This design comes from an exercise in tuning for small area on the open sky130 flow, not from production work.
Function was checked by simulation only, so behaviour that the tests miss may differ from the original.
Not every run is shown, and edits may drop behaviour that the tests do not exercise.
The clock cells of runs 7 to 14 come from the design's own scripts or RTL, not from TritonCTS.
The clock input has no modelled driver; a real chip could not lean on it and would need a root buffer or a full tree.
Power and IR drop assume default switching activity.

Figure 1. Cell area per tile (run 1).
12 x 12 tiles, from dark blue (low) to red (high), 0 to 100% covered.
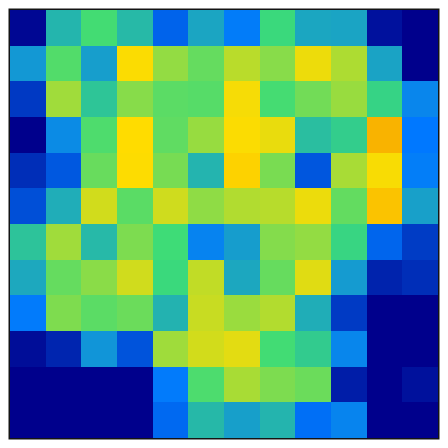
Figure 2. Where the registers sit (run 1).
Bar = 20 um. Other sequential cells in the stronger grey, the rest of the logic in the fainter grey.
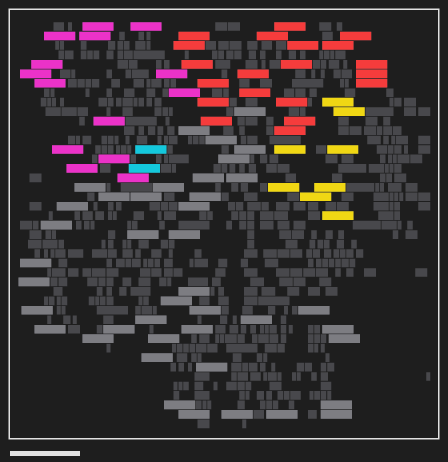
Figure 3. Clock network drawn from the DEF (run 1).
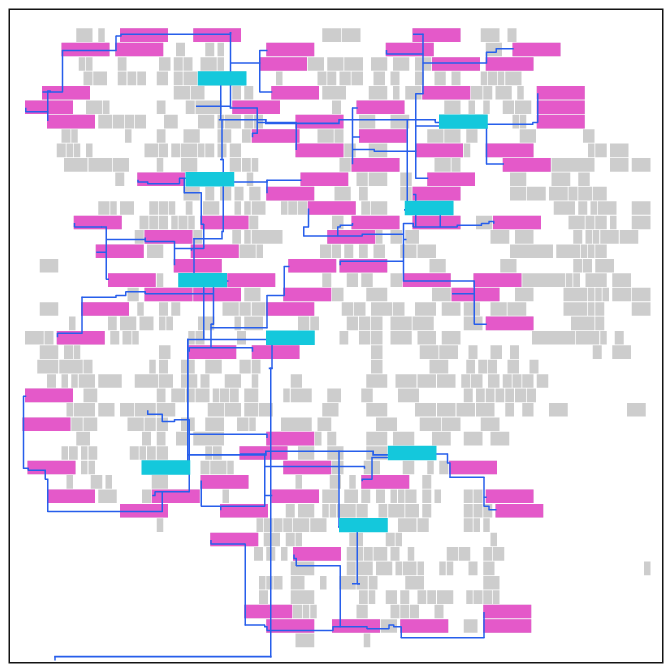
Figure 4. Placement by cell class (run 1).
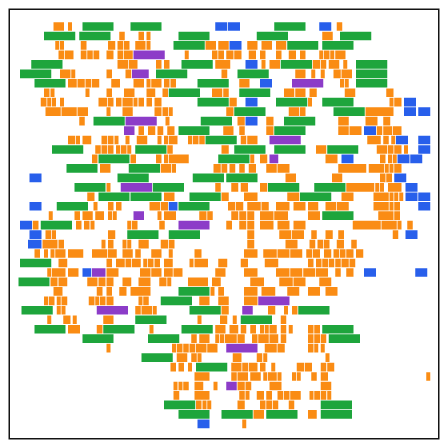
==> design.v <==
module Barrel_Shift_Gen#(
    parameter ADDRESS_BITS = 3,
              LEFT         = 0,
              RIGHT        = 0
    )(
    input  wire[ADDRESS_BITS-1:0] amt,
    input  wire[2**ADDRESS_BITS-1:0] num,
    output wire[2**ADDRESS_BITS-1:0] shifted
    );
    parameter WIDTH = 2**ADDRESS_BITS;
    wire[WIDTH-1:0] intermediate[ADDRESS_BITS:0];
    assign intermediate[0] = num;
    assign shifted         = intermediate[ADDRESS_BITS];
    genvar i;
    generate
       if (LEFT == 1)
         for(i=0;i<ADDRESS_BITS;i=i+1) begin: barrel_l_gen
            assign intermediate[i+1] = amt[i] ? {intermediate[i][WIDTH-2**i-1:0],intermediate[i][WIDTH-1:WIDTH-2**i]} : intermediate[i];
         end
       else if (RIGHT == 1)
         for(i=0;i<ADDRESS_BITS;i=i+1) begin: barrel_r_gen
            assign intermediate[i+1] = amt[i] ? {intermediate[i][2**i-1:0],intermediate[i][WIDTH-1:2**i]} : intermediate[i];
         end
    endgenerate
endmodule
`timescale 1ns / 1ps
module counter #(parameter BITS=20)
   (input                 clk,
    input                 reset,
    output reg [BITS-1:0] count
    );
   always @(posedge(clk), posedge(reset))
     if(reset)
       count <= 0;
     else
       count <= count+1;
endmodule
module debounce
   (
    input wire clk, reset,
    input wire sw,
    output reg db_level, db_tick
   );
   localparam  [1:0]
               zero  = 2'b00,
               wait0 = 2'b01,
               one   = 2'b10,
               wait1 = 2'b11;
   localparam N=14;
   reg [N-1:0] q_reg, q_next;
   reg [1:0] state_reg, state_next;
    always @(posedge clk, posedge reset)
       if (reset)
          begin
             state_reg <= zero;
             q_reg <= 0;
          end
       else
          begin
             state_reg <= state_next;
             q_reg <= q_next;
          end
   always @*
   begin
      state_next = state_reg;    
      q_next = q_reg;            
      db_tick = 1'b0;            
      db_level = 1'b0;           
      case (state_reg)
         zero:
            begin
               db_level = 1'b0;
               if (sw)
                  begin
                     state_next = wait1;
                     q_next = {N{1'b1}};  
                  end
            end
         wait1:
            begin
               db_level = 1'b0;
               if (sw)
                  begin
                     q_next = q_reg - 1;
                     if (q_next==0)
                        begin
                           state_next = one;
                           db_tick = 1'b1;
                        end
                  end
               else  
                  state_next = zero;
            end
         one:
            begin
               db_level = 1'b1;
               if (~sw)
                  begin
                     state_next = wait0;
                     q_next = {N{1'b1}};  
                  end
            end
         wait0:
            begin
               db_level = 1'b1;
               if (~sw)
                  begin
                     q_next = q_reg - 1;
                     if (q_next==0)
                        state_next = zero;
                  end
               else  
                  state_next = one;
            end
         default: state_next = zero;
      endcase
   end
endmodule
`timescale 1ns / 1ps
module sseg_driver(
    input [3:0] num,
    output reg [0:6] sseg,
    output dp
    );
    assign dp = 1;
    always@* begin
        case(num)
        0:       sseg <= 7'b0000001;
        1:       sseg <= 7'b1001111;
        2:       sseg <= 7'b0010010;
        3:       sseg <= 7'b0000110;
        4:       sseg <= 7'b1001100;
        5:       sseg <= 7'b0100100;
        6:       sseg <= 7'b0000010;
        7:       sseg <= 7'b0001111;
        8:       sseg <= 7'b0000000;
        9:       sseg <= 7'b0001100;
        10:      sseg <= 7'b0001000;
        11:      sseg <= 7'b1100000;
        12:      sseg <= 7'b0110001;
        13:      sseg <= 7'b1000010;
        14:      sseg <= 7'b0110000;
        default: sseg <= 7'b0111000;
        endcase
    end
endmodule
`timescale 1ns / 1ps
module pass_through
  (input [7:0]      sw,
   input            mclk,
   input            reset,
   input [2:0]      btn,
   output [7:0]     led,
   output [0:6]     seg,
   output           dp,
   output reg [3:0] an
   );
   reg [3:0]        value;
   reg [7:0]        shift_reg, shift_next,
                    result_reg, result_next;
   reg              start, start_next;
   wire [7:0]       right_shifted, left_shifted;
   wire [25:0]      count;
   wire             btn_0,
                    btn_1,
                    btn_2;
   assign led = shift_reg;
   debounce btn_0_db (.clk(mclk), .reset(reset), .sw(btn[0]), .db_level(), .db_tick(btn_0));
   debounce btn_1_db (.clk(mclk), .reset(reset), .sw(btn[1]), .db_level(), .db_tick(btn_1));
   debounce btn_2_db (.clk(mclk), .reset(reset), .sw(btn[2]), .db_level(), .db_tick(btn_2));
   sseg_driver my_sseg_conv(.num(value),
                            .sseg(seg),
                            .dp(dp)
                            );
   counter #(26) my_timer(.clk(mclk),
                          .reset(reset),
                          .count(count)
                          );
   Barrel_Shift_Gen #(.ADDRESS_BITS(3), .RIGHT(1))
   right_shifter (.num(result_reg),
                  .amt(sw[2:0]),
                  .shifted(right_shifted)
                  );
   Barrel_Shift_Gen #(.ADDRESS_BITS(3), .LEFT(1))
   left_shifter (.num(result_reg),
                 .amt(sw[2:0]),
                 .shifted(left_shifted)
                 );
   always @(posedge mclk, posedge reset)
     begin
        if (reset)
          begin
             start      <= 1'b0;
             result_reg <= 8'h00;
             shift_reg  <= 8'h00;
          end
        else
          begin
             start      <= start_next;
             result_reg <= result_next;
             shift_reg  <= shift_next;
          end
     end
   always @*
     begin
        value       <= 4'h0;
        an          <= 4'b1111;
        start_next  <= start;
        result_next <= result_reg;
        shift_next  <= shift_reg;
        case(count[19:18])
          2'b00: begin
             value <= sw[3:0];
             an    <= 4'b1110;
          end
          2'b01: begin
             value <= sw[7:4];
             an    <= 4'b1101;
          end
          2'b10: begin
             value <= result_reg[3:0];
             an    <= 4'b1011;
          end
          2'b11: begin
             value <= result_reg[7:4];
             an    <= 4'b0111;
          end
        endcase  
        case({btn_2, btn_1, btn_0})
          3'b000: begin
             if (start)
               result_next <= shift_reg;
          end
          3'b100: begin
             result_next <= sw;
             start_next  <= 1'b0;
          end
          3'b010: begin
             shift_next <= left_shifted;
             start_next <= 1'b1;
          end
          3'b001: begin
             shift_next <= right_shifted;
             start_next <= 1'b1;
          end
        endcase  
     end
endmodule
==> run.sh <==
#!/bin/bash
# synth_recipe.tcl (not shown) runs the flow's synth.tcl, then flattens the netlist and writes it again
# the make line also repeats each setting of config.mk as NAME=value (left out here)
make -C /OpenROAD-flow-scripts/flow DESIGN_CONFIG=/design/flow/config.mk WORK_HOME=/design/flow/orfs CLKGATE_MAP_FILE= SYNTH_SCRIPT=/design/flow/synth_recipe.tcl finish
==> config.mk <==
export PLATFORM = sky130hd
export DESIGN_NAME = pass_through
export DESIGN_NICKNAME = pass_through
export VERILOG_FILES = /design/flow/design.v
export SDC_FILE = /design/flow/constraint.sdc
export NUM_CORES = 4
export LEC_CHECK = 0
export CAP_MARGIN = 20
export CORE_MARGIN = 2
export CORE_UTILIZATION = 40
export SLEW_MARGIN = 20
==> constraint.sdc <==
create_clock -name core_clock -period 10.0 [get_ports {mclk}]
set_input_delay 2.0000 -clock core_clock [delete_from_list [all_inputs] [get_ports {mclk}]]
set_output_delay 2.0000 -clock core_clock [all_outputs]
set_load 0.01 [all_outputs]
==> impl_metrics.toml, run 1 <==
[timing]
max_freq_mhz = 145
relSlewSlack_pct = 35.4
post-route-period-util_pct = 69.1
skew_ns = 0.00662
fin_crit_ns = 6.91
final_hold_viol_count = 0
drv_slew = 0
rsz0062_at_grt = "false"
setup_viol = 0
hold-worst-slack_ns = 0.474

[pwr]
p_clk_share_pct = 34.5
fin_total_pwr_w = 0.000952
vdd_drop_max_v = 0.0000868
p_per_area_nw_per_um2 = 150
p_switching_w = 0.000323
p_int_w = 0.000629
p_comb_share_pct = 21.2
p_leak_nw = 2.44
seqPwrFrac_pct = 44.3
p_sw_share_pct = 34.0

[routing]
ant_nets = 0
wl_met3_um = 521
drt-met1-wl_um = 6440
routed_wl_um = 13200
firstDrtPassIters = 5
wl_per_cell_um = 15.9
viasPerCell = 5.83
drtIter0Drc = 298
met2WireLength_um = 6090
route.vias.total = 4841
dr.max_layer_used = "met4"

[cells_and_area]
most-common-layout-cells = "dfrtp_1 (85), a21oi_1 (56), o21ai_0 (51)"
fillers = 1325
finalNetCount = 671
inverters = 17
multi_input_area_um2 = 3290
nClkBuffers = 10
antenna_cells = 0
final_core_util_pct = 45.7
seq_cells = 85
multi_input_area_share_pct = 52.0
area_growth_pct = 11.8
buffers_excl_clock = 34
register_area_um2 = 2130
clk_share_pct = 4.62
final_common_cell = "dfrtp_1"
buf_share_pct = 5.31
seq_share_pct = 33.5
largest_reg_flops = 20
stdcell_count = 831
multi_input_cells = 499
drive_gt1_share_pct = 8.91

[clock_tree]
htreeDepth = 3
cts_tree = "done"
cts_root_buffer = "clkbuf_16"
clk_latency_ns = 0.35
clk_pin_slew_ns = 0.07
post_cts_buffers = 0
clockBufferDepth = 2
numClockSinks = 85
cts_buffers = 9

[placed_design]
globalplace.congestion = 0.827
io_buffers = 31
dp_hpwl_um = 9440
dp_cells = 815

[global_route]
grt_pass1_wl_um = 21800
grt_pass1_vias = 4435
grt_max_degree = 86
overflow = 0
gr-usage-all-layers_pct = 17.9

[worst_setup_path]
crit_chain = "clkdlybuf4s50_1, mux4_2, inv_1, ha_1, a21oi_1, a21oi_1, a21oi_1, a31oi_1, clkdlybuf4s50_1"
endpoint_kind = "primary output"
critPathSlowestCell = "clkdlybuf4s50_1"
critPathKind = "input port to primary output"
r2r_cells = 7
r2r_slack_ns = 6.22
required_ns = 8.00
rr_startpoint = "btn_2_db.q_reg[3]$_DFFE_PP0P_"
crit_path_max_fanout = 18
critPathMaxStageDelay_ns = 1.09
startpoint_type = "input port"
crit_family = "buffers and inverters"
crit_buf_inv = 3
cp.arrival_ns = 4.91

[floorplanning]
die_w_um = 123
start_util_pct = 40.9
rows = 43
core_area_um2 = 13900
die_y_um = 123
die_area_um2 = 15100
io_pins = 33

[synthesis]
ys_seq_elements = 85
avgSynthCellArea_um2 = 8.81
synthCells = 644
seq_area_frac_synth_pct = 37.5
synthFlopType = "dfrtp_1"
netlist_area_um2 = 5670
ys_async_sr_fraction_pct = 100
synth_edf_count = 0
synthesis.nets = 669
ys_warn_count = 6

[job]
drv_cap = 0

[worst_hold_path]
hold-path-endpoint = "my_timer.count[17]$_DFF_PP0_"
holdPathStages = 1
min-delay-start = "my_timer.count[17]$_DFF_PP0_"
hp-class = "flip-flop to flip-flop"

[status]
status = "complete, no violations"
Notes on Figure 1 above:
mean over tiles = 40%
fullest tile = 80%
tiles over 75% full = 2.8%
nearly empty tiles = 13%

Notes on Figure 2 above:
red -> my_timer.count  # sequential cells 20
yellow -> result_reg  # sequential cells 8
cyan -> btn_2_db.state_reg  # sequential cells 2
magenta -> btn_2_db.q_reg  # sequential cells 14, where north-west

Notes on Figure 3 above:
magenta -> flip-flops  # count 85
blue -> clock wires  # length 1200 um
cyan -> clock drivers  # count 9
routed clock nets = 10
flops lie = all over the die

Notes on Figure 4 above:
green -> flops  # cells 85, share of their area 35%
blue -> other buffers and delay cells  # cells 34, share of their area 5.5%
orange -> combinational and other logic  # cells 516, share of their area 55%
purple -> clock drivers and dummy loads  # cells 16, share of their area 4.8%

## run 1: worst reg2reg max path, delay by kind of cell (launching register included)
kind            cells  cell delay [ns]
flops               1             0.48
simple gates        4             2.10
compound gates      2             0.88
xor+xnor            1             0.24
## run 1: routing by layer
| layer | vias to the layer above | track usage, % |
|---|---|---|
| li1 | 2366 | - |
| met1 | 2371 | 25.6 |
| met2 | 91 | 28.0 |
| met3 | 13 | 3.18 |
| met4 | 0 | 5.04 |
| met5 | - | 0 |
## run 1: synth_stat cells (6+ instances only)
master	instances	share of area [%]
a21oi_1	56	4.9
a2bb2oi_1	8	1.2
a31oi_1	18	2.0
and3_1	8	0.88
clkbuf_1	36	2.4
dfrtp_1	85	38
ha_1	12	2.6
inv_1	17	1.1
mux2_2	18	3.6
mux2i_1	25	4.4
nand2_1	49	3.2
nand2b_1	19	2.1
nand3_1	19	1.7
nor2_1	46	3.0
nor3_1	27	2.4
nor4_1	8	0.88
o21a_1	6	0.79
o21ai_0	51	4.5
o22ai_1	10	1.1
or2_2	6	0.66
xnor2_1	25	3.9
xor2_1	7	1.1
## run 1: worst max path at each step
stage	start	slack (ns)	end	cells after the start
detailed placement	sw[0]	3.09	seg[3]	9
floorplan	sw[0]	4.47	seg[3]	8
CTS	sw[0]	3.10	seg[3]	9
global route	sw[0]	2.92	seg[3]	8
global placement	sw[0]	3.17	seg[3]	9
finish	sw[0]	3.09	seg[3]	9
## run 1: logic make-up (layout without fill, tap and decap cells)
group	Yosys count	after routing	share of synthesized area [%]
AO/OA/AOI/OAI	186	186	20.2
XOR/XNOR	32	32	4.94
adder cells (fa/ha/maj)	12	12	2.65
buffers and inverters	60	67	4.52
flip-flops	85	85	37.5
multiplexers	47	47	9.58
other	1	1	0.0661
AND/OR/NAND/NOR	221	221	20.5
## run 1: through the flow
stage                     instance area, um2  setup WS, ns
after floorplan                         5670          4.47
after global placement                  6040          3.17
after detailed placement                6040          3.09
after CTS                               6340          3.10
after global routing                    6340          2.92
final                                   6340          3.09
## run 1: power groups by stage
stage	registers (W)	clock network (W)	logic, W
4_1_cts	0.000421	0.000338	0.000203
5_1_grt	0.000429	0.000354	0.000229
6_report	0.000422	0.000329	0.000202
3_5_place_dp	0.000427	0	0.000202
3_3_place_gp	0.000424	0	0.000194
2_1_floorplan	0.000403	0	0.000170
==> run 2: changes to the inputs <==
==> design.v (replaced) <==
module Barrel_Shift_Gen
   (input  wire [2:0] amt,
    input  wire [7:0] num,
    output wire [7:0] shifted
    );
   wire [7:0] s1 = amt[0] ? {num[0],   num[7:1]} : num;
   wire [7:0] s2 = amt[1] ? {s1[1:0],  s1[7:2]}  : s1;
   assign shifted = amt[2] ? {s2[3:0], s2[7:4]}  : s2;
endmodule
module counter
   (input            clk,
    input            reset,
    output reg [1:0] sel
    );
   reg [17:0] lo;
   wire       z  = ~|lo[16:0];
   wire       fb = lo[17] ^ lo[10] ^ z;
   wire       wrap = lo[17] & z;    
   always @(posedge clk, posedge reset)
     if (reset) begin
        lo  <= 18'b0;
        sel <= 2'b0;
     end else begin
        lo     <= {lo[16:0], fb};
        sel[0] <= sel[0] ^ wrap;
        sel[1] <= sel[1] ^ (sel[0] & wrap);
     end
endmodule
module debounce
   (
    input  wire clk, reset,
    input  wire sw,
    output wire db_tick
   );
   reg        L, W;
   reg [13:0] p;
   wire d    = sw ^ L;           
   wire term = &p;
   wire fire = W & d & term;
   always @(posedge clk, posedge reset)
     if (reset) begin
        L <= 1'b0;
        W <= 1'b0;
     end else begin
        L <= L ^ fire;
        W <= d & ~(W & term);
     end
   wire fb = p[0] ^ p[1] ^ p[11] ^ p[13];
   always @(posedge clk)
     p <= W ? {~p[12:0], fb} : 14'b0;
   assign db_tick = fire & ~L;
endmodule
module sseg_driver(
    input [3:0] num,
    output reg [0:6] sseg,
    output dp
    );
    assign dp = 1;
    always@* begin
        case(num)
        0:       sseg = 7'b0000001;
        1:       sseg = 7'b1001111;
        2:       sseg = 7'b0010010;
        3:       sseg = 7'b0000110;
        4:       sseg = 7'b1001100;
        5:       sseg = 7'b0100100;
        6:       sseg = 7'b0000010;
        7:       sseg = 7'b0001111;
        8:       sseg = 7'b0000000;
        9:       sseg = 7'b0001100;
        10:      sseg = 7'b0001000;
        11:      sseg = 7'b1100000;
        12:      sseg = 7'b0110001;
        13:      sseg = 7'b1000010;
        14:      sseg = 7'b0110000;
        default: sseg = 7'b0111000;
        endcase
    end
endmodule
module pass_through
  (input [7:0]      sw,
   input            mclk,
   input            reset,
   input [2:0]      btn,
   output [7:0]     led,
   output [0:6]     seg,
   output           dp,
   output [3:0]     an
   );
   reg  [7:0] shift_reg, result_reg;
   reg        start;
   wire       t0, t1, t2;
   wire [1:0] sel;
   wire [7:0] rotated;
   assign led = shift_reg;
   debounce btn_0_db (.clk(mclk), .reset(reset), .sw(btn[0]), .db_tick(t0));
   debounce btn_1_db (.clk(mclk), .reset(reset), .sw(btn[1]), .db_tick(t1));
   debounce btn_2_db (.clk(mclk), .reset(reset), .sw(btn[2]), .db_tick(t2));
   counter my_timer (.clk(mclk), .reset(reset), .sel(sel));
   wire [2:0] amt = t1 ? (3'd0 - sw[2:0]) : sw[2:0];
   Barrel_Shift_Gen rotator (.amt(amt), .num(result_reg), .shifted(rotated));
   wire none  = ~(t0 | t1 | t2);
   wire load  = t2 & ~t1 & ~t0;
   wire rot   = (t1 ^ t0) & ~t2;
   always @(posedge mclk, posedge reset)
     if (reset) begin
        start      <= 1'b0;
        result_reg <= 8'h00;
        shift_reg  <= 8'h00;
     end else begin
        if (load)
          result_reg <= sw;
        else if (none & start)
          result_reg <= shift_reg;
        if (rot)
          shift_reg <= rotated;
        if (load | rot)
          start <= rot;
     end
   wire [7:0] digits = sel[1] ? result_reg : sw;
   wire [3:0] value  = sel[0] ? digits[7:4] : digits[3:0];
   assign an = ~(4'b0001 << sel);
   sseg_driver my_sseg_conv (.num(value), .sseg(seg), .dp(dp));
endmodule
--- a/config.mk
+++ b/config.mk
@@ -5,6 +5,7 @@
 export SDC_FILE = /design/flow/constraint.sdc
 export NUM_CORES = 4
 export LEC_CHECK = 0
+export ABC_AREA = 1
 export CAP_MARGIN = 20
 export CORE_MARGIN = 2
 export CORE_UTILIZATION = 40
Figure 5. Where the registers sit (run 2).
Bar = 20 um. Other sequential cells in the stronger grey, the rest of the logic in the fainter grey.
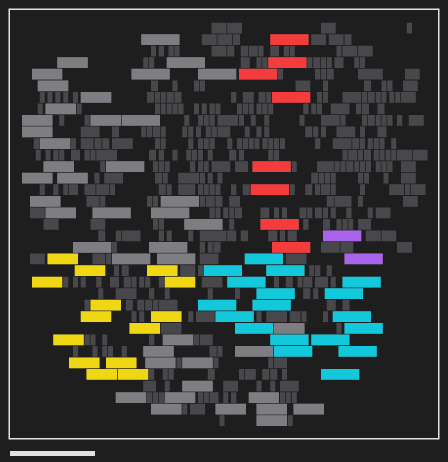
purple -> my_timer.sel  # sequential cells 2
cyan -> my_timer.lo  # sequential cells 18
red -> result_reg  # sequential cells 8
yellow -> btn_2_db.p  # sequential cells 14, where south-west

Figure 6. Clock network drawn from the DEF (run 2).
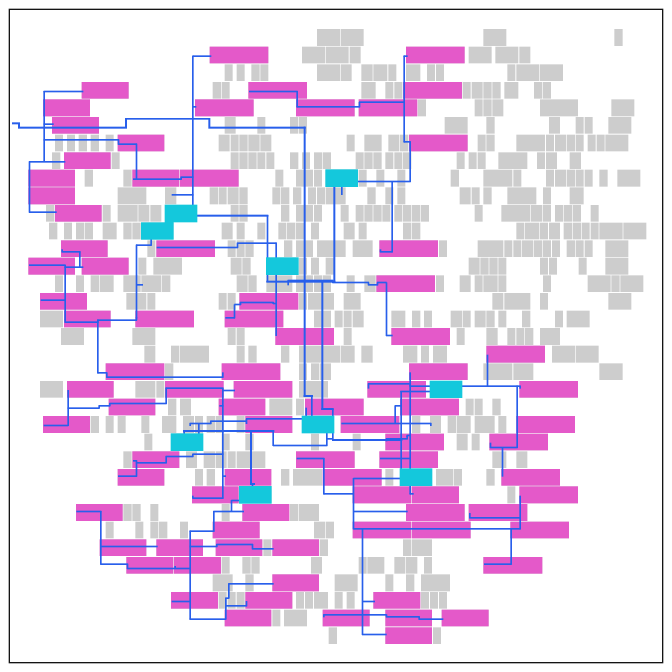
cyan -> clock drivers  # count 9
magenta -> flip-flops  # count 85
blue -> clock wires  # length 1020 um
routed clock nets = 10

==> impl_metrics.toml, run 2 <==
[status]
status = "complete, no violations"

[pwr]
vdd_drop_max_v = 0.0000995
p_leak_nw = 2.15
p_per_area_nw_per_um2 = 158

[worst_setup_path]
startpoint_type = "input port"
cp.arrival_ns = 4.10
crit_path_max_fanout = 11
crit_path_start = "sw[0]"
r2r_slack_ns = 7.68
crit_chain = "clkdlybuf4s50_1, nand2_1, nand2_1, nor2_1, ha_1, inv_1, nand2_1, nand2_1, nand2_1, nand2_1, clkdlybuf4s50_1"
required_ns = 8.00
critPathSlowestCell = "clkdlybuf4s50_1"
endpoint_kind = "primary output"
critPathKind = "input port to primary output"
cp_common_cell = "nand2_1"
crit_buf_inv = 3
crit_family = "buffers and inverters"
critPathMaxStageDelay_ns = 0.59

[clock_tree]
post_cts_buffers = 0
cts.repair.resized = 0
clk_latency_ns = 0.35
numClockSinks = 85
cts_tree = "done"
clockBufferDepth = 2
clk_pin_slew_ns = 0.09
cts_buffers = 9
cts_root_buffer = "clkbuf_8"
htreeDepth = 3

[synthesis]
ys_async_sr_fraction_pct = 50.6
synthCells = 472
synth.area.top_cells = "dfrtp_1 (29%), dfxtp_1 (22%), nand2_1 (17%), nor2_1 (6.6%), ha_1 (4.7%)"
synth_top_area_share_pct = 28.7
netlist_area_um2 = 3750
synth_edf_count = 0
synthesis.nets = 499
synthFlopType = "dfrtp_1"
yosys-top-cells-count = "nand2_1 (170), nor2_1 (66), dfrtp_1 (43)"
yosys.cell_count.top_type = "nand2_1"
seq_area_frac_synth_pct = 51.1
avgSynthCellArea_um2 = 7.94
ys_warn_count = 4
synth_top_cell_by_area = "dfrtp_1"
ys_seq_elements = 85

[timing]
skew_ns = 0.00864
rsz0062_at_grt = "false"
relSlewSlack_pct = 56.9
hold-worst-slack_ns = 0.382
drv_slew = 0
post-route-period-util_pct = 61.0
fin_crit_ns = 6.10
final_hold_viol_count = 0
max_freq_mhz = 164
setup_viol = 0

[routing]
route.vias.total = 2881
firstDrtPassIters = 4
ant_nets = 0
met2WireLength_um = 3130
drt-met1-wl_um = 3510
routed_wl_um = 6980
wl_met3_um = 260
viasPerCell = 4.63
dr.max_layer_used = "met4"
drtIter0Drc = 146

[cells_and_area]
most-common-layout-cells = "nand2_1 (170), nor2_1 (66), dfrtp_1 (43)"
antenna_cells = 0
fillers = 900
final_common_cell = "nand2_1"
finalNetCount = 533
drive_gt1_share_pct = 6.26
finalInstanceArea_um2 = 4310

[floorplanning]
core_area_um2 = 9150
die_w_um = 101
start_util_pct = 41.0
io_pins = 33
die_area_um2 = 10200

[placed_design]
io_buffers = 31
dp_cells = 606
placed_area_um2 = 4140
dp_hpwl_um = 5160

[job]
drv_cap = 0

[worst_hold_path]
min-delay-start = "my_timer.lo[6]$_DFF_PP0_"
hp-class = "flip-flop to flip-flop"

[global_route]
grt_pass1_wl_um = 12500
grt_pass1_vias = 2712
overflow = 0
gr-usage-all-layers_pct = 15.5
grt_max_degree = 44
Figure 7. Cell placement (run 2).
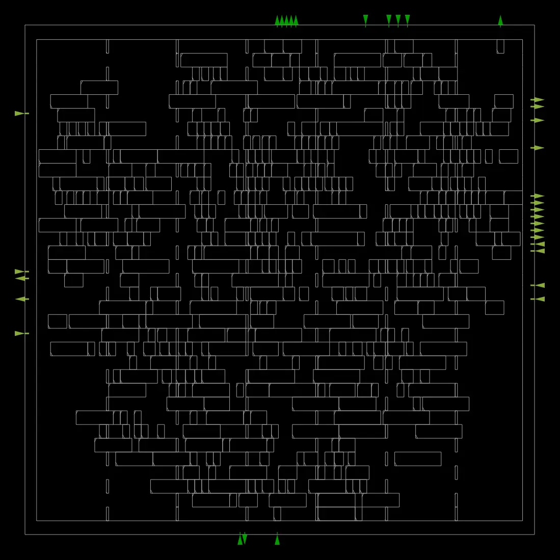
seq_cells: 85
Rows: 35
Layout Cells excl Fill: 622

run 2: cell count changes after synthesis, sizes merged, moves of 22 or more:
| cell | before | now |
|---|---|---|
| dfrtp | 85 | 43 |
| nand2 | 49 | 176 |
| inv | 17 | 40 |
| mux2i | 25 | 0 |
| dfxtp | 0 | 42 |
| nor3 | 27 | 4 |
| nor2 | 46 | 68 |
| a21oi | 57 | 4 |
| o21ai | 51 | 11 |
| clkbuf | 36 | 3 |
run 2: routing by layer:
metal,track usage (%),vias up
met5,0,-
met4,4.85,0
met3,4.65,8
met2,23.7,38
met1,21.1,1291
li1,-,1544
run 2: final timing paths:
| kind | depth (start not counted) | end |
|---|---|---|
| max in group asynchronous | 3 | result_reg[0]$_DFFE_PP0P_ |
| min reg2reg | 0 | my_timer.lo[7]$_DFF_PP0_ |
| max | 11 | seg[3] |
| min in group asynchronous | 3 | my_timer.lo[7]$_DFF_PP0_ |
| min | 0 | my_timer.lo[7]$_DFF_PP0_ |
| max reg2reg | 11 | shift_reg[5]$_DFFE_PP0P_ |
run 2: layout make-up:
type                            instances  area (um2)  area share [%]
Sequential cell                        85        1920            44.5
Multi-Input combinational cell        337        1610            37.3
Timing Repair Buffer                   32         318            7.37
Inverter                               41         159            3.69
Tap cell                              111         139            3.22
Clock buffer                            9         124            2.87
Clock inverter                          7        47.5            1.10
run 2: cell families after synthesis:
logic type	share of synthesized area, %
AO/OA/AOI/OAI	3.77
XOR/XNOR	1.87
AND/OR/NAND/NOR	32.5
buffers and inverters	5.97
other	0.100
flip-flops	51.1
adder cells (fa/ha/maj)	4.67
run 2: metrics by stage:
step                      utilization (%)  power [W]  setup WS, ns
final                                47.1   0.000682          3.90
after global routing                 47.1   0.000724          3.75
after CTS                            47.1   0.000692          3.90
after detailed placement             45.2   0.000475          3.90
after global placement               45.2   0.000472          3.94
after floorplan                         -   0.000450          5.00
run 2: worst register-to-register path, stage by stage (launching register included):
cell	delay (ns)
dfxtp_1	0.34
nand2_1	0.06
nor2_1	0.11
nand4_1	0.13
nor3_1	0.25
ha_1	0.26
inv_2	0.10
ha_1	0.29
nand2_1	0.27
inv_1	0.21
nand3_1	0.14
nand2_1	0.05
run 2: where the power goes:
group          total (W)  leakage [nW]  switching, W  internal (W)
logic          0.0000733          1.18     0.0000410     0.0000322
registers       0.000393         0.877     0.0000186      0.000375
clock network   0.000216        0.0931      0.000124     0.0000916
total           0.000682          2.15      0.000184      0.000498
==> run 3: changes to the inputs <==
--- a/config.mk
+++ b/config.mk
@@ -5,7 +5,6 @@
 export SDC_FILE = /design/flow/constraint.sdc
 export NUM_CORES = 4
 export LEC_CHECK = 0
-export ABC_AREA = 1
 export CAP_MARGIN = 20
 export CORE_MARGIN = 2
 export CORE_UTILIZATION = 40
Figure 8. Clock network drawn from the DEF (run 3).
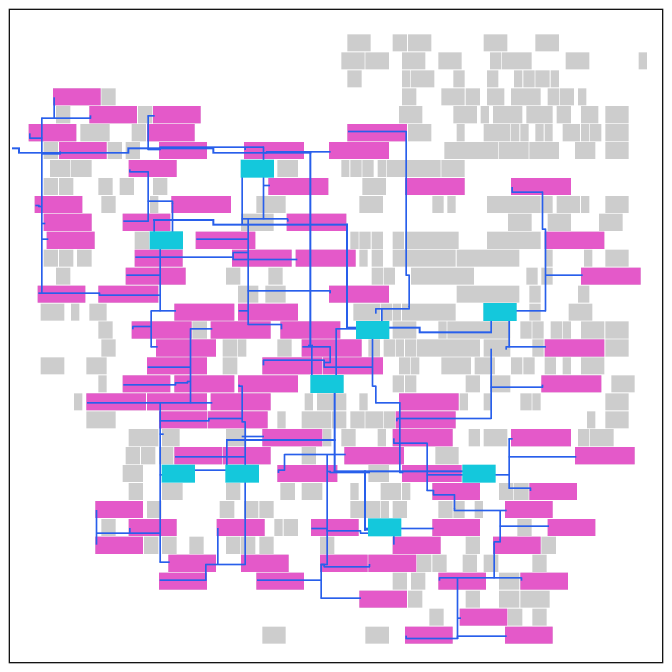
magenta -> flip-flops  # count 85
cyan -> clock drivers  # count 9
blue -> clock wires  # length 1050 um
flops lie = all over the die
routed clock nets = 10

Figure 9. Cell area per tile (run 3).
10 x 10 tiles, from dark blue (low) to red (high), 0 to 100% covered.
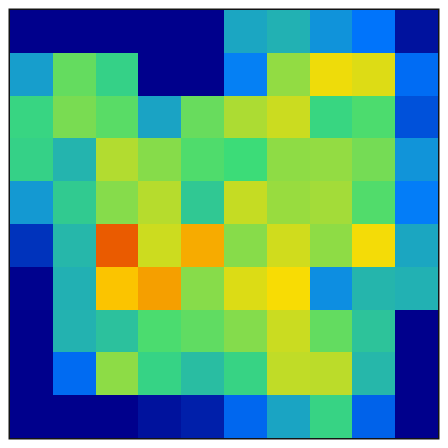
mean over tiles = 41%
fullest tile = 90%
tiles over 75% full = 4.0%
nearly empty tiles = 16%
emptiest ninth of the die = south-west

==> impl_metrics.toml, run 3 <==
[clock_tree]
cts.repair.resized = 0
cts_root_buffer = "clkbuf_8"
cts_buffers = 9
clockBufferDepth = 2
htreeDepth = 3
clk_latency_ns = 0.35
cts_tree = "done"
post_cts_buffers = 0
numClockSinks = 85

[synthesis]
ys_seq_elements = 85
synth_edf_count = 0
synthCells = 318
seq_area_frac_synth_pct = 53.3
netlist_area_um2 = 3600
synth_top_area_share_pct = 29.9
yosys.cell_count.top_type = "nor2b_1"
synthFlopType = "dfrtp_1"
ys_warn_count = 4
ys_async_sr_fraction_pct = 50.6
synthesis.nets = 345
avgSynthCellArea_um2 = 11.3
synth_top_cell_by_area = "dfrtp_1"
yosys-top-cells-count = "nor2b_1 (46), dfrtp_1 (43), dfxtp_1 (42)"
netlist-cell-type-count = 35
synth.area.top_cells = "dfrtp_1 (30%), dfxtp_1 (23%), nor2b_1 (8.0%), ha_1 (4.9%), mux4_1 (4.4%)"

[timing]
final_hold_viol_count = 0
skew_ns = 0.00831
max_freq_mhz = 152
setup_ws_ns = 3.43
relSlewSlack_pct = 35.9
rsz0062_at_grt = "false"
hold-worst-slack_ns = 0.384
drv_slew = 0
setup_viol = 0
tns_ns = 0
post-route-period-util_pct = 65.7
fin_crit_ns = 6.57

[worst_setup_path]
rr_startpoint = "btn_1_db.W$_DFF_PP0_"
crit_path_start = "sw[0]"
critPathKind = "input port to primary output"
cp.arrival_ns = 4.57
startpoint_type = "input port"
endpoint_kind = "primary output"
r2r_slack_ns = 6.89
crit_path_max_fanout = 10
required_ns = 8.00

[floorplanning]
io_pins = 33
die_y_um = 98.8
die_area_um2 = 9770
die_w_um = 98.8
rows = 34
core_area_um2 = 8720
start_util_pct = 41.2

[routing]
viasPerCell = 5.04
ant_nets = 0
drtIter0Drc = 98
wl_per_cell_um = 14.0
route.vias.total = 2315
firstDrtPassIters = 4
routed_wl_um = 6410

[placed_design]
dp_hpwl_um = 4450
globalplace.congestion = 0.773
pre_cts_ws_ns = 3.43
io_buffers = 31

[global_route]
grt_pass1_vias = 2320
antenna_found_initial = 0
grt_pass1_wl_um = 11100
overflow = 0
grt_max_degree = 44
gr-usage-all-layers_pct = 14.3

[pwr]
vdd_drop_max_v = 0.0000971
fin_total_pwr_w = 0.000676
p_leak_nw = 1.76
p_per_area_nw_per_um2 = 162

[worst_hold_path]
hp-class = "flip-flop to flip-flop"
min-delay-start = "my_timer.lo[5]$_DFF_PP0_"

[status]
status = "complete, no violations"

[cells_and_area]
final_core_util_pct = 47.7
register_area_um2 = 1920
final_common_cell = "nor2b_1"
fillers = 816
multi_input_area_um2 = 1550
area_growth_pct = 15.7
most-common-layout-cells = "nor2b_1 (46), dfrtp_1 (43), dfxtp_1 (42)"
drive_gt1_share_pct = 7.41
finalNetCount = 373
antenna_cells = 0
largest_reg_flops = 18

[job]
drv_cap = 0
Figure 10. Where the registers sit (run 3).
Bar = 20 um. Other sequential cells in the stronger grey, the rest of the logic in the fainter grey.
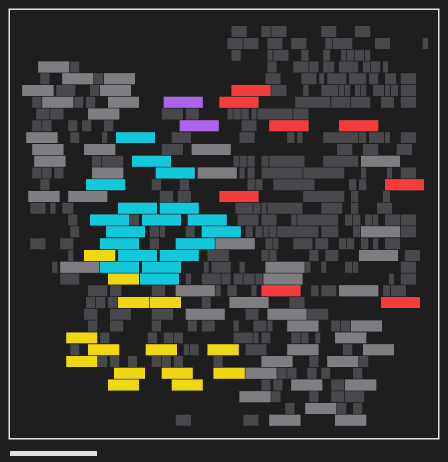
cyan -> my_timer.lo  # sequential cells 18
yellow -> btn_2_db.p  # sequential cells 14
red -> result_reg  # sequential cells 8
purple -> my_timer.sel  # sequential cells 2
not coloured = 43

==> run 3: through the flow <==
step | cell area [um2] | cells
4_1_cts | 4160 | 459
5_1_grt | 4160 | 459
2_1_floorplan | 3600 | 318
3_5_place_dp | 3970 | 443
3_3_place_gp | 3970 | 443
6_report | 4160 | 459
==> run 3: layout make-up <==
cell class / instances / share of cell area [%]
Sequential cell: 85 / 46.1
Clock buffer: 10 / 3.31
Timing Repair Buffer: 32 / 7.64
Tap cell: 108 / 3.25
Inverter: 15 / 1.35
Multi-Input combinational cell: 203 / 37.1
Clock inverter: 6 / 1.26
==> run 3: worst paths after layout <==
path	depth (start not counted)	end
worst max-delay path	7	seg[3]
worst min-delay path	0	my_timer.lo[6]$_DFF_PP0_
worst max register to register	8	shift_reg[1]$_DFFE_PP0P_
worst min register to register	0	my_timer.lo[6]$_DFF_PP0_
max in group asynchronous	3	btn_2_db.L$_DFF_PP0_
min in group asynchronous	3	my_timer.lo[5]$_DFF_PP0_
==> run 3: cells by family after synthesis <==
logic type	count (synthesis)	share of synthesized area (%)
other	1	0.104
and+or+nand+nor	130	19.8
DFF	85	53.3
adders and majority gates	14	4.87
AOI/OAI and AO/OA	20	3.27
buffers and inverters	30	3.76
muxes	24	11.5
xor gates and xnor gates	14	3.41
==> run 3: power breakdown <==
part           internal, W  switching (W)  total (W)
Combinational    0.0000377      0.0000283  0.0000660
Clock             0.000102       0.000132   0.000234
Sequential        0.000363      0.0000134   0.000376
Total             0.000502       0.000173   0.000676
==> run 3: layer usage <==
metal	track usage, %	part of all wire [%]	vias up
li1	-	-	1146
met1	19.2	48	1110
met2	22.2	46	48
met3	4.18	4.5	11
met4	4.95	1.3	0
met5	0	0	-
==> run 3: critical path, stage by stage <==
cell             delay (ns)
clkdlybuf4s50_1        0.65
mux4_2                 0.61
inv_1                  0.14
ha_1                   0.28
a32o_1                 0.23
a21oi_1                0.11
clkdlybuf4s50_1        0.54
==> run 4: changes to the inputs <==
==> flow/run.sh (new file) <==
#!/bin/bash
# Standard layout, with two changes: synthesis maps with an area-oriented
# ABC script, and the port buffers are the smallest buffer (buf_1).
set -euo pipefail
W=$(pwd)
export FLOW_ABC_SCRIPT=$W/flow/area.abc
bash standard.sh \
  SYNTH_SCRIPT=$W/flow/synth_area.tcl \
  "BUFFER_PORTS_ARGS=-buffer_cell sky130_fd_sc_hd__buf_1" \
  finish > $W/flow.log 2>&1
==> flow/area.abc (new file) <==
strash
balance
rewrite
refactor
balance
rewrite
rewrite -z
balance
refactor -z
rewrite -z
balance
dch -f
amap -m
topo
==> flow/synth_area.tcl (new file) <==
# synth_recipe.tcl with one change: ABC maps for area with flow/area.abc.
proc synth {args} { yosys synth -nofsm -noshare {*}$args }
proc abc {args} {
  set i [lsearch -exact $args -script]
  if { $i >= 0 } { lset args [expr {$i + 1}] $::env(FLOW_ABC_SCRIPT) }
  yosys abc {*}$args
}
source $::env(SCRIPTS_DIR)/synth.tcl
# left out here: clear keep_hierarchy, flatten, clean up, hide names made inside functions, write 1_2_yosys.v
==> standard.sh (new file) <==
#!/bin/bash
# synth_recipe.tcl (not shown) runs the flow's synth.tcl, then flattens the netlist and writes it again
# the make line also repeats each setting of config.mk as NAME=value (left out here)
make -C /OpenROAD-flow-scripts/flow DESIGN_CONFIG=/design/flow/config.mk WORK_HOME=/design/flow/orfs CLKGATE_MAP_FILE= SYNTH_SCRIPT=/design/flow/synth_recipe.tcl "${@:-finish}"
removed: run.sh
Figure 11. Where the registers sit (run 4).
Bar = 20 um. Other sequential cells in the stronger grey, the rest of the logic in the fainter grey.
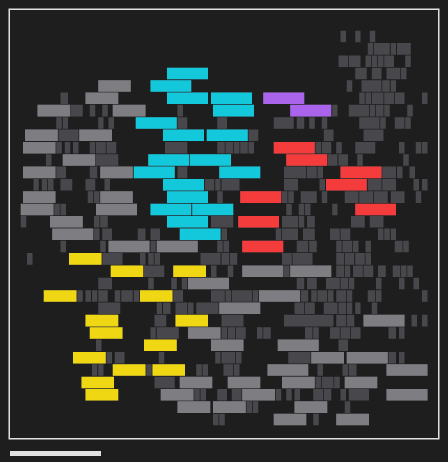
cyan -> my_timer.lo  # sequential cells 18
red -> result_reg  # sequential cells 8
purple -> my_timer.sel  # sequential cells 2
yellow -> btn_2_db.p  # sequential cells 14, where south-west
not coloured = 43

Figure 12. Clock network drawn from the DEF (run 4).
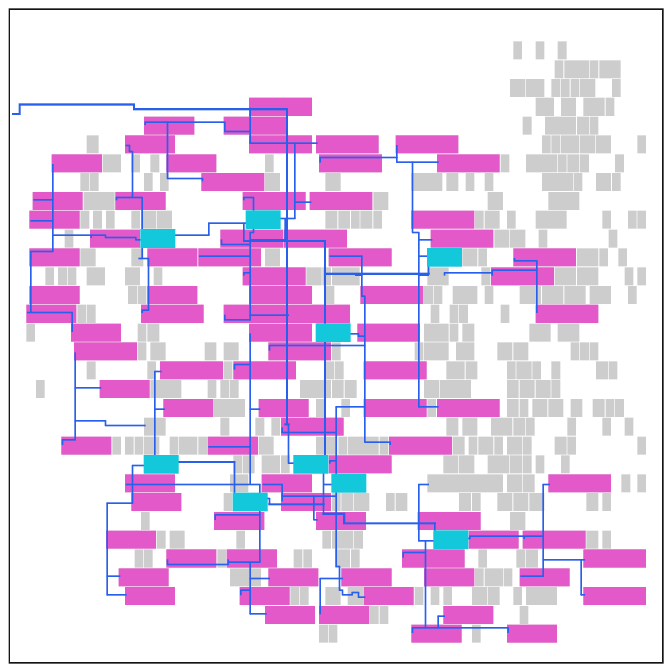
cyan -> clock drivers  # count 9
blue -> clock wires  # length 927 um
magenta -> flip-flops  # count 85
routed clock nets = 10
flops lie = all over the die

==> impl_metrics.toml, run 4 <==
[status]
status = "complete, no violations"

[floorplanning]
core_area_um2 = 7810
start_util_pct = 41.7
die_y_um = 94.2
rows = 32
io_pins = 33

[synthesis]
synth_top_area_share_pct = 33.0
synthSimpleGateAreaFrac_pct = 15.9
ys_warn_count = 4
synth.area.top_cells = "dfrtp_1 (33%), dfxtp_1 (26%), nor2_1 (8.0%), ha_1 (5.4%), o22ai_1 (4.6%)"
synth_xor_area_share_pct = 0
synth_top_family_by_area = "simple AND/OR/NAND/NOR gates"
synthesis.nets = 359
synth_edf_count = 0
netlist-cell-type-count = 30
synthCells = 332
ys_seq_elements = 85
seq_area_frac_synth_pct = 58.9

[pwr]
p_leak_nw = 1.53
p_switching_w = 0.000169
p_sw_share_pct = 25.3
seqPwrFrac_pct = 55.5
vdd_drop_max_v = 0.000100

[clock_tree]
cts_tree = "done"
cts.repair.resized = 0
htreeDepth = 3
clk_pin_slew_ns = 0.09
cts_root_buffer = "clkbuf_8"
numClockSinks = 85
cts_buffers = 9

[global_route]
overflow = 0
grt_pass1_wl_um = 10400
grt_max_degree = 44
grt_pass1_vias = 2314

[routing]
viasPerCell = 5.15
wl_per_cell_um = 12.9
routed_wl_um = 6190
route.vias.total = 2475
firstDrtPassIters = 4
ant_nets = 0

[worst_setup_path]
required_ns = 8.00
rr_startpoint = "btn_1_db.p[0]$_SDFF_PN0_"
crit_path_max_fanout = 10
endpoint_kind = "primary output"
r2r_cells = 10
startpoint_type = "input port"
rr_endpoint = "shift_reg[6]$_DFFE_PP0P_"
r2r_slack_ns = 6.66
critPathKind = "input port to primary output"

[placed_design]
io_buffers = 31
globalplace.congestion = 0.908
dp_hpwl_um = 4480
pre_cts_ws_ns = 4.29
placed_area_um2 = 3500

[cells_and_area]
most-common-layout-cells = "nor2_1 (69), dfrtp_1 (43), dfxtp_1 (42)"
area_growth_pct = 13.8
multi_input_area_um2 = 1210
finalInstanceArea_um2 = 3710
fillers = 750
antenna_cells = 0
register_area_um2 = 1920

[timing]
skew_ns = 0.00956
drv_slew = 0
setup_viol = 0
hold-worst-slack_ns = 0.380
setup_ws_ns = 4.27
final_hold_viol_count = 0
max_freq_mhz = 175
relSlewSlack_pct = 34.1
fin_crit_ns = 5.73

[worst_hold_path]
hp-class = "flip-flop to flip-flop"
holdPathStages = 0
hold-path-endpoint = "my_timer.lo[15]$_DFF_PP0_"
Figure 13. Cell placement (run 4).
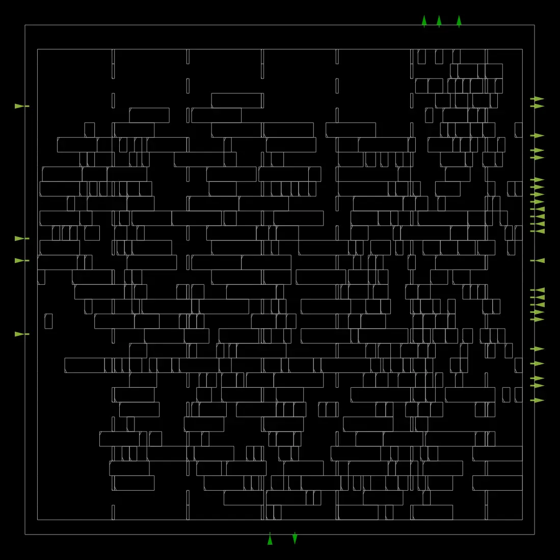
Layout Cells excl Fill: 481
Seq area share: 51.7%

[run 4: area by class of cell]
class                   instances  area share, %
flip-flops and latches         85           51.7
multi-input cells             214           32.8
well taps                     102           3.44
clock buffers                   9           3.34
repair buffers                 32           3.34
inverters                      32           3.24
clock inverters                 7           2.16
[run 4: cell families (layout without fill, tap and decap cells)]
kind of cell	after synthesis	after routing
simple gates	120	120
flops	85	85
compound gates	79	79
buf+inv	33	80
fa+ha+maj	14	14
other cells	1	1
[run 4: worst max-delay path: stages]
cell and delay, ns:
buf_1 0.19, o22a_1 0.26, o221ai_1 0.16, clkinv_1 0.22, ha_1 0.27, or2_0 0.25
a32o_1 0.25, buf_1 0.12
[run 4: metrics by stage]
step | std cells | total power [W]
finish | 481 | 0.000668
global route | 481 | 0.000702
CTS | 481 | 0.000678
detailed placement | 465 | 0.000429
global placement | 465 | 0.000427
floorplan | 332 | 0.000414
[run 4: metal layers]
| metal | vias to the layer above | GRT usage, % | wire (um) |
|---|---|---|---|
| li1 | 1254 | - | - |
| met1 | 1149 | 19.2 | 2940 |
| met2 | 62 | 23.7 | 2800 |
| met3 | 10 | 4.98 | 333 |
| met4 | 0 | 5.92 | 121 |
| met5 | - | 0 | 0 |
[run 4: worst max path at each step]
stage	slack [ns]	end	from
after global routing	4.16	seg[0]	sw[0]
after detailed placement	4.29	seg[0]	sw[0]
after global placement	4.33	seg[0]	sw[0]
final	4.27	seg[0]	sw[0]
after floorplan	4.73	seg[0]	sw[4]
after CTS	4.28	seg[0]	sw[0]
[run 4: power groups by stage]
stage	sequential [W]	clock (W)	combinational, W
after global routing	0.000373	0.000269	0.0000604
after detailed placement	0.000378	0	0.0000518
final	0.000371	0.000246	0.0000519
after CTS	0.000371	0.000254	0.0000526
after floorplan	0.000375	0	0.0000391
after global placement	0.000377	0	0.0000499
==> run 5: changes to the inputs <==
==> flow/run.sh (replaced) <==
#!/bin/bash
set -euo pipefail
W=$(pwd)
export FLOW_ABC_SCRIPT=$W/flow/area.abc
bash standard.sh \
  SYNTH_SCRIPT=$W/flow/synth_area.tcl ADDER_MAP_FILE= \
  "BUFFER_PORTS_ARGS=-buffer_cell sky130_fd_sc_hd__buf_1" \
  "CTS_ARGS=-sink_clustering_enable -repair_clock_nets -dont_use_dummy_load -sink_clustering_size 90 -sink_clustering_max_diameter 200 -buf_list sky130_fd_sc_hd__clkbuf_16" \
  finish > $W/flow.log 2>&1
==> flow/area.abc (replaced) <==
strash
balance
rewrite
refactor
balance
rewrite
rewrite -z
balance
refactor -z
rewrite -z
balance
dch
amap
topo
Figure 14. Cell area per tile (run 5).
9 x 9 tiles, from dark blue (low) to red (high), 0 to 100% covered.
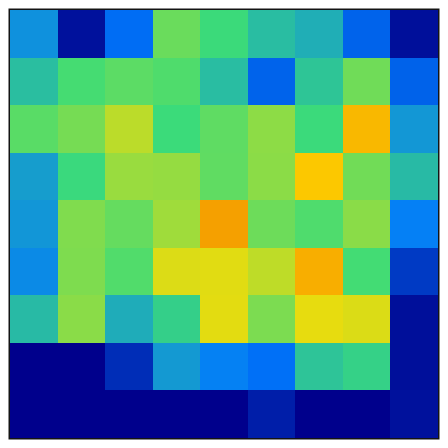
tiles over 75% full = 4.9%
densest ninth of the die = centre
emptiest ninth of the die = south-west
nearly empty tiles = 11%
mean over tiles = 41%
fullest tile = 82%

Figure 15. Placement by cell class (run 5).
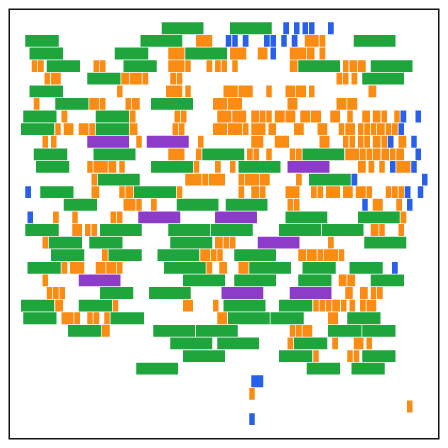
orange -> combinational and other logic  # cells 240, share of their area 35%
purple -> clock drivers  # cells 9, share of their area 6.5%
green -> flops  # cells 85, share of their area 55%
blue -> other buffers and delay cells  # cells 32, share of their area 3.6%

==> impl_metrics.toml, run 5 <==
[routing]
route.vias.total = 2443
drtIter0Drc = 108
firstDrtPassIters = 4
viasPerCell = 5.22

[worst_setup_path]
crit_buf_inv = 3
cp.arrival_ns = 3.68
rr_endpoint = "result_reg[0]$_DFFE_PP0P_"
crit_chain = "buf_1, o22ai_1, nor2_1, clkinv_1, nor2_1, a21oi_1, o21ai_0, buf_1"
crit_family = "buffers and inverters"
r2r_cells = 9
cp.depth = 8
critPathSlowestCell = "buf_1"
rr_startpoint = "btn_0_db.p[11]$_SDFF_PN0_"
startpoint_type = "input port"
critPathKind = "input port to primary output"

[synthesis]
synth.area.top_cells = "dfrtp_1 (34%), dfxtp_1 (27%), nor2_1 (10%), o22ai_1 (3.6%), nand2_1 (3.1%)"
synthFlopType = "dfrtp_1"
netlist-cell-type-count = 28
synth_compound_gate_area_share_pct = 17.0
synthSimpleGateAreaFrac_pct = 18.2
netlist_area_um2 = 3120
ys_seq_elements = 85
synth_edf_count = 0
ys_async_sr_fraction_pct = 50.6
ys_warn_count = 4
synthAdderAreaFrac_pct = 0

[timing]
fin_crit_ns = 5.68
relSlewSlack_pct = 26.6
setup_viol = 0
tns_ns = 0
hold-worst-slack_ns = 0.370

[clock_tree]
cts_root_buffer = "clkbuf_16"
numClockSinks = 85
clk_pin_slew_ns = 0.05
cts.repair.resized = 0
clk_latency_ns = 0.32
clockBufferDepth = 2

[global_route]
grt_pass1_wl_um = 10400
grt_max_degree = 44
antenna_found_initial = 0
overflow = 0

[pwr]
p_per_area_nw_per_um2 = 199
vdd_drop_max_v = 0.000116
p_comb_share_pct = 8.7
p_leak_nw = 1.45
p_sw_share_pct = 23.3
p_int_w = 0.000549
seqPwrFrac_pct = 53.9

[cells_and_area]
register_area_um2 = 1920
fillers = 746
final_common_cell = "nor2_1"
area_growth_pct = 15.0
most-common-layout-cells = "nor2_1 (87), dfrtp_1 (43), dfxtp_1 (42)"
finalNetCount = 381
multi_input_area_um2 = 1100

[worst_hold_path]
min-delay-start = "my_timer.lo[15]$_DFF_PP0_"
holdPathStages = 0

[placed_design]
dp_cells = 459
dp_hpwl_um = 4370
io_buffers = 31

[job]
drv_cap = 0

[status]
status = "complete, no violations"

[floorplanning]
start_util_pct = 40.8
rows = 32
Figure 16. Where the registers sit (run 5).
Bar = 20 um. Other sequential cells in the stronger grey, the rest of the logic in the fainter grey.
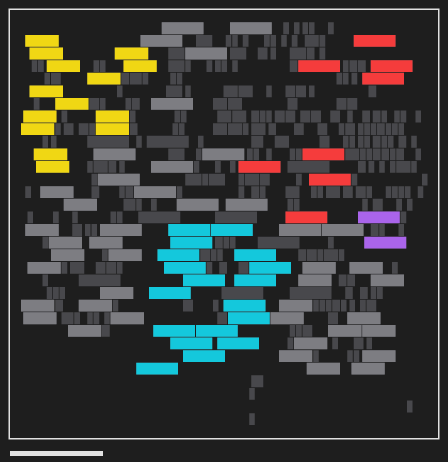
red -> result_reg  # sequential cells 8
cyan -> my_timer.lo  # sequential cells 18
purple -> my_timer.sel  # sequential cells 2
yellow -> btn_2_db.p  # sequential cells 14, where north-west

[run 5: kinds of logic (layout without fill, tap and decap cells)]
group	count (synthesis)	in the layout
simple gates	137	137
flops	85	85
compound gates	77	77
buf+inv	26	66
other cells	1	1
[run 5: per-layer routing]
metal	global-route usage [%]	part of all wire, %	up-vias
li1	-	-	1234
met1	22.1	51	1145
met2	22.6	44	58
met3	3.99	4.5	6
met4	5.97	1.2	0
met5	0	0	-
[run 5: stage by stage]
step	utilization [%]	worst slack [ns]	total power, W
2_1_floorplan	-	4.99	0.000434
3_3_place_gp	44.0	4.49	0.000453
3_5_place_dp	44.0	4.36	0.000455
4_1_cts	47.0	4.35	0.000726
5_1_grt	47.0	4.08	0.000754
6_report	47.0	4.32	0.000716
[run 5: worst max-delay path by stage]
stage,start,endpoint,slack [ns]
CTS,sw[0],seg[3],4.35
detailed placement,sw[0],seg[3],4.36
finish,sw[0],seg[3],4.32
global route,sw[0],seg[3],4.08
floorplan,sw[6],seg[6],4.99
global placement,sw[0],seg[3],4.49
[run 5: power groups by stage]
stage / sequential (W) / combinational (W) / clock [W]
after floorplan: 0.000389 / 0.0000452 / 0
after global placement: 0.000392 / 0.0000604 / 0
after detailed placement: 0.000393 / 0.0000620 / 0
after CTS: 0.000386 / 0.0000623 / 0.000278
after global routing: 0.000389 / 0.0000713 / 0.000293
final: 0.000386 / 0.0000621 / 0.000268
[run 5: cell type report]
| class | instances | share of cell area [%] |
|---|---|---|
| flip-flops and latches | 85 | 53.4 |
| multi-input cells | 215 | 30.7 |
| clock buffers | 9 | 6.27 |
| well taps | 102 | 3.55 |
| repair buffers | 32 | 3.45 |
| inverters | 25 | 2.61 |
==> run 6: changes to the inputs <==
==> flow/run.sh (replaced) <==
#!/bin/bash
set -euo pipefail
W=$(pwd)
export FLOW_ABC_SCRIPT=$W/flow/area.abc
bash standard.sh \
  SYNTH_SCRIPT=$W/flow/synth_area.tcl ADDER_MAP_FILE= \
  "BUFFER_PORTS_ARGS=-buffer_cell sky130_fd_sc_hd__buf_1" \
  "CTS_ARGS=-sink_clustering_enable -repair_clock_nets -dont_use_dummy_load -sink_clustering_size 50 -sink_clustering_max_diameter 200 -buf_list sky130_fd_sc_hd__clkbuf_8" \
  finish > $W/flow.log 2>&1
Figure 17. Where the registers sit (run 6).
Bar = 20 um. Other sequential cells in the stronger grey, the rest of the logic in the fainter grey.
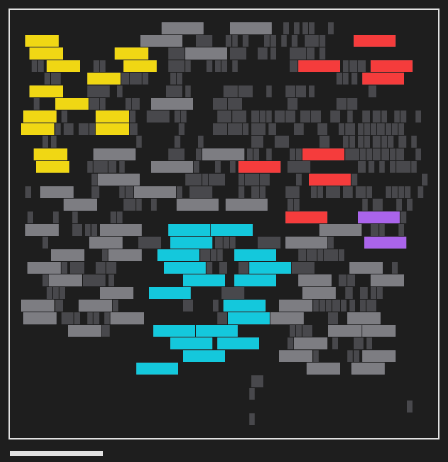
purple -> my_timer.sel  # sequential cells 2
red -> result_reg  # sequential cells 8
yellow -> btn_2_db.p  # sequential cells 14, where north-west
cyan -> my_timer.lo  # sequential cells 18
not coloured = 43

Figure 18. Cell placement (run 6).
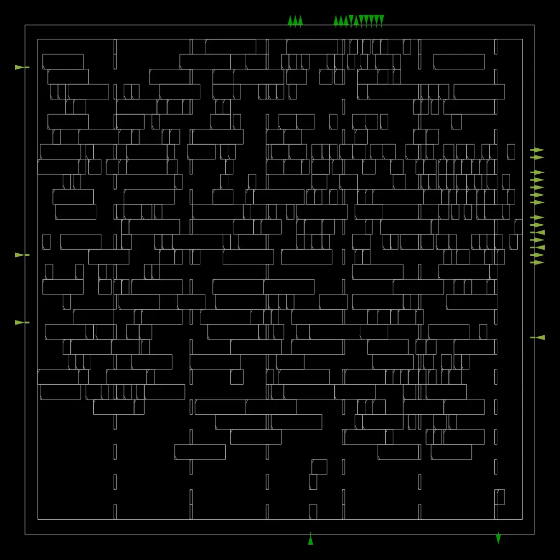
# fillers: 755
Rows: 32

==> impl_metrics.toml, run 6 <==
[pwr]
seqPwrFrac_pct = 61.3
p_leak_nw = 1.40
p_int_w = 0.000471
p_per_area_nw_per_um2 = 180
p_comb_share_pct = 9.9

[status]
status = "complete, no violations"

[global_route]
overflow = 0
grt_max_degree = 44
grt_pass1_wl_um = 10200

[timing]
fin_crit_ns = 5.69
hold-worst-slack_ns = 0.368
setup_viol = 0
rsz0062_at_grt = "false"
relSlewSlack_pct = 27.7
post-route-period-util_pct = 56.9
drv_slew = 0
max_freq_mhz = 176

[routing]
drtIter0Drc = 86
route.vias.total = 2429
wl_per_cell_um = 13.1
routed_wl_um = 6130

[clock_tree]
cts_buffers = 9
clockBufferDepth = 2
clk_pin_slew_ns = 0.07
clk_latency_ns = 0.34
cts.repair.resized = 0
htreeDepth = 3

[synthesis]
synthesis.nets = 339
avgSynthCellArea_um2 = 9.58
netlist_area_um2 = 3120
synth_edf_count = 0
synth.area.top_cells = "dfrtp_1 (34%), dfxtp_1 (27%), nor2_1 (10%), o22ai_1 (3.6%), nand2_1 (3.1%)"
synth_top_cell_by_area = "dfrtp_1"
synth_top_area_share_pct = 34.5
yosys-top-cells-count = "nor2_1 (87), dfrtp_1 (43), dfxtp_1 (42)"
ys_async_sr_fraction_pct = 50.6
ys_seq_elements = 85
ys_warn_count = 4
netlist-cell-type-count = 28

[worst_setup_path]
endpoint_kind = "primary output"
required_ns = 8.00
crit_path_max_fanout = 13
cp.arrival_ns = 3.69
startpoint_type = "input port"
critPathKind = "input port to primary output"

[cells_and_area]
largest_reg_flops = 18
finalInstanceArea_um2 = 3490
antenna_cells = 0
drive_gt1_share_pct = 2.73
final_common_cell = "nor2_1"

[job]
drv_cap = 0

[placed_design]
io_buffers = 31
Figure 19. Cell area per tile (run 6).
9 x 9 tiles, from dark blue (low) to red (high), 0 to 100% covered.
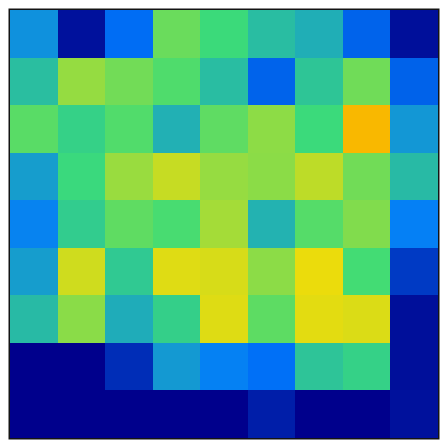
fullest tile = 79%
emptiest ninth of the die = south-west
densest ninth of the die = centre
mean over tiles = 39%

-- run 6: cell counts after synthesis --
No cell type changed its count.
-- run 6: kinds of logic after synthesis --
logic type | share of synthesized area [%]
AOI/OAI and AO/OA | 17.0
DFF | 61.4
and+or+nand+nor | 18.2
buffers and inverters | 3.25
other | 0.120
-- run 6: path summary, 6_finish.rpt --
| path | to | depth (start not counted) | slack (ns) | startpoint |
|---|---|---|---|---|
| worst max-delay path | seg[3] | 8 | 4.31 | sw[0] |
| worst min-delay path | my_timer.lo[8]$_DFF_PP0_ | 0 | 0.37 | my_timer.lo[7]$_DFF_PP0_ |
| worst max register to register | result_reg[0]$_DFFE_PP0P_ | 9 | 6.42 | btn_0_db.p[11]$_SDFF_PN0_ |
| worst min register to register | my_timer.lo[8]$_DFF_PP0_ | 0 | 0.37 | my_timer.lo[7]$_DFF_PP0_ |
| max in group asynchronous | shift_reg[3]$_DFFE_PP0P_ | 3 | 7.85 | reset |
| min in group asynchronous | my_timer.lo[13]$_DFF_PP0_ | 3 | 1.75 | reset |
-- run 6: cell type report --
cell class,instances,share of cell area [%]
tap,102,3.66
sequential,85,54.9
clock buffer,9,3.55
inverter,25,2.69
multi-input combinational,215,31.6
timing repair buffer,32,3.55
-- run 6: worst max-delay path: stages --
cell,delay (ns)
buf_1,0.40
o22ai_1,0.16
nor2_1,0.36
clkinv_1,0.18
nor2_1,0.17
a21oi_1,0.05
o21ai_0,0.19
buf_1,0.17
-- run 6: per-stage QoR --
step	utilization, %	instances	power, W	setup slack [ns]
2_1_floorplan	-	326	0.000434	4.99
6_report	45.6	468	0.000629	4.31
3_3_place_gp	44.0	459	0.000453	4.49
3_5_place_dp	44.0	459	0.000455	4.36
5_1_grt	45.6	468	0.000665	4.08
4_1_cts	45.6	468	0.000638	4.35
-- run 6: power groups by stage --
stage               Clock [W]  Sequential, W  Combinational (W)
CTS                  0.000190       0.000385          0.0000622
global route         0.000205       0.000389          0.0000711
finish               0.000181       0.000386          0.0000621
detailed placement          0       0.000393          0.0000620
floorplan                   0       0.000389          0.0000452
global placement            0       0.000392          0.0000604
-- run 6: per-layer routing --
metal  part of all wire, %  GRT usage [%]  vias up  wire length (um)
met3                   4.3           3.99        8               263
met1                    51           21.5     1131              3120
met5                     0              0        -                 0
met2                    43           22.6       58              2660
met4                   1.3           5.97        0                80
li1                      -              -     1232                 -
==> run 7: changes to the inputs <==
==> flow/run.sh (replaced) <==
#!/bin/bash
# Standard layout with three changes: synthesis maps with an area-oriented
# ABC script (without the half-adder extraction), the port buffers are
# buf_1, and the clock tree is one buffer driving all registers.
set -euo pipefail
W=$(pwd)
export FLOW_ABC_SCRIPT=$W/flow/area.abc
export FLOW_CLKBUF=${FLOW_CLKBUF:-sky130_fd_sc_hd__clkbuf_16}
export FLOW_CLK_K=${FLOW_CLK_K:-4}
bash standard.sh \
  SYNTH_SCRIPT=$W/flow/synth_area.tcl ADDER_MAP_FILE= \
  "BUFFER_PORTS_ARGS=-buffer_cell sky130_fd_sc_hd__buf_1" \
  PRE_CTS_TCL=$W/flow/cts_single.tcl \
  finish > $W/flow.log 2>&1
==> flow/cts_single.tcl (new file) <==
rename clock_tree_synthesis orig_clock_tree_synthesis
proc clock_tree_synthesis {args} {
  set db [ord::get_db]
  set block [ord::get_db_block]
  set clk_net [$block findNet mclk]
  set master [$db findMaster $::env(FLOW_CLKBUF)]
  set k $::env(FLOW_CLK_K)
  set sinks {}
  foreach it [$clk_net getITerms] {
    set bb [[$it getInst] getBBox]
    lappend sinks [list $it [expr {([$bb xMin] + [$bb xMax]) / 2.0}] \
                       [expr {([$bb yMin] + [$bb yMax]) / 2.0}]]
  }
  set n [llength $sinks]
  # initial centres: sinks spread along x
  set sorted [lsort -real -index 1 $sinks]
  set cx {}; set cy {}
  for {set j 0} {$j < $k} {incr j} {
    set s [lindex $sorted [expr {int(($j + 0.5) * $n / $k)}]]
    lappend cx [lindex $s 1]; lappend cy [lindex $s 2]
  }
  for {set iter 0} {$iter < 50} {incr iter} {
    set assign {}
    foreach s $sinks {
      set best 0; set bd 1e30
      for {set j 0} {$j < $k} {incr j} {
        set d [expr {abs([lindex $s 1] - [lindex $cx $j]) + abs([lindex $s 2] - [lindex $cy $j])}]
        if {$d < $bd} { set bd $d; set best $j }
      }
      lappend assign $best
    }
    set nx {}; set ny {}
    for {set j 0} {$j < $k} {incr j} {
      set sx 0; set sy 0; set c 0
      foreach s $sinks a $assign {
        if {$a == $j} { set sx [expr {$sx + [lindex $s 1]}]; set sy [expr {$sy + [lindex $s 2]}]; incr c }
      }
      if {$c > 0} { lappend nx [expr {$sx / $c}]; lappend ny [expr {$sy / $c}] } else { lappend nx [lindex $cx $j]; lappend ny [lindex $cy $j] }
    }
    set cx $nx; set cy $ny
  }
  for {set j 0} {$j < $k} {incr j} {
    set inst [odb::dbInst_create $block $master clkbuf_leaf_$j]
    set leaf [odb::dbNet_create $block clknet_leaf_$j]
    $leaf setSigType CLOCK
    set c 0
    foreach s $sinks a $assign {
      if {$a == $j} {
        set it [lindex $s 0]
        $it disconnect
        $it connect $leaf
        incr c
      }
    }
    [$inst findITerm A] connect $clk_net
    [$inst findITerm X] connect $leaf
    $inst setLocation [expr {int([lindex $cx $j])}] [expr {int([lindex $cy $j])}]
    $inst setPlacementStatus PLACED
    puts "cts: clkbuf_leaf_$j ($::env(FLOW_CLKBUF)) drives $c registers"
  }
}
Figure 20. Cell placement (run 7).
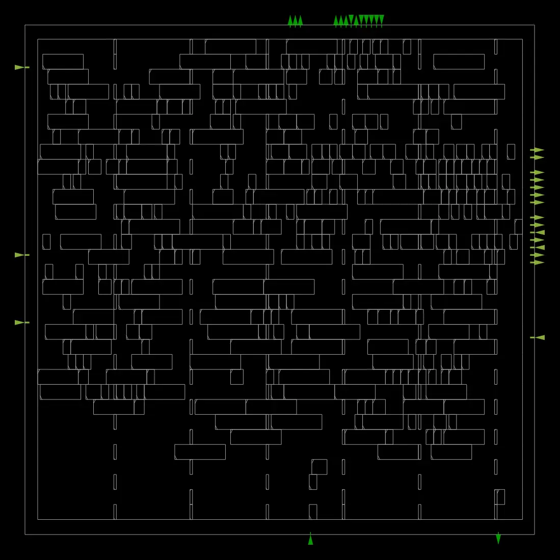
Seq area share: 55.3%
Layout Cells excl Fill: 463

Figure 21. Where the registers sit (run 7).
Bar = 20 um. Other sequential cells in the stronger grey, the rest of the logic in the fainter grey.
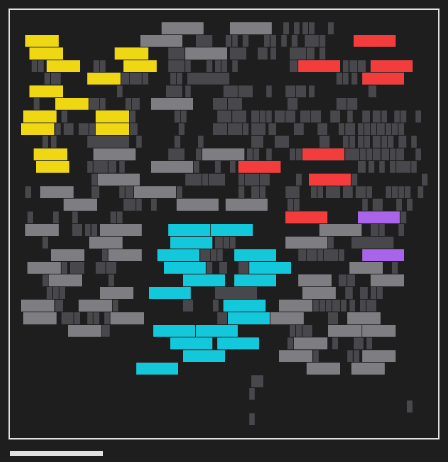
purple -> my_timer.sel  # sequential cells 2
red -> result_reg  # sequential cells 8
yellow -> btn_2_db.p  # sequential cells 14, where north-west
cyan -> my_timer.lo  # sequential cells 18

==> impl_metrics.toml, run 7 <==
[global_route]
gr-usage-all-layers_pct = 13.9
grt_pass1_vias = 2165
antenna_found_initial = 0
grt_pass1_wl_um = 10100
grt_max_degree = 44

[synthesis]
avgSynthCellArea_um2 = 9.58
synth_top_family_by_area = "simple AND/OR/NAND/NOR gates"
synth_edf_count = 0
synthCells = 326
synth.area.top_cells = "dfrtp_1 (34%), dfxtp_1 (27%), nor2_1 (10%), o22ai_1 (3.6%), nand2_1 (3.1%)"
yosys.cell_count.top_type = "nor2_1"
synth_compound_gate_area_share_pct = 17.0
yosys-top-cells-count = "nor2_1 (87), dfrtp_1 (43), dfxtp_1 (42)"
synthAdderAreaFrac_pct = 0
ys_seq_elements = 85
netlist_area_um2 = 3120
synth.mux.area_fraction_pct = 0
synth_xor_area_share_pct = 0
synth_top_cell_by_area = "dfrtp_1"
synthSimpleGateAreaFrac_pct = 18.2
netlist-cell-type-count = 28
ys_async_sr_fraction_pct = 50.6
ys_warn_count = 4
synthesis.nets = 339
synth_top_area_share_pct = 34.5
seq_area_frac_synth_pct = 61.4
synthFlopType = "dfrtp_1"

[timing]
setup_viol = 0
drv_slew = 0
skew_ns = 0.0243
relSlewSlack_pct = 28.1
post-route-period-util_pct = 56.9
tns_ns = 0
hold-worst-slack_ns = 0.380
fin_crit_ns = 5.69
max_freq_mhz = 176
final_hold_viol_count = 0

[floorplanning]
die_w_um = 92.3
die_y_um = 92.3
rows = 32
die_area_um2 = 8530
io_pins = 33
core_area_um2 = 7650

[pwr]
seqPwrFrac_pct = 64.0
p_per_area_nw_per_um2 = 174
p_comb_share_pct = 10.3
p_leak_nw = 1.39
p_int_w = 0.000463
vdd_drop_max_v = 0.000119
p_clk_share_pct = 25.7
p_sw_share_pct = 23.0

[cells_and_area]
register_area_um2 = 1920
drive_gt1_share_pct = 1.39
final_core_util_pct = 45.3
fillers = 751
antenna_cells = 0
largest_reg_flops = 18
finalNetCount = 376
final_common_cell = "nor2_1"
multi_input_area_um2 = 1100
most-common-layout-cells = "nor2_1 (87), dfrtp_1 (43), dfxtp_1 (42)"

[worst_setup_path]
crit_buf_inv = 3
critPathKind = "input port to primary output"
required_ns = 8.00
cp.arrival_ns = 3.69
crit_family = "buffers and inverters"
critPathSlowestCell = "buf_1"
critPathMaxStageDelay_ns = 0.38

[placed_design]
dp_hpwl_um = 4370
globalplace.congestion = 0.924
dp_cells = 459
io_buffers = 31

[worst_hold_path]
hp-class = "flip-flop to flip-flop"

[routing]
wl_per_cell_um = 13.0
routed_wl_um = 6020
ant_nets = 0
route.vias.total = 2435

[status]
status = "complete, no violations"

[clock_tree]
cts.repair.resized = 0
post_cts_buffers = 0
clk_latency_ns = 0.15

[job]
drv_cap = 0
Figure 22. Cell area per tile (run 7).
9 x 9 tiles, from dark blue (low) to red (high), 0 to 100% covered.
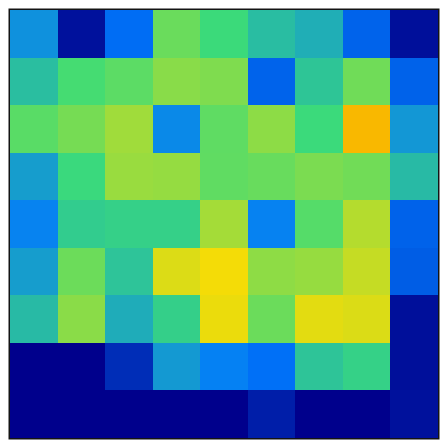
nearly empty tiles = 11%
mean over tiles = 39%
fullest tile = 79%

[run 7: cell counts after synthesis]
No cell type changed its count.
[run 7: cell type report]
cell class | count | share of cell area, %
multi-input combinational | 215 | 31.8
timing repair buffer | 32 | 3.57
sequential | 85 | 55.3
buffer | 4 | 2.89
tap | 102 | 3.68
inverter | 25 | 2.71
[run 7: stage by stage]
| stage | worst slack (ns) | instance area, um2 | total power (W) |
|---|---|---|---|
| finish | 4.31 | 3470 | 0.000602 |
| global route | 4.08 | 3470 | 0.000632 |
| CTS | 4.35 | 3470 | 0.000578 |
| detailed placement | 4.36 | 3370 | 0.000455 |
| global placement | 4.49 | 3370 | 0.000453 |
| floorplan | 4.99 | 3120 | 0.000434 |
[run 7: routing by layer]
layer / GRT usage, % / wire length [um] / vias up
met5: 0 / 0 / -
met1: 20.7 / 3030 / 1141
met4: 2.36 / 99 / 0
met2: 22.7 / 2610 / 57
li1: - / - / 1227
met3: 1.14 / 277 / 10
[run 7: final timing paths]
check                                     startpoint                   endpoint  depth (start not counted)  slack [ns]
hold / removal             my_timer.lo[14]$_DFF_PP0_  my_timer.lo[15]$_DFF_PP0_                          0        0.38
setup / recovery                               sw[0]                     seg[3]                          8        4.31
hold reg to reg            my_timer.lo[14]$_DFF_PP0_  my_timer.lo[15]$_DFF_PP0_                          0        0.38
max in group asynchronous                      reset   shift_reg[0]$_DFFE_PP0P_                          3        7.67
setup reg to reg           btn_0_db.p[11]$_SDFF_PN0_  result_reg[0]$_DFFE_PP0P_                          9        6.36
min in group asynchronous                      reset  my_timer.lo[12]$_DFF_PP0_                          3        1.93
[run 7: worst reg2reg max path: cells and delay by family (launching register included)]
| family | cells | cell delay [ns] |
|---|---|---|
| simple gates | 5 | 1.58 |
| buf+inv | 2 | 0.65 |
| flops | 1 | 0.38 |
| compound gates | 2 | 0.89 |
[run 7: logic make-up after synthesis]
logic type	after synthesis
AO/OA/AOI/OAI	77
buffers and inverters	26
other	1
AND/OR/NAND/NOR	137
flip-flops	85
[run 7: power groups by stage]
stage	combinational [W]	clock [W]	sequential, W
floorplan	0.0000452	0	0.000389
global placement	0.0000604	0	0.000392
detailed placement	0.0000620	0	0.000393
CTS	0.0000622	0.000123	0.000393
global route	0.0000711	0.000172	0.000389
finish	0.0000619	0.000155	0.000385
==> run 8: changes to the inputs <==
--- a/flow/run.sh
+++ b/flow/run.sh
@@ -6,7 +6,7 @@
 W=$(pwd)
 export FLOW_ABC_SCRIPT=$W/flow/area.abc
 export FLOW_CLKBUF=${FLOW_CLKBUF:-sky130_fd_sc_hd__clkbuf_16}
-export FLOW_CLK_K=${FLOW_CLK_K:-4}
+export FLOW_CLK_K=${FLOW_CLK_K:-3}
 bash standard.sh \
   SYNTH_SCRIPT=$W/flow/synth_area.tcl ADDER_MAP_FILE= \
   "BUFFER_PORTS_ARGS=-buffer_cell sky130_fd_sc_hd__buf_1" \
Figure 23. Placement by cell class (run 8).
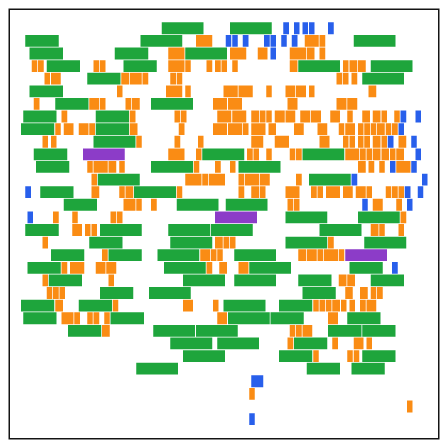
green -> flops  # cells 85, share of their area 58%
orange -> combinational and other logic  # cells 240, share of their area 36%
purple -> clock drivers  # cells 3, share of their area 2.3%
blue -> other buffers and delay cells  # cells 32, share of their area 3.7%

Figure 24. Where the registers sit (run 8).
Bar = 20 um. Other sequential cells in the stronger grey, the rest of the logic in the fainter grey.
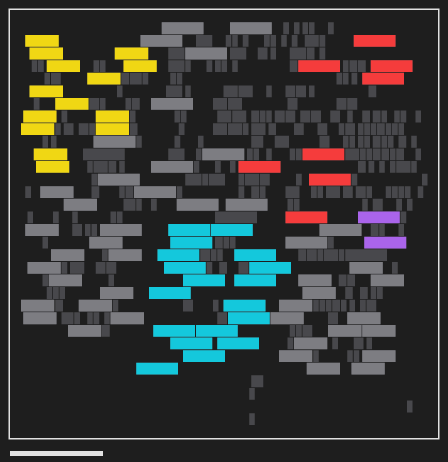
yellow -> btn_2_db.p  # sequential cells 14, where north-west
cyan -> my_timer.lo  # sequential cells 18
red -> result_reg  # sequential cells 8
purple -> my_timer.sel  # sequential cells 2
not coloured = 43

==> impl_metrics.toml, run 8 <==
[pwr]
p_clk_share_pct = 23.4
p_leak_nw = 1.38
p_switching_w = 0.000138
vdd_drop_max_v = 0.000147
p_sw_share_pct = 23.7
seqPwrFrac_pct = 65.9
p_comb_share_pct = 10.6
p_int_w = 0.000446
p_per_area_nw_per_um2 = 170

[timing]
relSlewSlack_pct = 27.8
fin_crit_ns = 5.68
setup_viol = 0
drv_slew = 0
skew_ns = 0.0122
rsz0062_at_grt = "false"
final_hold_viol_count = 0
tns_ns = 0
hold-worst-slack_ns = 0.379
post-route-period-util_pct = 56.8
max_freq_mhz = 176

[synthesis]
netlist_area_um2 = 3120
ys_seq_elements = 85
synth_edf_count = 0
synth_top_area_share_pct = 34.5
synthAdderAreaFrac_pct = 0
ys_async_sr_fraction_pct = 50.6
synth_top_family_by_area = "simple AND/OR/NAND/NOR gates"
ys_warn_count = 4
synthFlopType = "dfrtp_1"
synthesis.nets = 339
seq_area_frac_synth_pct = 61.4
synth_top_cell_by_area = "dfrtp_1"
yosys-top-cells-count = "nor2_1 (87), dfrtp_1 (43), dfxtp_1 (42)"
synth_compound_gate_area_share_pct = 17.0
synth.mux.area_fraction_pct = 0
synth_xor_area_share_pct = 0
synthCells = 326
netlist-cell-type-count = 28
synthSimpleGateAreaFrac_pct = 18.2
synth.area.top_cells = "dfrtp_1 (34%), dfxtp_1 (27%), nor2_1 (10%), o22ai_1 (3.6%), nand2_1 (3.1%)"
yosys.cell_count.top_type = "nor2_1"

[status]
status = "complete, no violations"

[worst_hold_path]
min-delay-start = "my_timer.lo[16]$_DFF_PP0_"
holdPathStages = 0
hold-path-endpoint = "my_timer.lo[17]$_DFF_PP0_"
hp-class = "flip-flop to flip-flop"

[routing]
wl_per_cell_um = 12.9
route.vias.total = 2417
drc = 0
routed_wl_um = 5970
ant_nets = 0
firstDrtPassIters = 4
viasPerCell = 5.23
drtIter0Drc = 92

[global_route]
grt_max_degree = 44
overflow = 0
grt_pass1_vias = 2149
grt_pass1_wl_um = 10000
antenna_found_initial = 0
gr-usage-all-layers_pct = 13.8

[cells_and_area]
finalInstanceArea_um2 = 3440
final_core_util_pct = 45.0
drive_gt1_share_pct = 1.11
most-common-layout-cells = "nor2_1 (87), dfrtp_1 (43), dfxtp_1 (42)"
finalNetCount = 375
antenna_cells = 0
largest_reg_flops = 18
stdcell_count = 462
area_growth_pct = 10.2
final_common_cell = "nor2_1"

[placed_design]
placed_area_um2 = 3370
io_buffers = 31
dp_hpwl_um = 4370
globalplace.congestion = 0.924
dp_cells = 459

[floorplanning]
rows = 32
start_util_pct = 40.8
die_y_um = 92.3
core_area_um2 = 7650
die_w_um = 92.3
die_area_um2 = 8530
io_pins = 33

[worst_setup_path]
required_ns = 8.00
crit_path_max_fanout = 13
rr_startpoint = "btn_0_db.p[11]$_SDFF_PN0_"
endpoint_kind = "primary output"
r2r_cells = 9
rr_endpoint = "result_reg[0]$_DFFE_PP0P_"
critPathKind = "input port to primary output"
cp.arrival_ns = 3.68
r2r_slack_ns = 6.40

[job]
drv_cap = 0

[clock_tree]
post_cts_buffers = 0
cts.repair.resized = 0
clk_pin_slew_ns = 0.11
clk_latency_ns = 0.17
cts_hold_buffers = 0
Figure 25. Clock network drawn from the DEF (run 8).
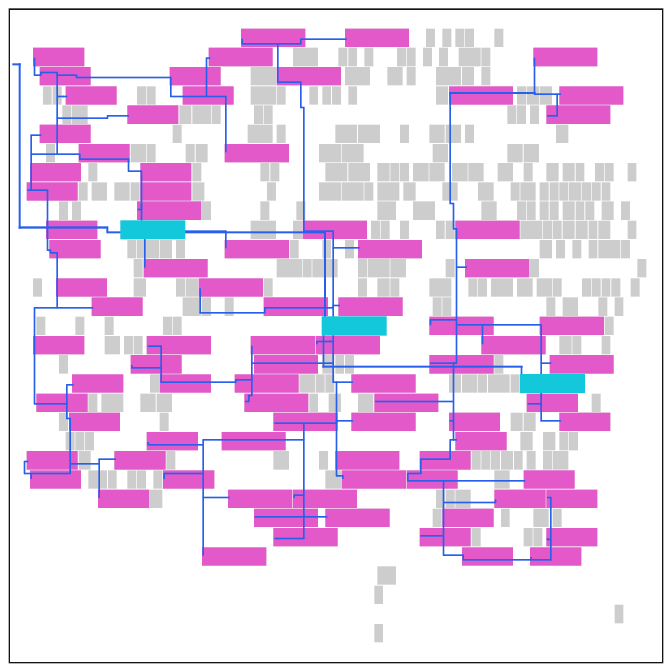
cyan -> clock drivers  # count 3
magenta -> flip-flops  # count 85
blue -> clock wires  # length 799 um
flops lie = all over the die

run 8: power by group through the flow:
stage	combinational, W	sequential [W]	clock, W
after floorplan	0.0000452	0.000389	0
after detailed placement	0.0000620	0.000393	0
after global placement	0.0000604	0.000392	0
final	0.0000620	0.000385	0.000137
after global routing	0.0000712	0.000389	0.000155
after CTS	0.0000622	0.000393	0.000106
run 8: layer usage:
layer	global-route usage, %	vias to the layer above	part of all wire [%]
li1	-	1226	-
met1	21.0	1133	51
met2	22.6	52	44
met3	1.14	6	4.2
met4	1.24	0	0.89
met5	0	-	0
run 8: through the flow:
step	total power, W	setup WS [ns]
global route	0.000615	4.08
global placement	0.000453	4.49
detailed placement	0.000455	4.36
floorplan	0.000434	4.99
finish	0.000584	4.32
CTS	0.000561	4.35
run 8: how the worst max path moves through the flow:
stage / from / endpoint / slack, ns / cells after the start
6_report: sw[0] / seg[3] / 4.32 / 8
5_1_grt: sw[0] / seg[3] / 4.08 / 8
4_1_cts: sw[0] / seg[3] / 4.35 / 8
3_5_place_dp: sw[0] / seg[3] / 4.36 / 8
3_3_place_gp: sw[0] / seg[3] / 4.49 / 8
2_1_floorplan: sw[6] / seg[6] / 4.99 / 6
run 8: layout make-up:
cell class	instances	area [um2]
Multi-Input combinational cell	215	1100
Sequential cell	85	1920
Buffer	3	75.1
Fill cell	755	4210
Timing Repair Buffer	32	124
Tap cell	102	128
Inverter	25	93.8
run 8: critical path, cell delays in order:
cell	delay [ns]
buf_1	0.39
o22ai_1	0.16
nor2_1	0.36
clkinv_1	0.18
nor2_1	0.17
a21oi_1	0.05
o21ai_0	0.19
buf_1	0.17
run 8: kinds of logic (layout without fill, tap and decap cells):
kind of cell / after synthesis / count (layout)
AND/OR/NAND/NOR: 137 / 137
flip-flops: 85 / 85
other: 1 / 1
AO/OA/AOI/OAI: 77 / 77
buffers and inverters: 26 / 60
==> run 9: changes to the inputs <==
--- a/config.mk
+++ b/config.mk
@@ -7,5 +7,6 @@
 export LEC_CHECK = 0
 export CAP_MARGIN = 20
 export CORE_MARGIN = 2
-export CORE_UTILIZATION = 40
+export CORE_UTILIZATION = 70
+export PLACE_DENSITY = 0.8
 export SLEW_MARGIN = 20
Figure 26. Clock network drawn from the DEF (run 9).
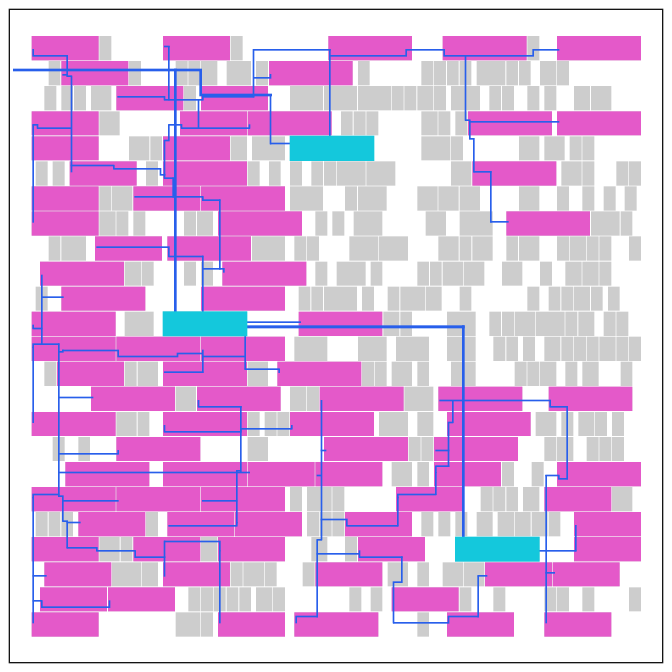
cyan -> clock drivers  # count 3
magenta -> flip-flops  # count 85
blue -> clock wires  # length 712 um
flops lie = all over the die
routed clock nets = 4

Figure 27. Cell area per tile (run 9).
7 x 7 tiles, from dark blue (low) to red (high), 0 to 100% covered.
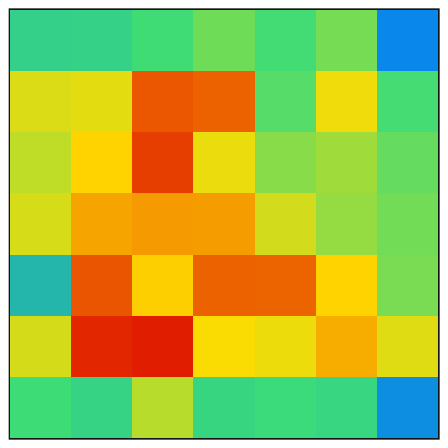
tiles over 75% full = 31%
fullest tile = 97%
emptiest ninth of the die = north-east
densest ninth of the die = centre
mean over tiles = 66%

==> impl_metrics.toml, run 9 <==
[cells_and_area]
largest_reg_flops = 18
finalInstanceArea_um2 = 3380
antenna_cells = 0
drive_gt1_share_pct = 1.39
most-common-layout-cells = "nor2_1 (87), dfrtp_1 (43), dfxtp_1 (42)"
final_common_cell = "nor2_1"
area_growth_pct = 8.38
final_core_util_pct = 78.2

[placed_design]
io_buffers = 31

[worst_setup_path]
endpoint_kind = "primary output"
r2r_cells = 9
rr_startpoint = "btn_0_db.p[11]$_SDFF_PN0_"
r2r_slack_ns = 6.48
crit_path_start = "sw[0]"
crit_path_max_fanout = 13
startpoint_type = "input port"
required_ns = 8.00
critPathSlowestCell = "nor2_1"
cp.arrival_ns = 3.66
rr_endpoint = "result_reg[0]$_DFFE_PP0P_"
critPathMaxStageDelay_ns = 0.38

[floorplanning]
io_pins = 33
die_w_um = 70.8
die_y_um = 70.8
rows = 24
start_util_pct = 72.2

[timing]
skew_ns = 0.0287
setup_ws_ns = 4.34
rsz0062_at_grt = "false"
tns_ns = 0
drv_slew = 0
final_hold_viol_count = 0
max_freq_mhz = 177
post-route-period-util_pct = 56.6
setup_viol = 0

[synthesis]
synth_top_cell_by_area = "dfrtp_1"
netlist-cell-type-count = 28
avgSynthCellArea_um2 = 9.58
netlist_area_um2 = 3120
ys_seq_elements = 85
yosys.cell_count.top_type = "nor2_1"
synth_top_area_share_pct = 34.5
synthFlopType = "dfrtp_1"
synthCells = 326
ys_warn_count = 4
synth.area.top_cells = "dfrtp_1 (34%), dfxtp_1 (27%), nor2_1 (10%), o22ai_1 (3.6%), nand2_1 (3.1%)"

[global_route]
grt_pass1_wl_um = 10600
overflow = 0
grt_pass1_vias = 2330
grt_max_degree = 44

[pwr]
p_comb_share_pct = 10.8
p_per_area_nw_per_um2 = 173
vdd_drop_max_v = 0.000154
p_clk_share_pct = 23.0
fin_total_pwr_w = 0.000584
p_sw_share_pct = 23.6
p_int_w = 0.000446
p_leak_nw = 1.38

[routing]
viasPerCell = 6.00
ant_nets = 0
route.vias.total = 2471
firstDrtPassIters = 5
routed_wl_um = 6310
drtIter0Drc = 177

[worst_hold_path]
hold-path-endpoint = "my_timer.lo[16]$_DFF_PP0_"

[clock_tree]
cts.repair.resized = 0
cts_hold_buffers = 0

[status]
status = "complete, no violations"
Figure 28. Where the registers sit (run 9).
Bar = 20 um. Other sequential cells in the stronger grey, the rest of the logic in the fainter grey.
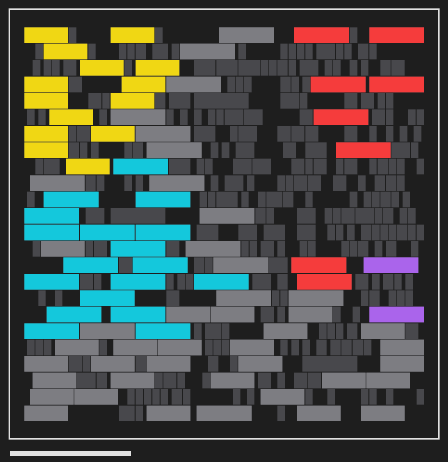
red -> result_reg  # sequential cells 8
cyan -> my_timer.lo  # sequential cells 18, where west
yellow -> btn_2_db.p  # sequential cells 14, where north-west
purple -> my_timer.sel  # sequential cells 2
not coloured = 43

run 9: power groups by stage:
stage / combinational, W / clock (W) / sequential (W)
4_1_cts: 0.0000631 / 0.000106 / 0.000394
5_1_grt: 0.0000717 / 0.000147 / 0.000390
3_3_place_gp: 0.0000592 / 0 / 0.000392
6_report: 0.0000630 / 0.000134 / 0.000387
2_1_floorplan: 0.0000452 / 0 / 0.000389
3_5_place_dp: 0.0000626 / 0 / 0.000393
run 9: per-stage QoR:
step                hold slack, ns  std cells
floorplan                    0.346        326
global placement             0.354        409
detailed placement           0.363        409
CTS                          0.362        412
global route                 0.401        412
finish                       0.391        412
run 9: area by class of cell:
class	instances	area, um2	share of cell area (%)
flip-flops and latches	85	1920	56.7
plain buffers	3	75.1	2.22
inverters	25	93.8	2.77
repair buffers	32	124	3.66
well taps	52	65.1	1.92
multi-input cells	215	1110	32.8
run 9: kinds of logic after synthesis:
group	after synthesis	synth area share (%)
other	1	0.120
and+or+nand+nor	137	18.2
buffers and inverters	26	3.25
AOI/OAI and AO/OA	77	17.0
DFF	85	61.4
run 9: worst max path at each step:
stage,endpoint,slack [ns],cells past startpoint
detailed placement,seg[0],4.41,8
global route,seg[2],4.10,9
CTS,seg[0],4.39,8
finish,seg[0],4.34,8
floorplan,seg[6],4.99,6
global placement,seg[3],4.48,8
run 9: routing by layer:
| layer | track usage (%) | share of wire (%) | up-vias |
|---|---|---|---|
| met5 | 0 | 0 | - |
| met3 | 2.14 | 4.9 | 8 |
| met2 | 45.0 | 49 | 67 |
| met1 | 36.5 | 45 | 1165 |
| met4 | 3.98 | 1.3 | 0 |
| li1 | - | - | 1231 |
run 9: critical path: cells and delay by family:
| kind | cells | cell delay (ns) |
|---|---|---|
| buf+inv | 2 | 0.56 |
| simple gates | 3 | 0.65 |
| compound gates | 3 | 0.45 |
==> run 10: changes to the inputs <==
--- a/flow/run.sh
+++ b/flow/run.sh
@@ -5,8 +5,9 @@
 set -euo pipefail
 W=$(pwd)
 export FLOW_ABC_SCRIPT=$W/flow/area.abc
-export FLOW_CLKBUF=${FLOW_CLKBUF:-sky130_fd_sc_hd__clkbuf_16}
-export FLOW_CLK_K=${FLOW_CLK_K:-3}
+export FLOW_CLKBUF=${FLOW_CLKBUF:-sky130_fd_sc_hd__inv_16}
+export FLOW_CLK_K=3
+export FLOW_CLK_ROOT=sky130_fd_sc_hd__inv_4
 bash standard.sh \
   SYNTH_SCRIPT=$W/flow/synth_area.tcl ADDER_MAP_FILE= \
   "BUFFER_PORTS_ARGS=-buffer_cell sky130_fd_sc_hd__buf_1" \
--- a/flow/cts_single.tcl
+++ b/flow/cts_single.tcl
@@ -39,6 +39,21 @@
     }
     set cx $nx; set cy $ny
   }
+  # optional root cell between the clock port and the leaves (the leaves are
+  # then inverters when the root is one, so every register still sees mclk's
+  # rising edge after an even number of inversions)
+  set drv_net $clk_net
+  if {[info exists ::env(FLOW_CLK_ROOT)] && $::env(FLOW_CLK_ROOT) ne ""} {
+    set rinst [odb::dbInst_create $block [$db findMaster $::env(FLOW_CLK_ROOT)] clkbuf_root]
+    set drv_net [odb::dbNet_create $block clknet_root]
+    $drv_net setSigType CLOCK
+    [$rinst findITerm A] connect $clk_net
+    [$rinst findITerm Y] connect $drv_net
+    set sx 0; set sy 0
+    foreach x $cx y $cy { set sx [expr {$sx + $x}]; set sy [expr {$sy + $y}] }
+    $rinst setLocation [expr {int($sx / $k)}] [expr {int($sy / $k)}]
+    $rinst setPlacementStatus PLACED
+  }
   for {set j 0} {$j < $k} {incr j} {
     set inst [odb::dbInst_create $block $master clkbuf_leaf_$j]
     set leaf [odb::dbNet_create $block clknet_leaf_$j]
@@ -52,8 +67,10 @@
         incr c
       }
     }
-    [$inst findITerm A] connect $clk_net
-    [$inst findITerm X] connect $leaf
+    [$inst findITerm A] connect $drv_net
+    set out [$inst findITerm X]
+    if {$out eq "NULL" || $out eq ""} { set out [$inst findITerm Y] }
+    $out connect $leaf
     $inst setLocation [expr {int([lindex $cx $j])}] [expr {int([lindex $cy $j])}]
     $inst setPlacementStatus PLACED
     puts "cts: clkbuf_leaf_$j ($::env(FLOW_CLKBUF)) drives $c registers"
--- a/config.mk
+++ b/config.mk
@@ -7,6 +7,5 @@
 export LEC_CHECK = 0
 export CAP_MARGIN = 20
 export CORE_MARGIN = 2
-export CORE_UTILIZATION = 70
-export PLACE_DENSITY = 0.8
+export CORE_UTILIZATION = 40
 export SLEW_MARGIN = 20
Figure 29. Cell area per tile (run 10).
9 x 9 tiles, from dark blue (low) to red (high), 0 to 100% covered.
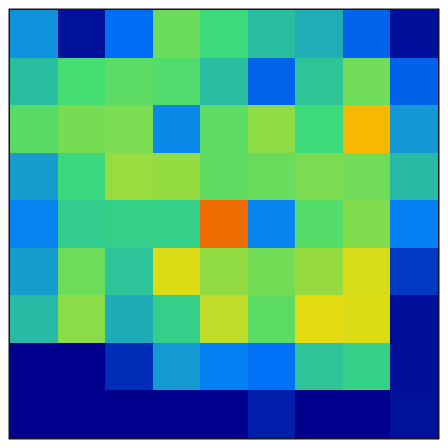
fullest tile = 88%
densest ninth of the die = centre
nearly empty tiles = 11%
tiles over 75% full = 2.5%

Figure 30. Clock network drawn from the DEF (run 10).
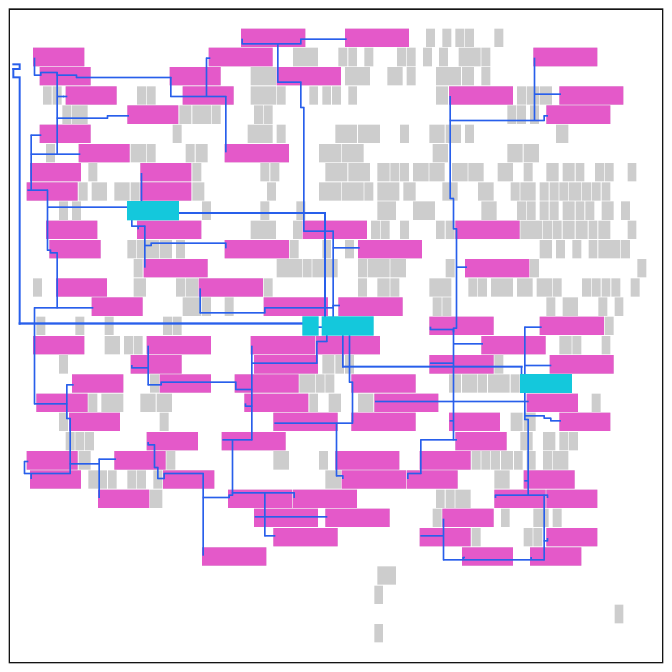
blue -> clock wires  # length 815 um
magenta -> flip-flops  # count 85
cyan -> clock drivers  # count 4
routed clock nets = 5
flops lie = all over the die

==> impl_metrics.toml, run 10 <==
[status]
status = "complete, no violations"

[clock_tree]
post_cts_buffers = 0

[timing]
relSlewSlack_pct = 28.3
drv_slew = 0
skew_ns = 0.00854
tns_ns = 0

[routing]
drtIter0Drc = 98
routed_wl_um = 5990
drc = 0
ant_nets = 0
route.vias.total = 2431

[worst_setup_path]
critPathMaxStageDelay_ns = 0.39
startpoint_type = "input port"
endpoint_kind = "primary output"
required_ns = 8.00
crit_family = "buffers and inverters"

[global_route]
use_met2_pct = 22.7
grt_max_degree = 44
antenna_found_initial = 0
grt_pass1_vias = 2144
grt_busiest_layer = "met2"
grt.met3_usage_pct = 1.46

[synthesis]
synthCells = 326
synth_edf_count = 0
synth_top_area_share_pct = 34.5
synth_top_family_by_area = "simple AND/OR/NAND/NOR gates"
synthFlopType = "dfrtp_1"
synth_top_cell_by_area = "dfrtp_1"
ys_seq_elements = 85
netlist_area_um2 = 3120
synth.area.top_cells = "dfrtp_1 (34%), dfxtp_1 (27%), nor2_1 (10%), o22ai_1 (3.6%), nand2_1 (3.1%)"
synth_xor_area_share_pct = 0
yosys.cell_count.top_type = "nor2_1"

[cells_and_area]
final_common_cell = "nor2_1"
finalNetCount = 376
drive_gt1_share_pct = 1.39
area_growth_pct = 9.94
most-common-layout-cells = "nor2_1 (87), dfrtp_1 (43), dfxtp_1 (42)"
antenna_cells = 0

[job]
drv_cap = 0

[pwr]
p_per_area_nw_per_um2 = 171

[floorplanning]
rows = 32
core_area_um2 = 7650

[placed_design]
io_buffers = 31
Figure 31. Cell placement (run 10).
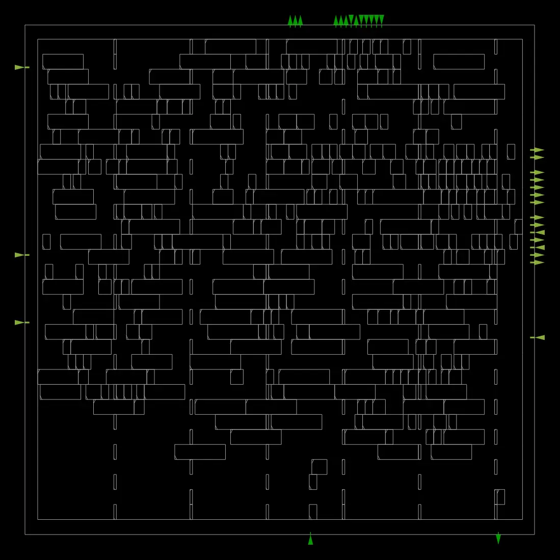
Seq area share: 55.9%
Taps Inserted: 102

## run 10: kinds of logic after synthesis
family / Yosys count
and+or+nand+nor: 137
buffers and inverters: 26
other: 1
DFF: 85
AOI/OAI and AO/OA: 77
## run 10: per-layer routing
| metal | routed length, um | part of all wire (%) |
|---|---|---|
| met5 | 0 | 0 |
| met4 | 70 | 1.2 |
| met3 | 268 | 4.5 |
| met2 | 2630 | 44 |
| met1 | 3020 | 50 |
## run 10: through the flow
stage,hold slack (ns),instance area [um2],worst slack [ns]
CTS,0.362,3430,4.35
detailed placement,0.358,3370,4.36
floorplan,0.346,3120,4.99
global placement,0.356,3370,4.49
global route,0.382,3430,4.08
finish,0.379,3430,4.32
## run 10: worst paths after layout
check,from,cells past startpoint,to
worst max-delay path,sw[0],8,seg[3]
worst min-delay path,my_timer.lo[14]$_DFF_PP0_,0,my_timer.lo[15]$_DFF_PP0_
worst max register to register,btn_0_db.p[11]$_SDFF_PN0_,9,result_reg[0]$_DFFE_PP0P_
worst min register to register,my_timer.lo[14]$_DFF_PP0_,0,my_timer.lo[15]$_DFF_PP0_
max in group asynchronous,reset,3,btn_2_db.W$_DFF_PP0_
min in group asynchronous,reset,3,my_timer.lo[12]$_DFF_PP0_
## run 10: final cells by class
class                           count  area (um2)
Sequential cell                    85        1920
Timing Repair Buffer               32         124
Multi-Input combinational cell    215        1100
Inverter                           29         160
Tap cell                          102         128
Fill cell                         755        4220
## run 10: report_power, final
group / internal (W) / switching [W]
clock network: 0.0000212 / 0.000118
registers: 0.000367 / 0.0000185
logic: 0.0000238 / 0.0000382
## run 10: worst reg2reg max path, cell delays in order (launching register included)
cell      delay, ns
dfxtp_1        0.39
nand4_1        0.11
nor4_1         0.54
clkinv_1       0.19
nor3_1         0.34
nor3_1         0.26
a31oi_1        0.64
clkinv_1       0.46
and3_1         0.31
a221o_1        0.25
==> run 11: changes to the inputs <==
--- a/flow/run.sh
+++ b/flow/run.sh
@@ -5,7 +5,7 @@
 set -euo pipefail
 W=$(pwd)
 export FLOW_ABC_SCRIPT=$W/flow/area.abc
-export FLOW_CLKBUF=${FLOW_CLKBUF:-sky130_fd_sc_hd__inv_16}
+export FLOW_CLKBUF=${FLOW_CLKBUF:-sky130_fd_sc_hd__inv_12}
 export FLOW_CLK_K=3
 export FLOW_CLK_ROOT=sky130_fd_sc_hd__inv_4
 bash standard.sh \
Figure 32. Cell area per tile (run 11).
9 x 9 tiles, from dark blue (low) to red (high), 0 to 100% covered.
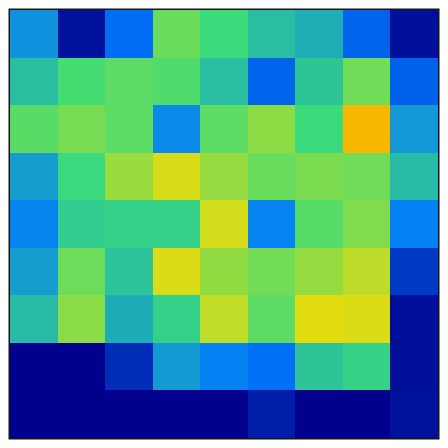
densest ninth of the die = centre
mean over tiles = 39%
tiles over 75% full = 1.2%
nearly empty tiles = 11%
emptiest ninth of the die = south-west

Figure 33. Placement by cell class (run 11).
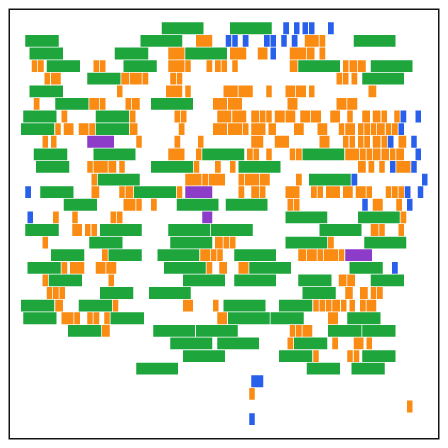
blue -> other buffers and delay cells  # cells 32, share of their area 3.8%
green -> flops  # cells 85, share of their area 58%
orange -> combinational and other logic  # cells 240, share of their area 36%
purple -> clock drivers  # cells 4, share of their area 1.7%

==> impl_metrics.toml, run 11 <==
[status]
status = "complete, no violations"

[floorplanning]
die_y_um = 92.3
start_util_pct = 40.8
io_pins = 33
die_area_um2 = 8530
die_w_um = 92.3

[routing]
wl_per_cell_um = 13.0
route.vias.total = 2425
drtIter0Drc = 90
drc = 0

[worst_setup_path]
crit_chain = "buf_1, o22ai_1, nor2_1, clkinv_1, nor2_1, a21oi_1, o21ai_0, buf_1"
critPathSlowestCell = "buf_1"
startpoint_type = "input port"
crit_family = "buffers and inverters"
endpoint_kind = "primary output"
critPathKind = "input port to primary output"
critPathMaxStageDelay_ns = 0.38

[timing]
setup_viol = 0
tns_ns = 0
final_hold_viol_count = 0
relSlewSlack_pct = 26.5
fin_crit_ns = 5.68
drv_slew = 0

[placed_design]
dp_cells = 459

[synthesis]
netlist-cell-type-count = 28
synth_top_family_by_area = "simple AND/OR/NAND/NOR gates"
synthesis.nets = 339
avgSynthCellArea_um2 = 9.58
yosys-top-cells-count = "nor2_1 (87), dfrtp_1 (43), dfxtp_1 (42)"
synth_top_area_share_pct = 34.5
ys_warn_count = 4
synth_top_cell_by_area = "dfrtp_1"
synth_edf_count = 0
synthAdderAreaFrac_pct = 0

[clock_tree]
clk_latency_ns = 0.22
post_cts_buffers = 0

[worst_hold_path]
hp-class = "flip-flop to flip-flop"

[cells_and_area]
drive_gt1_share_pct = 1.39
most-common-layout-cells = "nor2_1 (87), dfrtp_1 (43), dfxtp_1 (42)"
largest_reg_flops = 18
finalNetCount = 376

[global_route]
antenna_found_initial = 0
grt_pass1_wl_um = 10100
grt_pass1_vias = 2165
gr-usage-all-layers_pct = 14.0

[pwr]
p_per_area_nw_per_um2 = 168
p_leak_nw = 1.37
Figure 34. Cell placement (run 11).
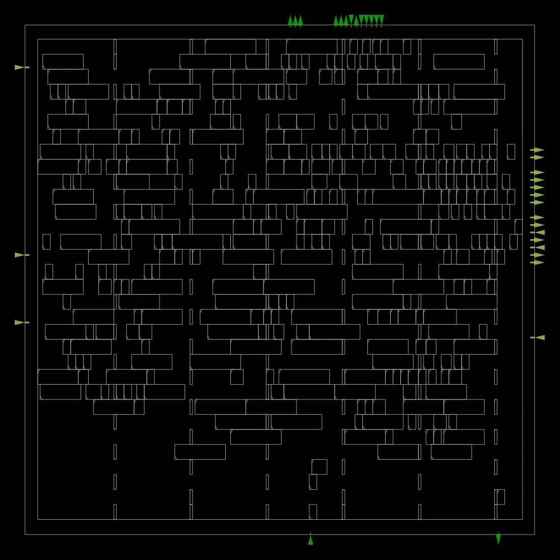
Seq area share: 56.0%
# fillers: 756
final core occ: 44.7%
Core Footprint: 7650 um2

## run 11: cell counts after synthesis
No cell type changed its count.
## run 11: final timing paths
path                                                start                   endpoint  slack (ns)  cells past startpoint
worst min register to register  my_timer.lo[16]$_DFF_PP0_  my_timer.lo[17]$_DFF_PP0_        0.38                      0
worst min-delay path            my_timer.lo[16]$_DFF_PP0_  my_timer.lo[17]$_DFF_PP0_        0.38                      0
max in group asynchronous                           reset  my_timer.sel[0]$_DFF_PP0_        7.76                      3
worst max register to register  btn_0_db.p[11]$_SDFF_PN0_  result_reg[0]$_DFFE_PP0P_        6.39                      9
min in group asynchronous                           reset  my_timer.lo[12]$_DFF_PP0_        1.87                      3
worst max-delay path                                sw[0]                     seg[3]        4.32                      8
## run 11: cell families (layout without fill, tap and decap cells)
| kind of cell | after synthesis | after routing |
|---|---|---|
| AO/OA/AOI/OAI | 77 | 77 |
| buffers and inverters | 26 | 61 |
| flip-flops | 85 | 85 |
| other | 1 | 1 |
| AND/OR/NAND/NOR | 137 | 137 |
## run 11: per-layer routing
metal | vias to the layer above | wire (um) | track usage, %
met4 | 0 | 61 | 1.62
met3 | 6 | 234 | 1.46
met5 | - | 0 | 0
li1 | 1224 | - | -
met2 | 48 | 2660 | 22.9
met1 | 1147 | 3040 | 20.8
## run 11: layout make-up
cell class                 count  area share [%]
inverter                      29            4.35
multi-input combinational    215            32.3
sequential                    85            56.0
tap                          102            3.73
timing repair buffer          32            3.62
## run 11: through the flow
step | total power [W] | hold slack [ns] | setup slack [ns]
floorplan | 0.000434 | 0.346 | 4.99
global placement | 0.000453 | 0.356 | 4.49
detailed placement | 0.000455 | 0.358 | 4.36
CTS | 0.000556 | 0.362 | 4.35
global route | 0.000608 | 0.384 | 4.08
finish | 0.000575 | 0.379 | 4.32
## run 11: power breakdown
part	total [W]	internal, W	switching (W)
Sequential	0.000385	0.000367	0.0000185
Clock	0.000128	0.0000174	0.000110
Combinational	0.0000622	0.0000238	0.0000384
==> run 12: changes to the inputs <==
--- a/design.v
+++ b/design.v
@@ -34,21 +34,19 @@
    );
    reg        L, W;
    reg [13:0] p;
-   wire d    = sw ^ L;           
-   wire term = &p;
-   wire fire = W & d & term;
+   wire last = W & (&p);         
    always @(posedge clk, posedge reset)
      if (reset) begin
         L <= 1'b0;
         W <= 1'b0;
      end else begin
-        L <= L ^ fire;
-        W <= d & ~(W & term);
+        if (last) L <= sw;
+        W <= ~last & (sw ^ L);
      end
    wire fb = p[0] ^ p[1] ^ p[11] ^ p[13];
    always @(posedge clk)
      p <= W ? {~p[12:0], fb} : 14'b0;
-   assign db_tick = fire & ~L;
+   assign db_tick = last & sw & ~L;
 endmodule
 module sseg_driver(
     input [3:0] num,
==> flow/run.sh (replaced) <==
#!/bin/bash
# The standard layout (standard.sh) with four changes:
#  - synthesis (flow/synth_area.tcl) is synth_recipe.tcl with ABC mapping for
#    area (flow/area.abc) and without the half-adder extraction; registers
#    and their names are the standard synthesis's;
#  - the port buffers are buf_1;
#  - the clock tree (flow/cts_single.tcl, run as ORFS's PRE_CTS_TCL hook) is
#    one root inverter driving three inverters, each driving a third of the
#    registers, so every register is two inverters from mclk.
# Each step's full log is in orfs/logs/; make's output is in flow.log.
set -euo pipefail
W=$(pwd)
export FLOW_ABC_SCRIPT=$W/flow/area.abc
export FLOW_CLKBUF=sky130_fd_sc_hd__inv_12
export FLOW_CLK_K=3
export FLOW_CLK_ROOT=sky130_fd_sc_hd__inv_4
bash standard.sh \
  SYNTH_SCRIPT=$W/flow/synth_area.tcl ADDER_MAP_FILE= \
  "BUFFER_PORTS_ARGS=-buffer_cell sky130_fd_sc_hd__buf_1" \
  PRE_CTS_TCL=$W/flow/cts_single.tcl \
  finish > $W/flow.log 2>&1
--- a/config.mk
+++ b/config.mk
@@ -5,7 +5,7 @@
 export SDC_FILE = /design/flow/constraint.sdc
 export NUM_CORES = 4
 export LEC_CHECK = 0
-export CAP_MARGIN = 20
+export CAP_MARGIN = 0
 export CORE_MARGIN = 2
 export CORE_UTILIZATION = 40
-export SLEW_MARGIN = 20
+export SLEW_MARGIN = 0
Figure 35. Placement by cell class (run 12).
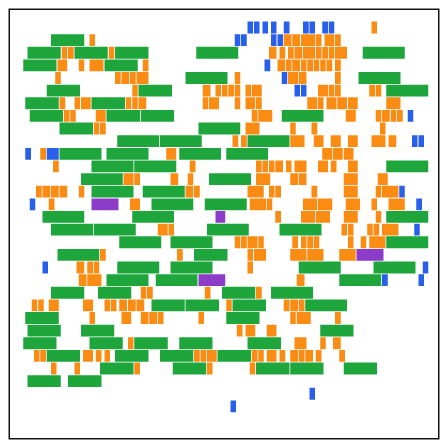
green -> flops  # cells 85, share of their area 58%
blue -> other buffers and delay cells  # cells 32, share of their area 3.8%
purple -> clock drivers  # cells 4, share of their area 1.7%
orange -> combinational and other logic  # cells 236, share of their area 36%

Figure 36. Cell area per tile (run 12).
9 x 9 tiles, from dark blue (low) to red (high), 0 to 100% covered.
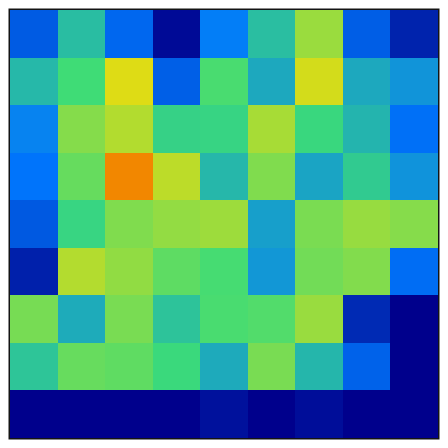
emptiest ninth of the die = south-east
mean over tiles = 39%
fullest tile = 85%
nearly empty tiles = 11%
tiles over 75% full = 1.2%

==> impl_metrics.toml, run 12 <==
[pwr]
vdd_drop_max_v = 0.000118
p_per_area_nw_per_um2 = 159
p_leak_nw = 1.40

[timing]
setup_viol = 0
fin_crit_ns = 5.83
max_freq_mhz = 171
post-route-period-util_pct = 58.3
relSlewSlack_pct = 34.6
setup_ws_ns = 4.17
hold-worst-slack_ns = 0.384
rsz0062_at_grt = "false"
final_hold_viol_count = 0
tns_ns = 0
tightest_slew_ns = 0.970
drv_slew = 0
skew_ns = 0.0346

[synthesis]
synthFlopType = "dfrtp_1"
synth_edf_count = 0
avgSynthCellArea_um2 = 9.66
seq_area_frac_synth_pct = 61.6
ys_warn_count = 4
yosys.cell_count.top_type = "nor2_1"
synth_top_cell_by_area = "dfrtp_1"
netlist_area_um2 = 3110
synthesis.nets = 335
netlist-cell-type-count = 28
ys_seq_elements = 85
synth_top_area_share_pct = 34.6
yosys-top-cells-count = "nor2_1 (87), dfrtp_1 (43), dfxtp_1 (42)"
synthCells = 322
synth.area.top_cells = "dfrtp_1 (35%), dfxtp_1 (27%), nor2_1 (11%), o22ai_1 (3.6%), nand2_1 (3.3%)"
ys_async_sr_fraction_pct = 50.6

[worst_setup_path]
startpoint_type = "input port"
required_ns = 8.00
rr_endpoint = "result_reg[0]$_DFFE_PP0P_"
r2r_slack_ns = 6.28
cp.arrival_ns = 3.83
endpoint_kind = "primary output"
rr_startpoint = "btn_1_db.p[3]$_SDFF_PN0_"
r2r_cells = 10
crit_path_start = "sw[0]"
critPathKind = "input port to primary output"
crit_path_max_fanout = 13

[global_route]
antenna_found_initial = 0
grt_pass1_wl_um = 10200
grt_max_degree = 44
overflow = 0
gr-usage-all-layers_pct = 14.2
grt_pass1_vias = 2200

[routing]
drtIter0Drc = 83
firstDrtPassIters = 6
wl_per_cell_um = 13.1
met2WireLength_um = 2780
routed_wl_um = 6000
drt-met1-wl_um = 2930
route.vias.total = 2367
dr.max_layer_used = "met4"
wl_met3_um = 237
ant_nets = 0
viasPerCell = 5.16
drc = 0

[placed_design]
globalplace.congestion = 0.826
dp_hpwl_um = 4370
pre_cts_ws_ns = 4.25
io_buffers = 31
placed_area_um2 = 3350

[job]
drv_cap = 0

[worst_hold_path]
min-delay-start = "my_timer.lo[15]$_DFF_PP0_"
hp-class = "flip-flop to flip-flop"
hold-path-endpoint = "my_timer.lo[16]$_DFF_PP0_"
holdPathStages = 0

[cells_and_area]
finalInstanceArea_um2 = 3410
antenna_cells = 0
drive_gt1_share_pct = 1.40
regMostFlops = "my_timer.lo"
finalNetCount = 372
most-common-layout-cells = "nor2_1 (87), dfrtp_1 (43), dfxtp_1 (42)"
final_common_cell = "nor2_1"
area_growth_pct = 9.62
largest_reg_flops = 18

[floorplanning]
die_w_um = 92.2
start_util_pct = 40.7
die_y_um = 92.2
rows = 32
io_pins = 33
die_area_um2 = 8490
core_area_um2 = 7650

[clock_tree]
post_cts_buffers = 0
clk_latency_ns = 0.22
cts_hold_buffers = 0
cts.repair.resized = 0
clk_pin_slew_ns = 0.11

[status]
status = "complete, no violations"
Figure 37. Cell placement (run 12).
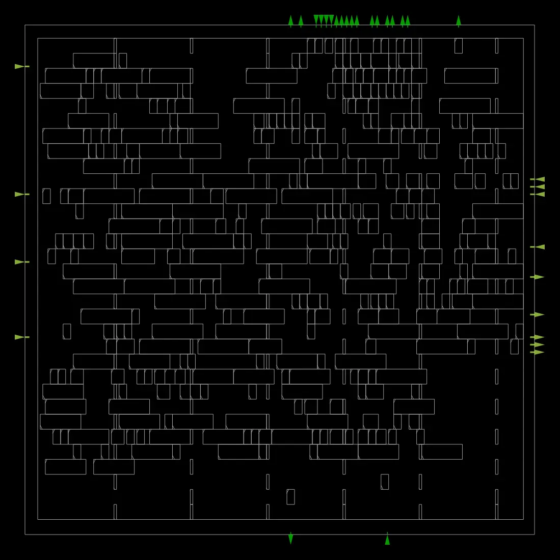
final core occ: 44.6%
# fillers: 733
Layout Cells excl Fill: 459
Seq area share: 56.2%

-- run 12: per-stage QoR --
stage	util (%)	power [W]	instances
after floorplan	-	0.000408	322
after global placement	43.8	0.000420	455
after detailed placement	43.8	0.000422	455
after CTS	44.6	0.000523	459
after global routing	44.6	0.000570	459
final	44.6	0.000542	459
-- run 12: final cells by class --
| type | count | area (um2) | area share [%] |
|---|---|---|---|
| sequential | 85 | 1920 | 56.2 |
| timing repair buffer | 32 | 124 | 3.63 |
| tap | 102 | 128 | 3.74 |
| inverter | 24 | 130 | 3.82 |
| multi-input combinational | 216 | 1110 | 32.6 |
-- run 12: power by group --
group / leakage (nW) / internal, W / switching (W)
registers: 0.912 / 0.000359 / 0.0000114
logic: 0.459 / 0.0000155 / 0.0000283
clock network: 0.0263 / 0.0000174 / 0.000110
-- run 12: worst max-delay path: stages --
cell and delay (ns):
buf_1 0.39, o22ai_1 0.16, nor2_1 0.35, clkinv_1 0.22, nor2_1 0.22, a21oi_1 0.10
o21ai_0 0.11, o21ai_0 0.13, buf_1 0.15
-- run 12: logic make-up after synthesis --
| logic type | synth area share, % |
|---|---|
| other cells | 0.121 |
| simple gates | 18.2 |
| flops | 61.6 |
| compound gates | 17.3 |
| buf+inv | 2.66 |
-- run 12: per-layer routing --
layer / GRT usage (%) / up-vias
met1: 20.6 / 1101
met4: 1.49 / 0
li1: - / 1220
met2: 23.7 / 42
met5: 0 / -
met3: 1.48 / 4
-- run 12: how the worst max path moves through the flow --
stage	endpoint	slack, ns
after floorplan	seg[3]	4.95
final	seg[3]	4.17
after global routing	seg[3]	3.91
after global placement	seg[3]	4.33
after detailed placement	seg[3]	4.25
after CTS	seg[3]	4.25
==> run 13: changes to the inputs <==
--- a/config.mk
+++ b/config.mk
@@ -5,7 +5,7 @@
 export SDC_FILE = /design/flow/constraint.sdc
 export NUM_CORES = 4
 export LEC_CHECK = 0
-export CAP_MARGIN = 0
+export CAP_MARGIN = 20
 export CORE_MARGIN = 2
 export CORE_UTILIZATION = 40
-export SLEW_MARGIN = 0
+export SLEW_MARGIN = 20
Figure 38. Clock network drawn from the DEF (run 13).
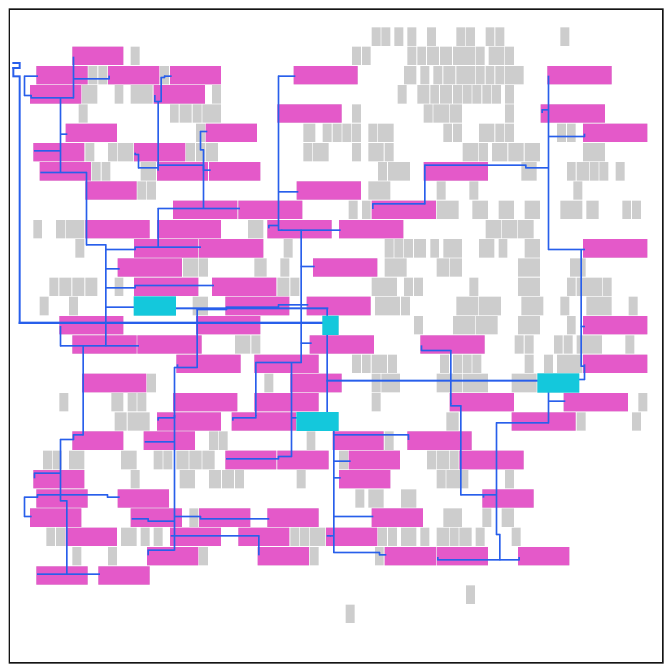
magenta -> flip-flops  # count 85
cyan -> clock drivers  # count 4
blue -> clock wires  # length 817 um
routed clock nets = 5
flops lie = all over the die

==> impl_metrics.toml, run 13 <==
[cells_and_area]
drive_gt1_share_pct = 1.40
regMostFlops = "my_timer.lo"
final_common_cell = "nor2_1"
register_area_um2 = 1920
area_growth_pct = 9.62
antenna_cells = 0
multi_input_area_um2 = 1110
fillers = 733

[synthesis]
ys_seq_elements = 85
netlist-cell-type-count = 28
synthFlopType = "dfrtp_1"
yosys-top-cells-count = "nor2_1 (87), dfrtp_1 (43), dfxtp_1 (42)"
synth_compound_gate_area_share_pct = 17.3
yosys.cell_count.top_type = "nor2_1"
ys_async_sr_fraction_pct = 50.6
netlist_area_um2 = 3110
ys_warn_count = 4
synth_top_cell_by_area = "dfrtp_1"

[global_route]
antenna_found_initial = 0
gr-usage-all-layers_pct = 14.2
grt_pass1_wl_um = 10200
grt_max_degree = 44

[routing]
route.vias.total = 2367
wl_per_cell_um = 13.1
drtIter0Drc = 83
firstDrtPassIters = 6
ant_nets = 0
drc = 0

[timing]
drv_slew = 0
hold-worst-slack_ns = 0.384
tns_ns = 0
fin_crit_ns = 5.83
final_hold_viol_count = 0

[worst_setup_path]
crit_buf_inv = 3
r2r_cells = 10
cp.arrival_ns = 3.83
rr_endpoint = "result_reg[0]$_DFFE_PP0P_"
required_ns = 8.00
crit_chain = "buf_1, o22ai_1, nor2_1, clkinv_1, nor2_1, a21oi_1, o21ai_0, o21ai_0, buf_1"
critPathSlowestCell = "buf_1"
crit_path_max_fanout = 13
rr_startpoint = "btn_1_db.p[3]$_SDFF_PN0_"

[floorplanning]
die_w_um = 92.2
die_y_um = 92.2
io_pins = 33

[clock_tree]
clk_pin_slew_ns = 0.11
clk_latency_ns = 0.22
cts_hold_buffers = 0
cts.repair.resized = 0

[worst_hold_path]
hold-path-endpoint = "my_timer.lo[16]$_DFF_PP0_"
min-delay-start = "my_timer.lo[15]$_DFF_PP0_"

[pwr]
p_per_area_nw_per_um2 = 159

[status]
status = "complete, no violations"

[placed_design]
globalplace.congestion = 0.826
dp_hpwl_um = 4370

[job]
drv_cap = 0
Figure 39. Where the registers sit (run 13).
Bar = 20 um. Other sequential cells in the stronger grey, the rest of the logic in the fainter grey.
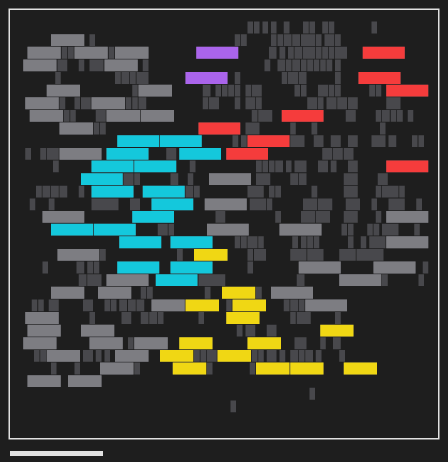
cyan -> my_timer.lo  # sequential cells 18
yellow -> btn_2_db.p  # sequential cells 14, where south
purple -> my_timer.sel  # sequential cells 2
red -> result_reg  # sequential cells 8
not coloured = 43

## run 13: cell counts in the layout (fill, tap and decap cells not counted)
No cell type changed its count.
## run 13: worst register-to-register path: cells and delay by family (launching register included)
kind / cells / cell delay (ns)
AND/OR/NAND/NOR: 7 / 1.75
AO/OA/AOI/OAI: 2 / 0.99
buffers and inverters: 1 / 0.49
flip-flops: 1 / 0.35
## run 13: power by group
| group | switching (W) | internal [W] |
|---|---|---|
| combinational | 0.0000283 | 0.0000155 |
| sequential | 0.0000114 | 0.000359 |
| clock | 0.000110 | 0.0000174 |
| total | 0.000149 | 0.000392 |
## run 13: final cells by class
class / instances / area share (%)
Sequential cell: 85 / 56.2
Inverter: 24 / 3.82
Timing Repair Buffer: 32 / 3.63
Tap cell: 102 / 3.74
Multi-Input combinational cell: 216 / 32.6
## run 13: cell families (layout without fill, tap and decap cells)
logic type	count (synthesis)	count (layout)
simple gates	137	137
buf+inv	21	56
compound gates	78	78
other cells	1	1
flops	85	85
## run 13: per-stage QoR
| step | instance area, um2 | total power, W | setup WS, ns | std cells |
|---|---|---|---|---|
| 3_5_place_dp | 3350 | 0.000422 | 4.25 | 455 |
| 5_1_grt | 3410 | 0.000570 | 3.91 | 459 |
| 4_1_cts | 3410 | 0.000523 | 4.25 | 459 |
| 6_report | 3410 | 0.000542 | 4.17 | 459 |
| 3_3_place_gp | 3350 | 0.000420 | 4.33 | 455 |
| 2_1_floorplan | 3110 | 0.000408 | 4.95 | 322 |
## run 13: how the worst max path moves through the flow
stage / endpoint / slack (ns) / depth (start not counted)
4_1_cts: seg[3] / 4.25 / 9
3_3_place_gp: seg[3] / 4.33 / 9
2_1_floorplan: seg[3] / 4.95 / 6
3_5_place_dp: seg[3] / 4.25 / 9
6_report: seg[3] / 4.17 / 9
5_1_grt: seg[3] / 3.91 / 9
## run 13: per-layer routing
layer	global-route usage, %	part of all wire (%)	up-vias
met5	0	0	-
met4	1.49	0.75	0
met3	1.48	4.0	4
met2	23.7	46	42
met1	20.6	49	1101
li1	-	-	1220
==> run 14: changes to the inputs <==
--- a/flow/area.abc
+++ b/flow/area.abc
@@ -1,3 +1,17 @@
+strash
+balance
+rewrite
+refactor
+balance
+rewrite
+rewrite -z
+balance
+refactor -z
+rewrite -z
+balance
+if -K 4
+mfs2
+strash
 strash
 balance
 rewrite
--- a/flow/cts_single.tcl
+++ b/flow/cts_single.tcl
@@ -20,14 +20,24 @@
     lappend cx [lindex $s 1]; lappend cy [lindex $s 2]
   }
   for {set iter 0} {$iter < 50} {incr iter} {
-    set assign {}
+    # balanced assignment: nearest free centre first, at most ceil(n/k)
+    # registers per group
+    set cap [expr {($n + $k - 1) / $k}]
+    set pairs {}
+    set i 0
     foreach s $sinks {
-      set best 0; set bd 1e30
       for {set j 0} {$j < $k} {incr j} {
-        set d [expr {abs([lindex $s 1] - [lindex $cx $j]) + abs([lindex $s 2] - [lindex $cy $j])}]
-        if {$d < $bd} { set bd $d; set best $j }
+        lappend pairs [list [expr {abs([lindex $s 1] - [lindex $cx $j]) + abs([lindex $s 2] - [lindex $cy $j])}] $i $j]
       }
-      lappend assign $best
+      incr i
+    }
+    set assign [lrepeat $n -1]
+    set used [lrepeat $k 0]
+    foreach pr [lsort -real -index 0 $pairs] {
+      lassign $pr d i j
+      if {[lindex $assign $i] >= 0 || [lindex $used $j] >= $cap} { continue }
+      lset assign $i $j
+      lset used $j [expr {[lindex $used $j] + 1}]
     }
     set nx {}; set ny {}
     for {set j 0} {$j < $k} {incr j} {
Figure 40. Placement by cell class (run 14).
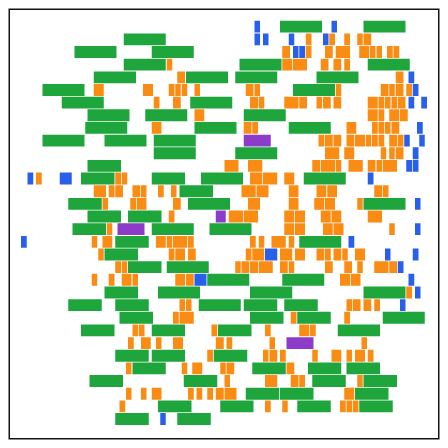
blue -> other buffers and delay cells  # cells 34, share of their area 4.2%
purple -> clock drivers  # cells 4, share of their area 1.7%
orange -> combinational and other logic  # cells 233, share of their area 36%
green -> flops  # cells 85, share of their area 58%

Figure 41. Clock network drawn from the DEF (run 14).
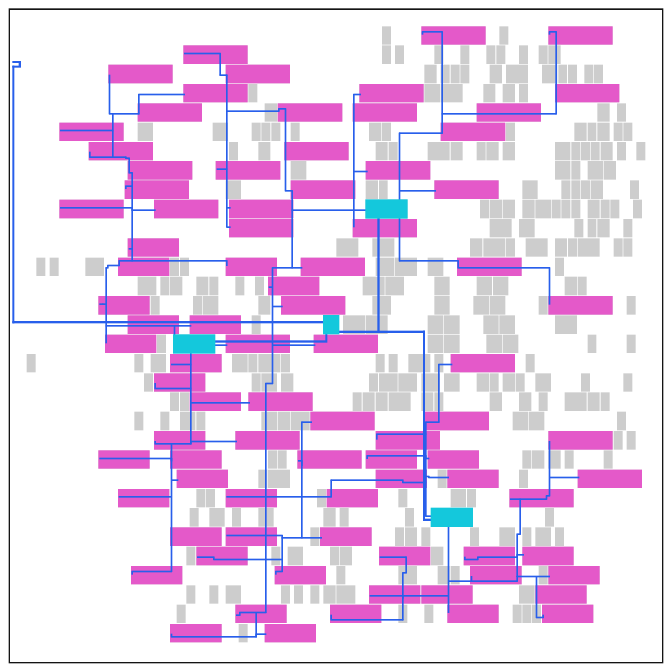
cyan -> clock drivers  # count 4
blue -> clock wires  # length 883 um
magenta -> flip-flops  # count 85
routed clock nets = 5
flops lie = all over the die

==> impl_metrics.toml, run 14 <==
[worst_setup_path]
cp.arrival_ns = 4.00
required_ns = 8.00
rr_startpoint = "btn_1_db.p[11]$_SDFF_PN0_"
startpoint_type = "input port"
r2r_slack_ns = 6.76
critPathKind = "input port to primary output"
endpoint_kind = "primary output"
crit_path_max_fanout = 12
rr_endpoint = "shift_reg[2]$_DFFE_PP0P_"
r2r_cells = 8

[timing]
skew_ns = 0.00843
final_hold_viol_count = 0
max_freq_mhz = 167
tns_ns = 0
drv_slew = 0
tightest_slew_ns = 0.891
rsz0062_at_grt = "false"
relSlewSlack_pct = 40.0
setup_viol = 0
post-route-period-util_pct = 60.0
fin_crit_ns = 6.00

[global_route]
grt_pass1_vias = 2207
gr-usage-all-layers_pct = 14.6
overflow = 0
grt_max_degree = 44
grt_pass1_wl_um = 10500
antenna_found_initial = 0

[pwr]
p_per_area_nw_per_um2 = 173
fin_total_pwr_w = 0.000591
vdd_drop_max_v = 0.0000768
p_leak_nw = 1.33

[worst_hold_path]
holdPathStages = 0
hp-class = "flip-flop to flip-flop"
min-delay-start = "my_timer.lo[2]$_DFF_PP0_"
hold-path-endpoint = "my_timer.lo[3]$_DFF_PP0_"

[routing]
firstDrtPassIters = 4
drtIter0Drc = 88
routed_wl_um = 6040
ant_nets = 0
viasPerCell = 5.15
route.vias.total = 2357
wl_per_cell_um = 13.2
drc = 0

[synthesis]
netlist_area_um2 = 3100
yosys-top-cells-count = "nor2_1 (63), dfrtp_1 (43), dfxtp_1 (42)"
synthCells = 319
synth.area.top_cells = "dfrtp_1 (35%), dfxtp_1 (27%), nor2_1 (7.6%), o22ai_1 (4.4%), o21ai_0 (3.6%)"
synthFlopType = "dfrtp_1"
seq_area_frac_synth_pct = 61.9
ys_warn_count = 4
synth_top_area_share_pct = 34.7
ys_async_sr_fraction_pct = 50.6
synthesis.nets = 332
netlist-cell-type-count = 23
synth_edf_count = 0
yosys.cell_count.top_type = "nor2_1"
avgSynthCellArea_um2 = 9.71
synth_top_cell_by_area = "dfrtp_1"
ys_seq_elements = 85

[floorplanning]
start_util_pct = 40.7
die_w_um = 92.0
die_y_um = 92.0
core_area_um2 = 7610
rows = 32
die_area_um2 = 8460
io_pins = 33

[placed_design]
placed_area_um2 = 3360
io_buffers = 31
dp_cells = 454
globalplace.congestion = 0.902
dp_hpwl_um = 4450

[cells_and_area]
largest_reg_flops = 18
finalInstanceArea_um2 = 3410
most-common-layout-cells = "nor2_1 (63), dfrtp_1 (43), dfxtp_1 (42)"
regMostFlops = "my_timer.lo"
antenna_cells = 0
final_common_cell = "nor2_1"
finalNetCount = 371
drive_gt1_share_pct = 1.97
area_growth_pct = 10.1
stdcell_count = 458

[clock_tree]
clk_pin_slew_ns = 0.10
cts_hold_buffers = 0
post_cts_buffers = 0
clk_latency_ns = 0.22

[job]
drv_cap = 0

[status]
status = "complete, no violations"
Figure 42. Where the registers sit (run 14).
Bar = 20 um. Other sequential cells in the stronger grey, the rest of the logic in the fainter grey.
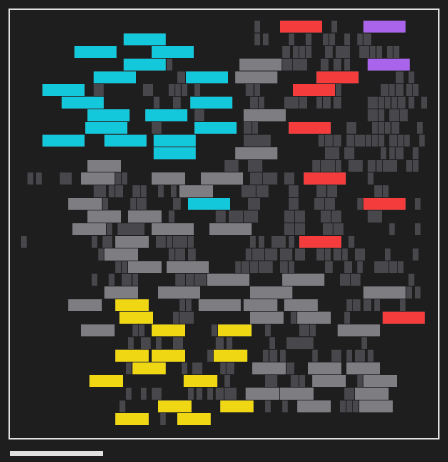
red -> result_reg  # sequential cells 8
cyan -> my_timer.lo  # sequential cells 18
yellow -> btn_2_db.p  # sequential cells 14
purple -> my_timer.sel  # sequential cells 2
not coloured = 43

[run 14: cell count changes after synthesis, sizes merged, moves of 4 or more]
cell	delta
nand2	-4
a221oi	+6
nor2	-24
a32oi	-6
o22ai	+4
a22oi	+4
clkinv	+6
o32a	-8
o21ai	+13
[run 14: worst max-delay path by stage]
stage | from | end | cells past startpoint
global placement | sw[0] | seg[4] | 8
finish | sw[0] | seg[4] | 8
CTS | sw[0] | seg[4] | 8
floorplan | sw[6] | seg[6] | 10
detailed placement | sw[0] | seg[4] | 8
global route | sw[0] | seg[6] | 8
[run 14: area by class of cell]
type	instances	area (um2)
fill	768	4200
sequential	85	1920
multi-input combinational	207	1070
inverter	30	153
timing repair buffer	34	139
tap	102	128
[run 14: metrics by stage]
stage	hold WS [ns]	setup WS, ns	utilization [%]
2_1_floorplan	0.346	4.82	-
3_3_place_gp	0.354	4.20	44.1
3_5_place_dp	0.365	4.06	44.1
4_1_cts	0.361	4.05	44.8
5_1_grt	0.389	3.69	44.8
6_report	0.376	4.00	44.8
[run 14: power breakdown]
group	total (W)	internal, W	leakage, nW	switching [W]
registers	0.000393	0.000371	0.894	0.0000216
clock network	0.000131	0.0000174	0.0263	0.000113
logic	0.0000672	0.0000266	0.408	0.0000406
[run 14: cells by family (layout without fill, tap and decap cells)]
family	after synthesis	in the layout	synth area share, %
AND/OR/NAND/NOR	113	113	15.6
AO/OA/AOI/OAI	93	93	19.0
flip-flops	85	85	61.9
buffers and inverters	27	64	3.39
other	1	1	0.121
[run 14: worst max-delay path: stages]
cell and delay (ns):
buf_1 0.36, clkinv_1 0.35, o221ai_1 0.51, clkinv_1 0.22, nor2_1 0.24, nor2_1 0.06
nor2_1 0.10, buf_1 0.16
[run 14: routing by layer]
layer	routed length, um	vias to the layer above	GRT usage, %
met5	0	-	0
met4	103	0	2.36
met3	248	8	1.31
met2	2680	51	24.6
met1	3010	1084	20.9
li1	-	1214	-

## what the ideal ports hide
Ports are ideal in the flow. The routed layouts listed here were re-timed in OpenROAD. Step 1: set_driving_cell puts a clkbuf_16 on mclk and a buf_2 on each other input, an assumption about the parent block. Step 2 adds t to the input delays and takes it off the output delays; t is the mean of the earliest and latest rising clock arrival at the registers after step 1. Input paths then give back, and output paths get back, about the clock's delay inside the block. Three values: ideal, step 1, step 2; two values: the first two.
run	t (ns)	slack for setup (ns)	worst setup path after step 2	worst data-port slew with drivers (ns)
run 1	0.383	3.093 / 3.059 / 3.059	input to output	0.04
run 2	0.377	3.896 / 3.869 / 3.869	input to output	0.04
run 3	0.377	3.435 / 3.402 / 3.402	input to output	0.04
run 4	0.369	4.273 / 4.244 / 4.244	input to output	0.04
run 5	0.352	4.316 / 4.293 / 4.293	input to output	0.04
run 6	0.361	4.307 / 4.284 / 4.284	input to output	0.04
run 7	0.215	4.314 / 4.291 / 4.291	input to output	0.04
run 8	0.220	4.315 / 4.292 / 4.292	input to output	0.04
run 9	0.218	4.343 / 4.311 / 4.311	input to output	0.04
run 10	0.265	4.323 / 4.300 / 4.300	input to output	0.04
run 11	0.244	4.316 / 4.293 / 4.293	input to output	0.04
run 12	0.239	4.167 / 4.141 / 4.141	input to output	0.03
run 13	0.239	4.167 / 4.141 / 4.141	input to output	0.03
run 14	0.247	3.995 / 3.970 / 3.970	input to output	0.03
After both steps setup and hold are still met in every run listed. For run 1, which loses most, drivers alone change the setup slack by -0.034 ns; drivers and shift together by -0.034 ns.
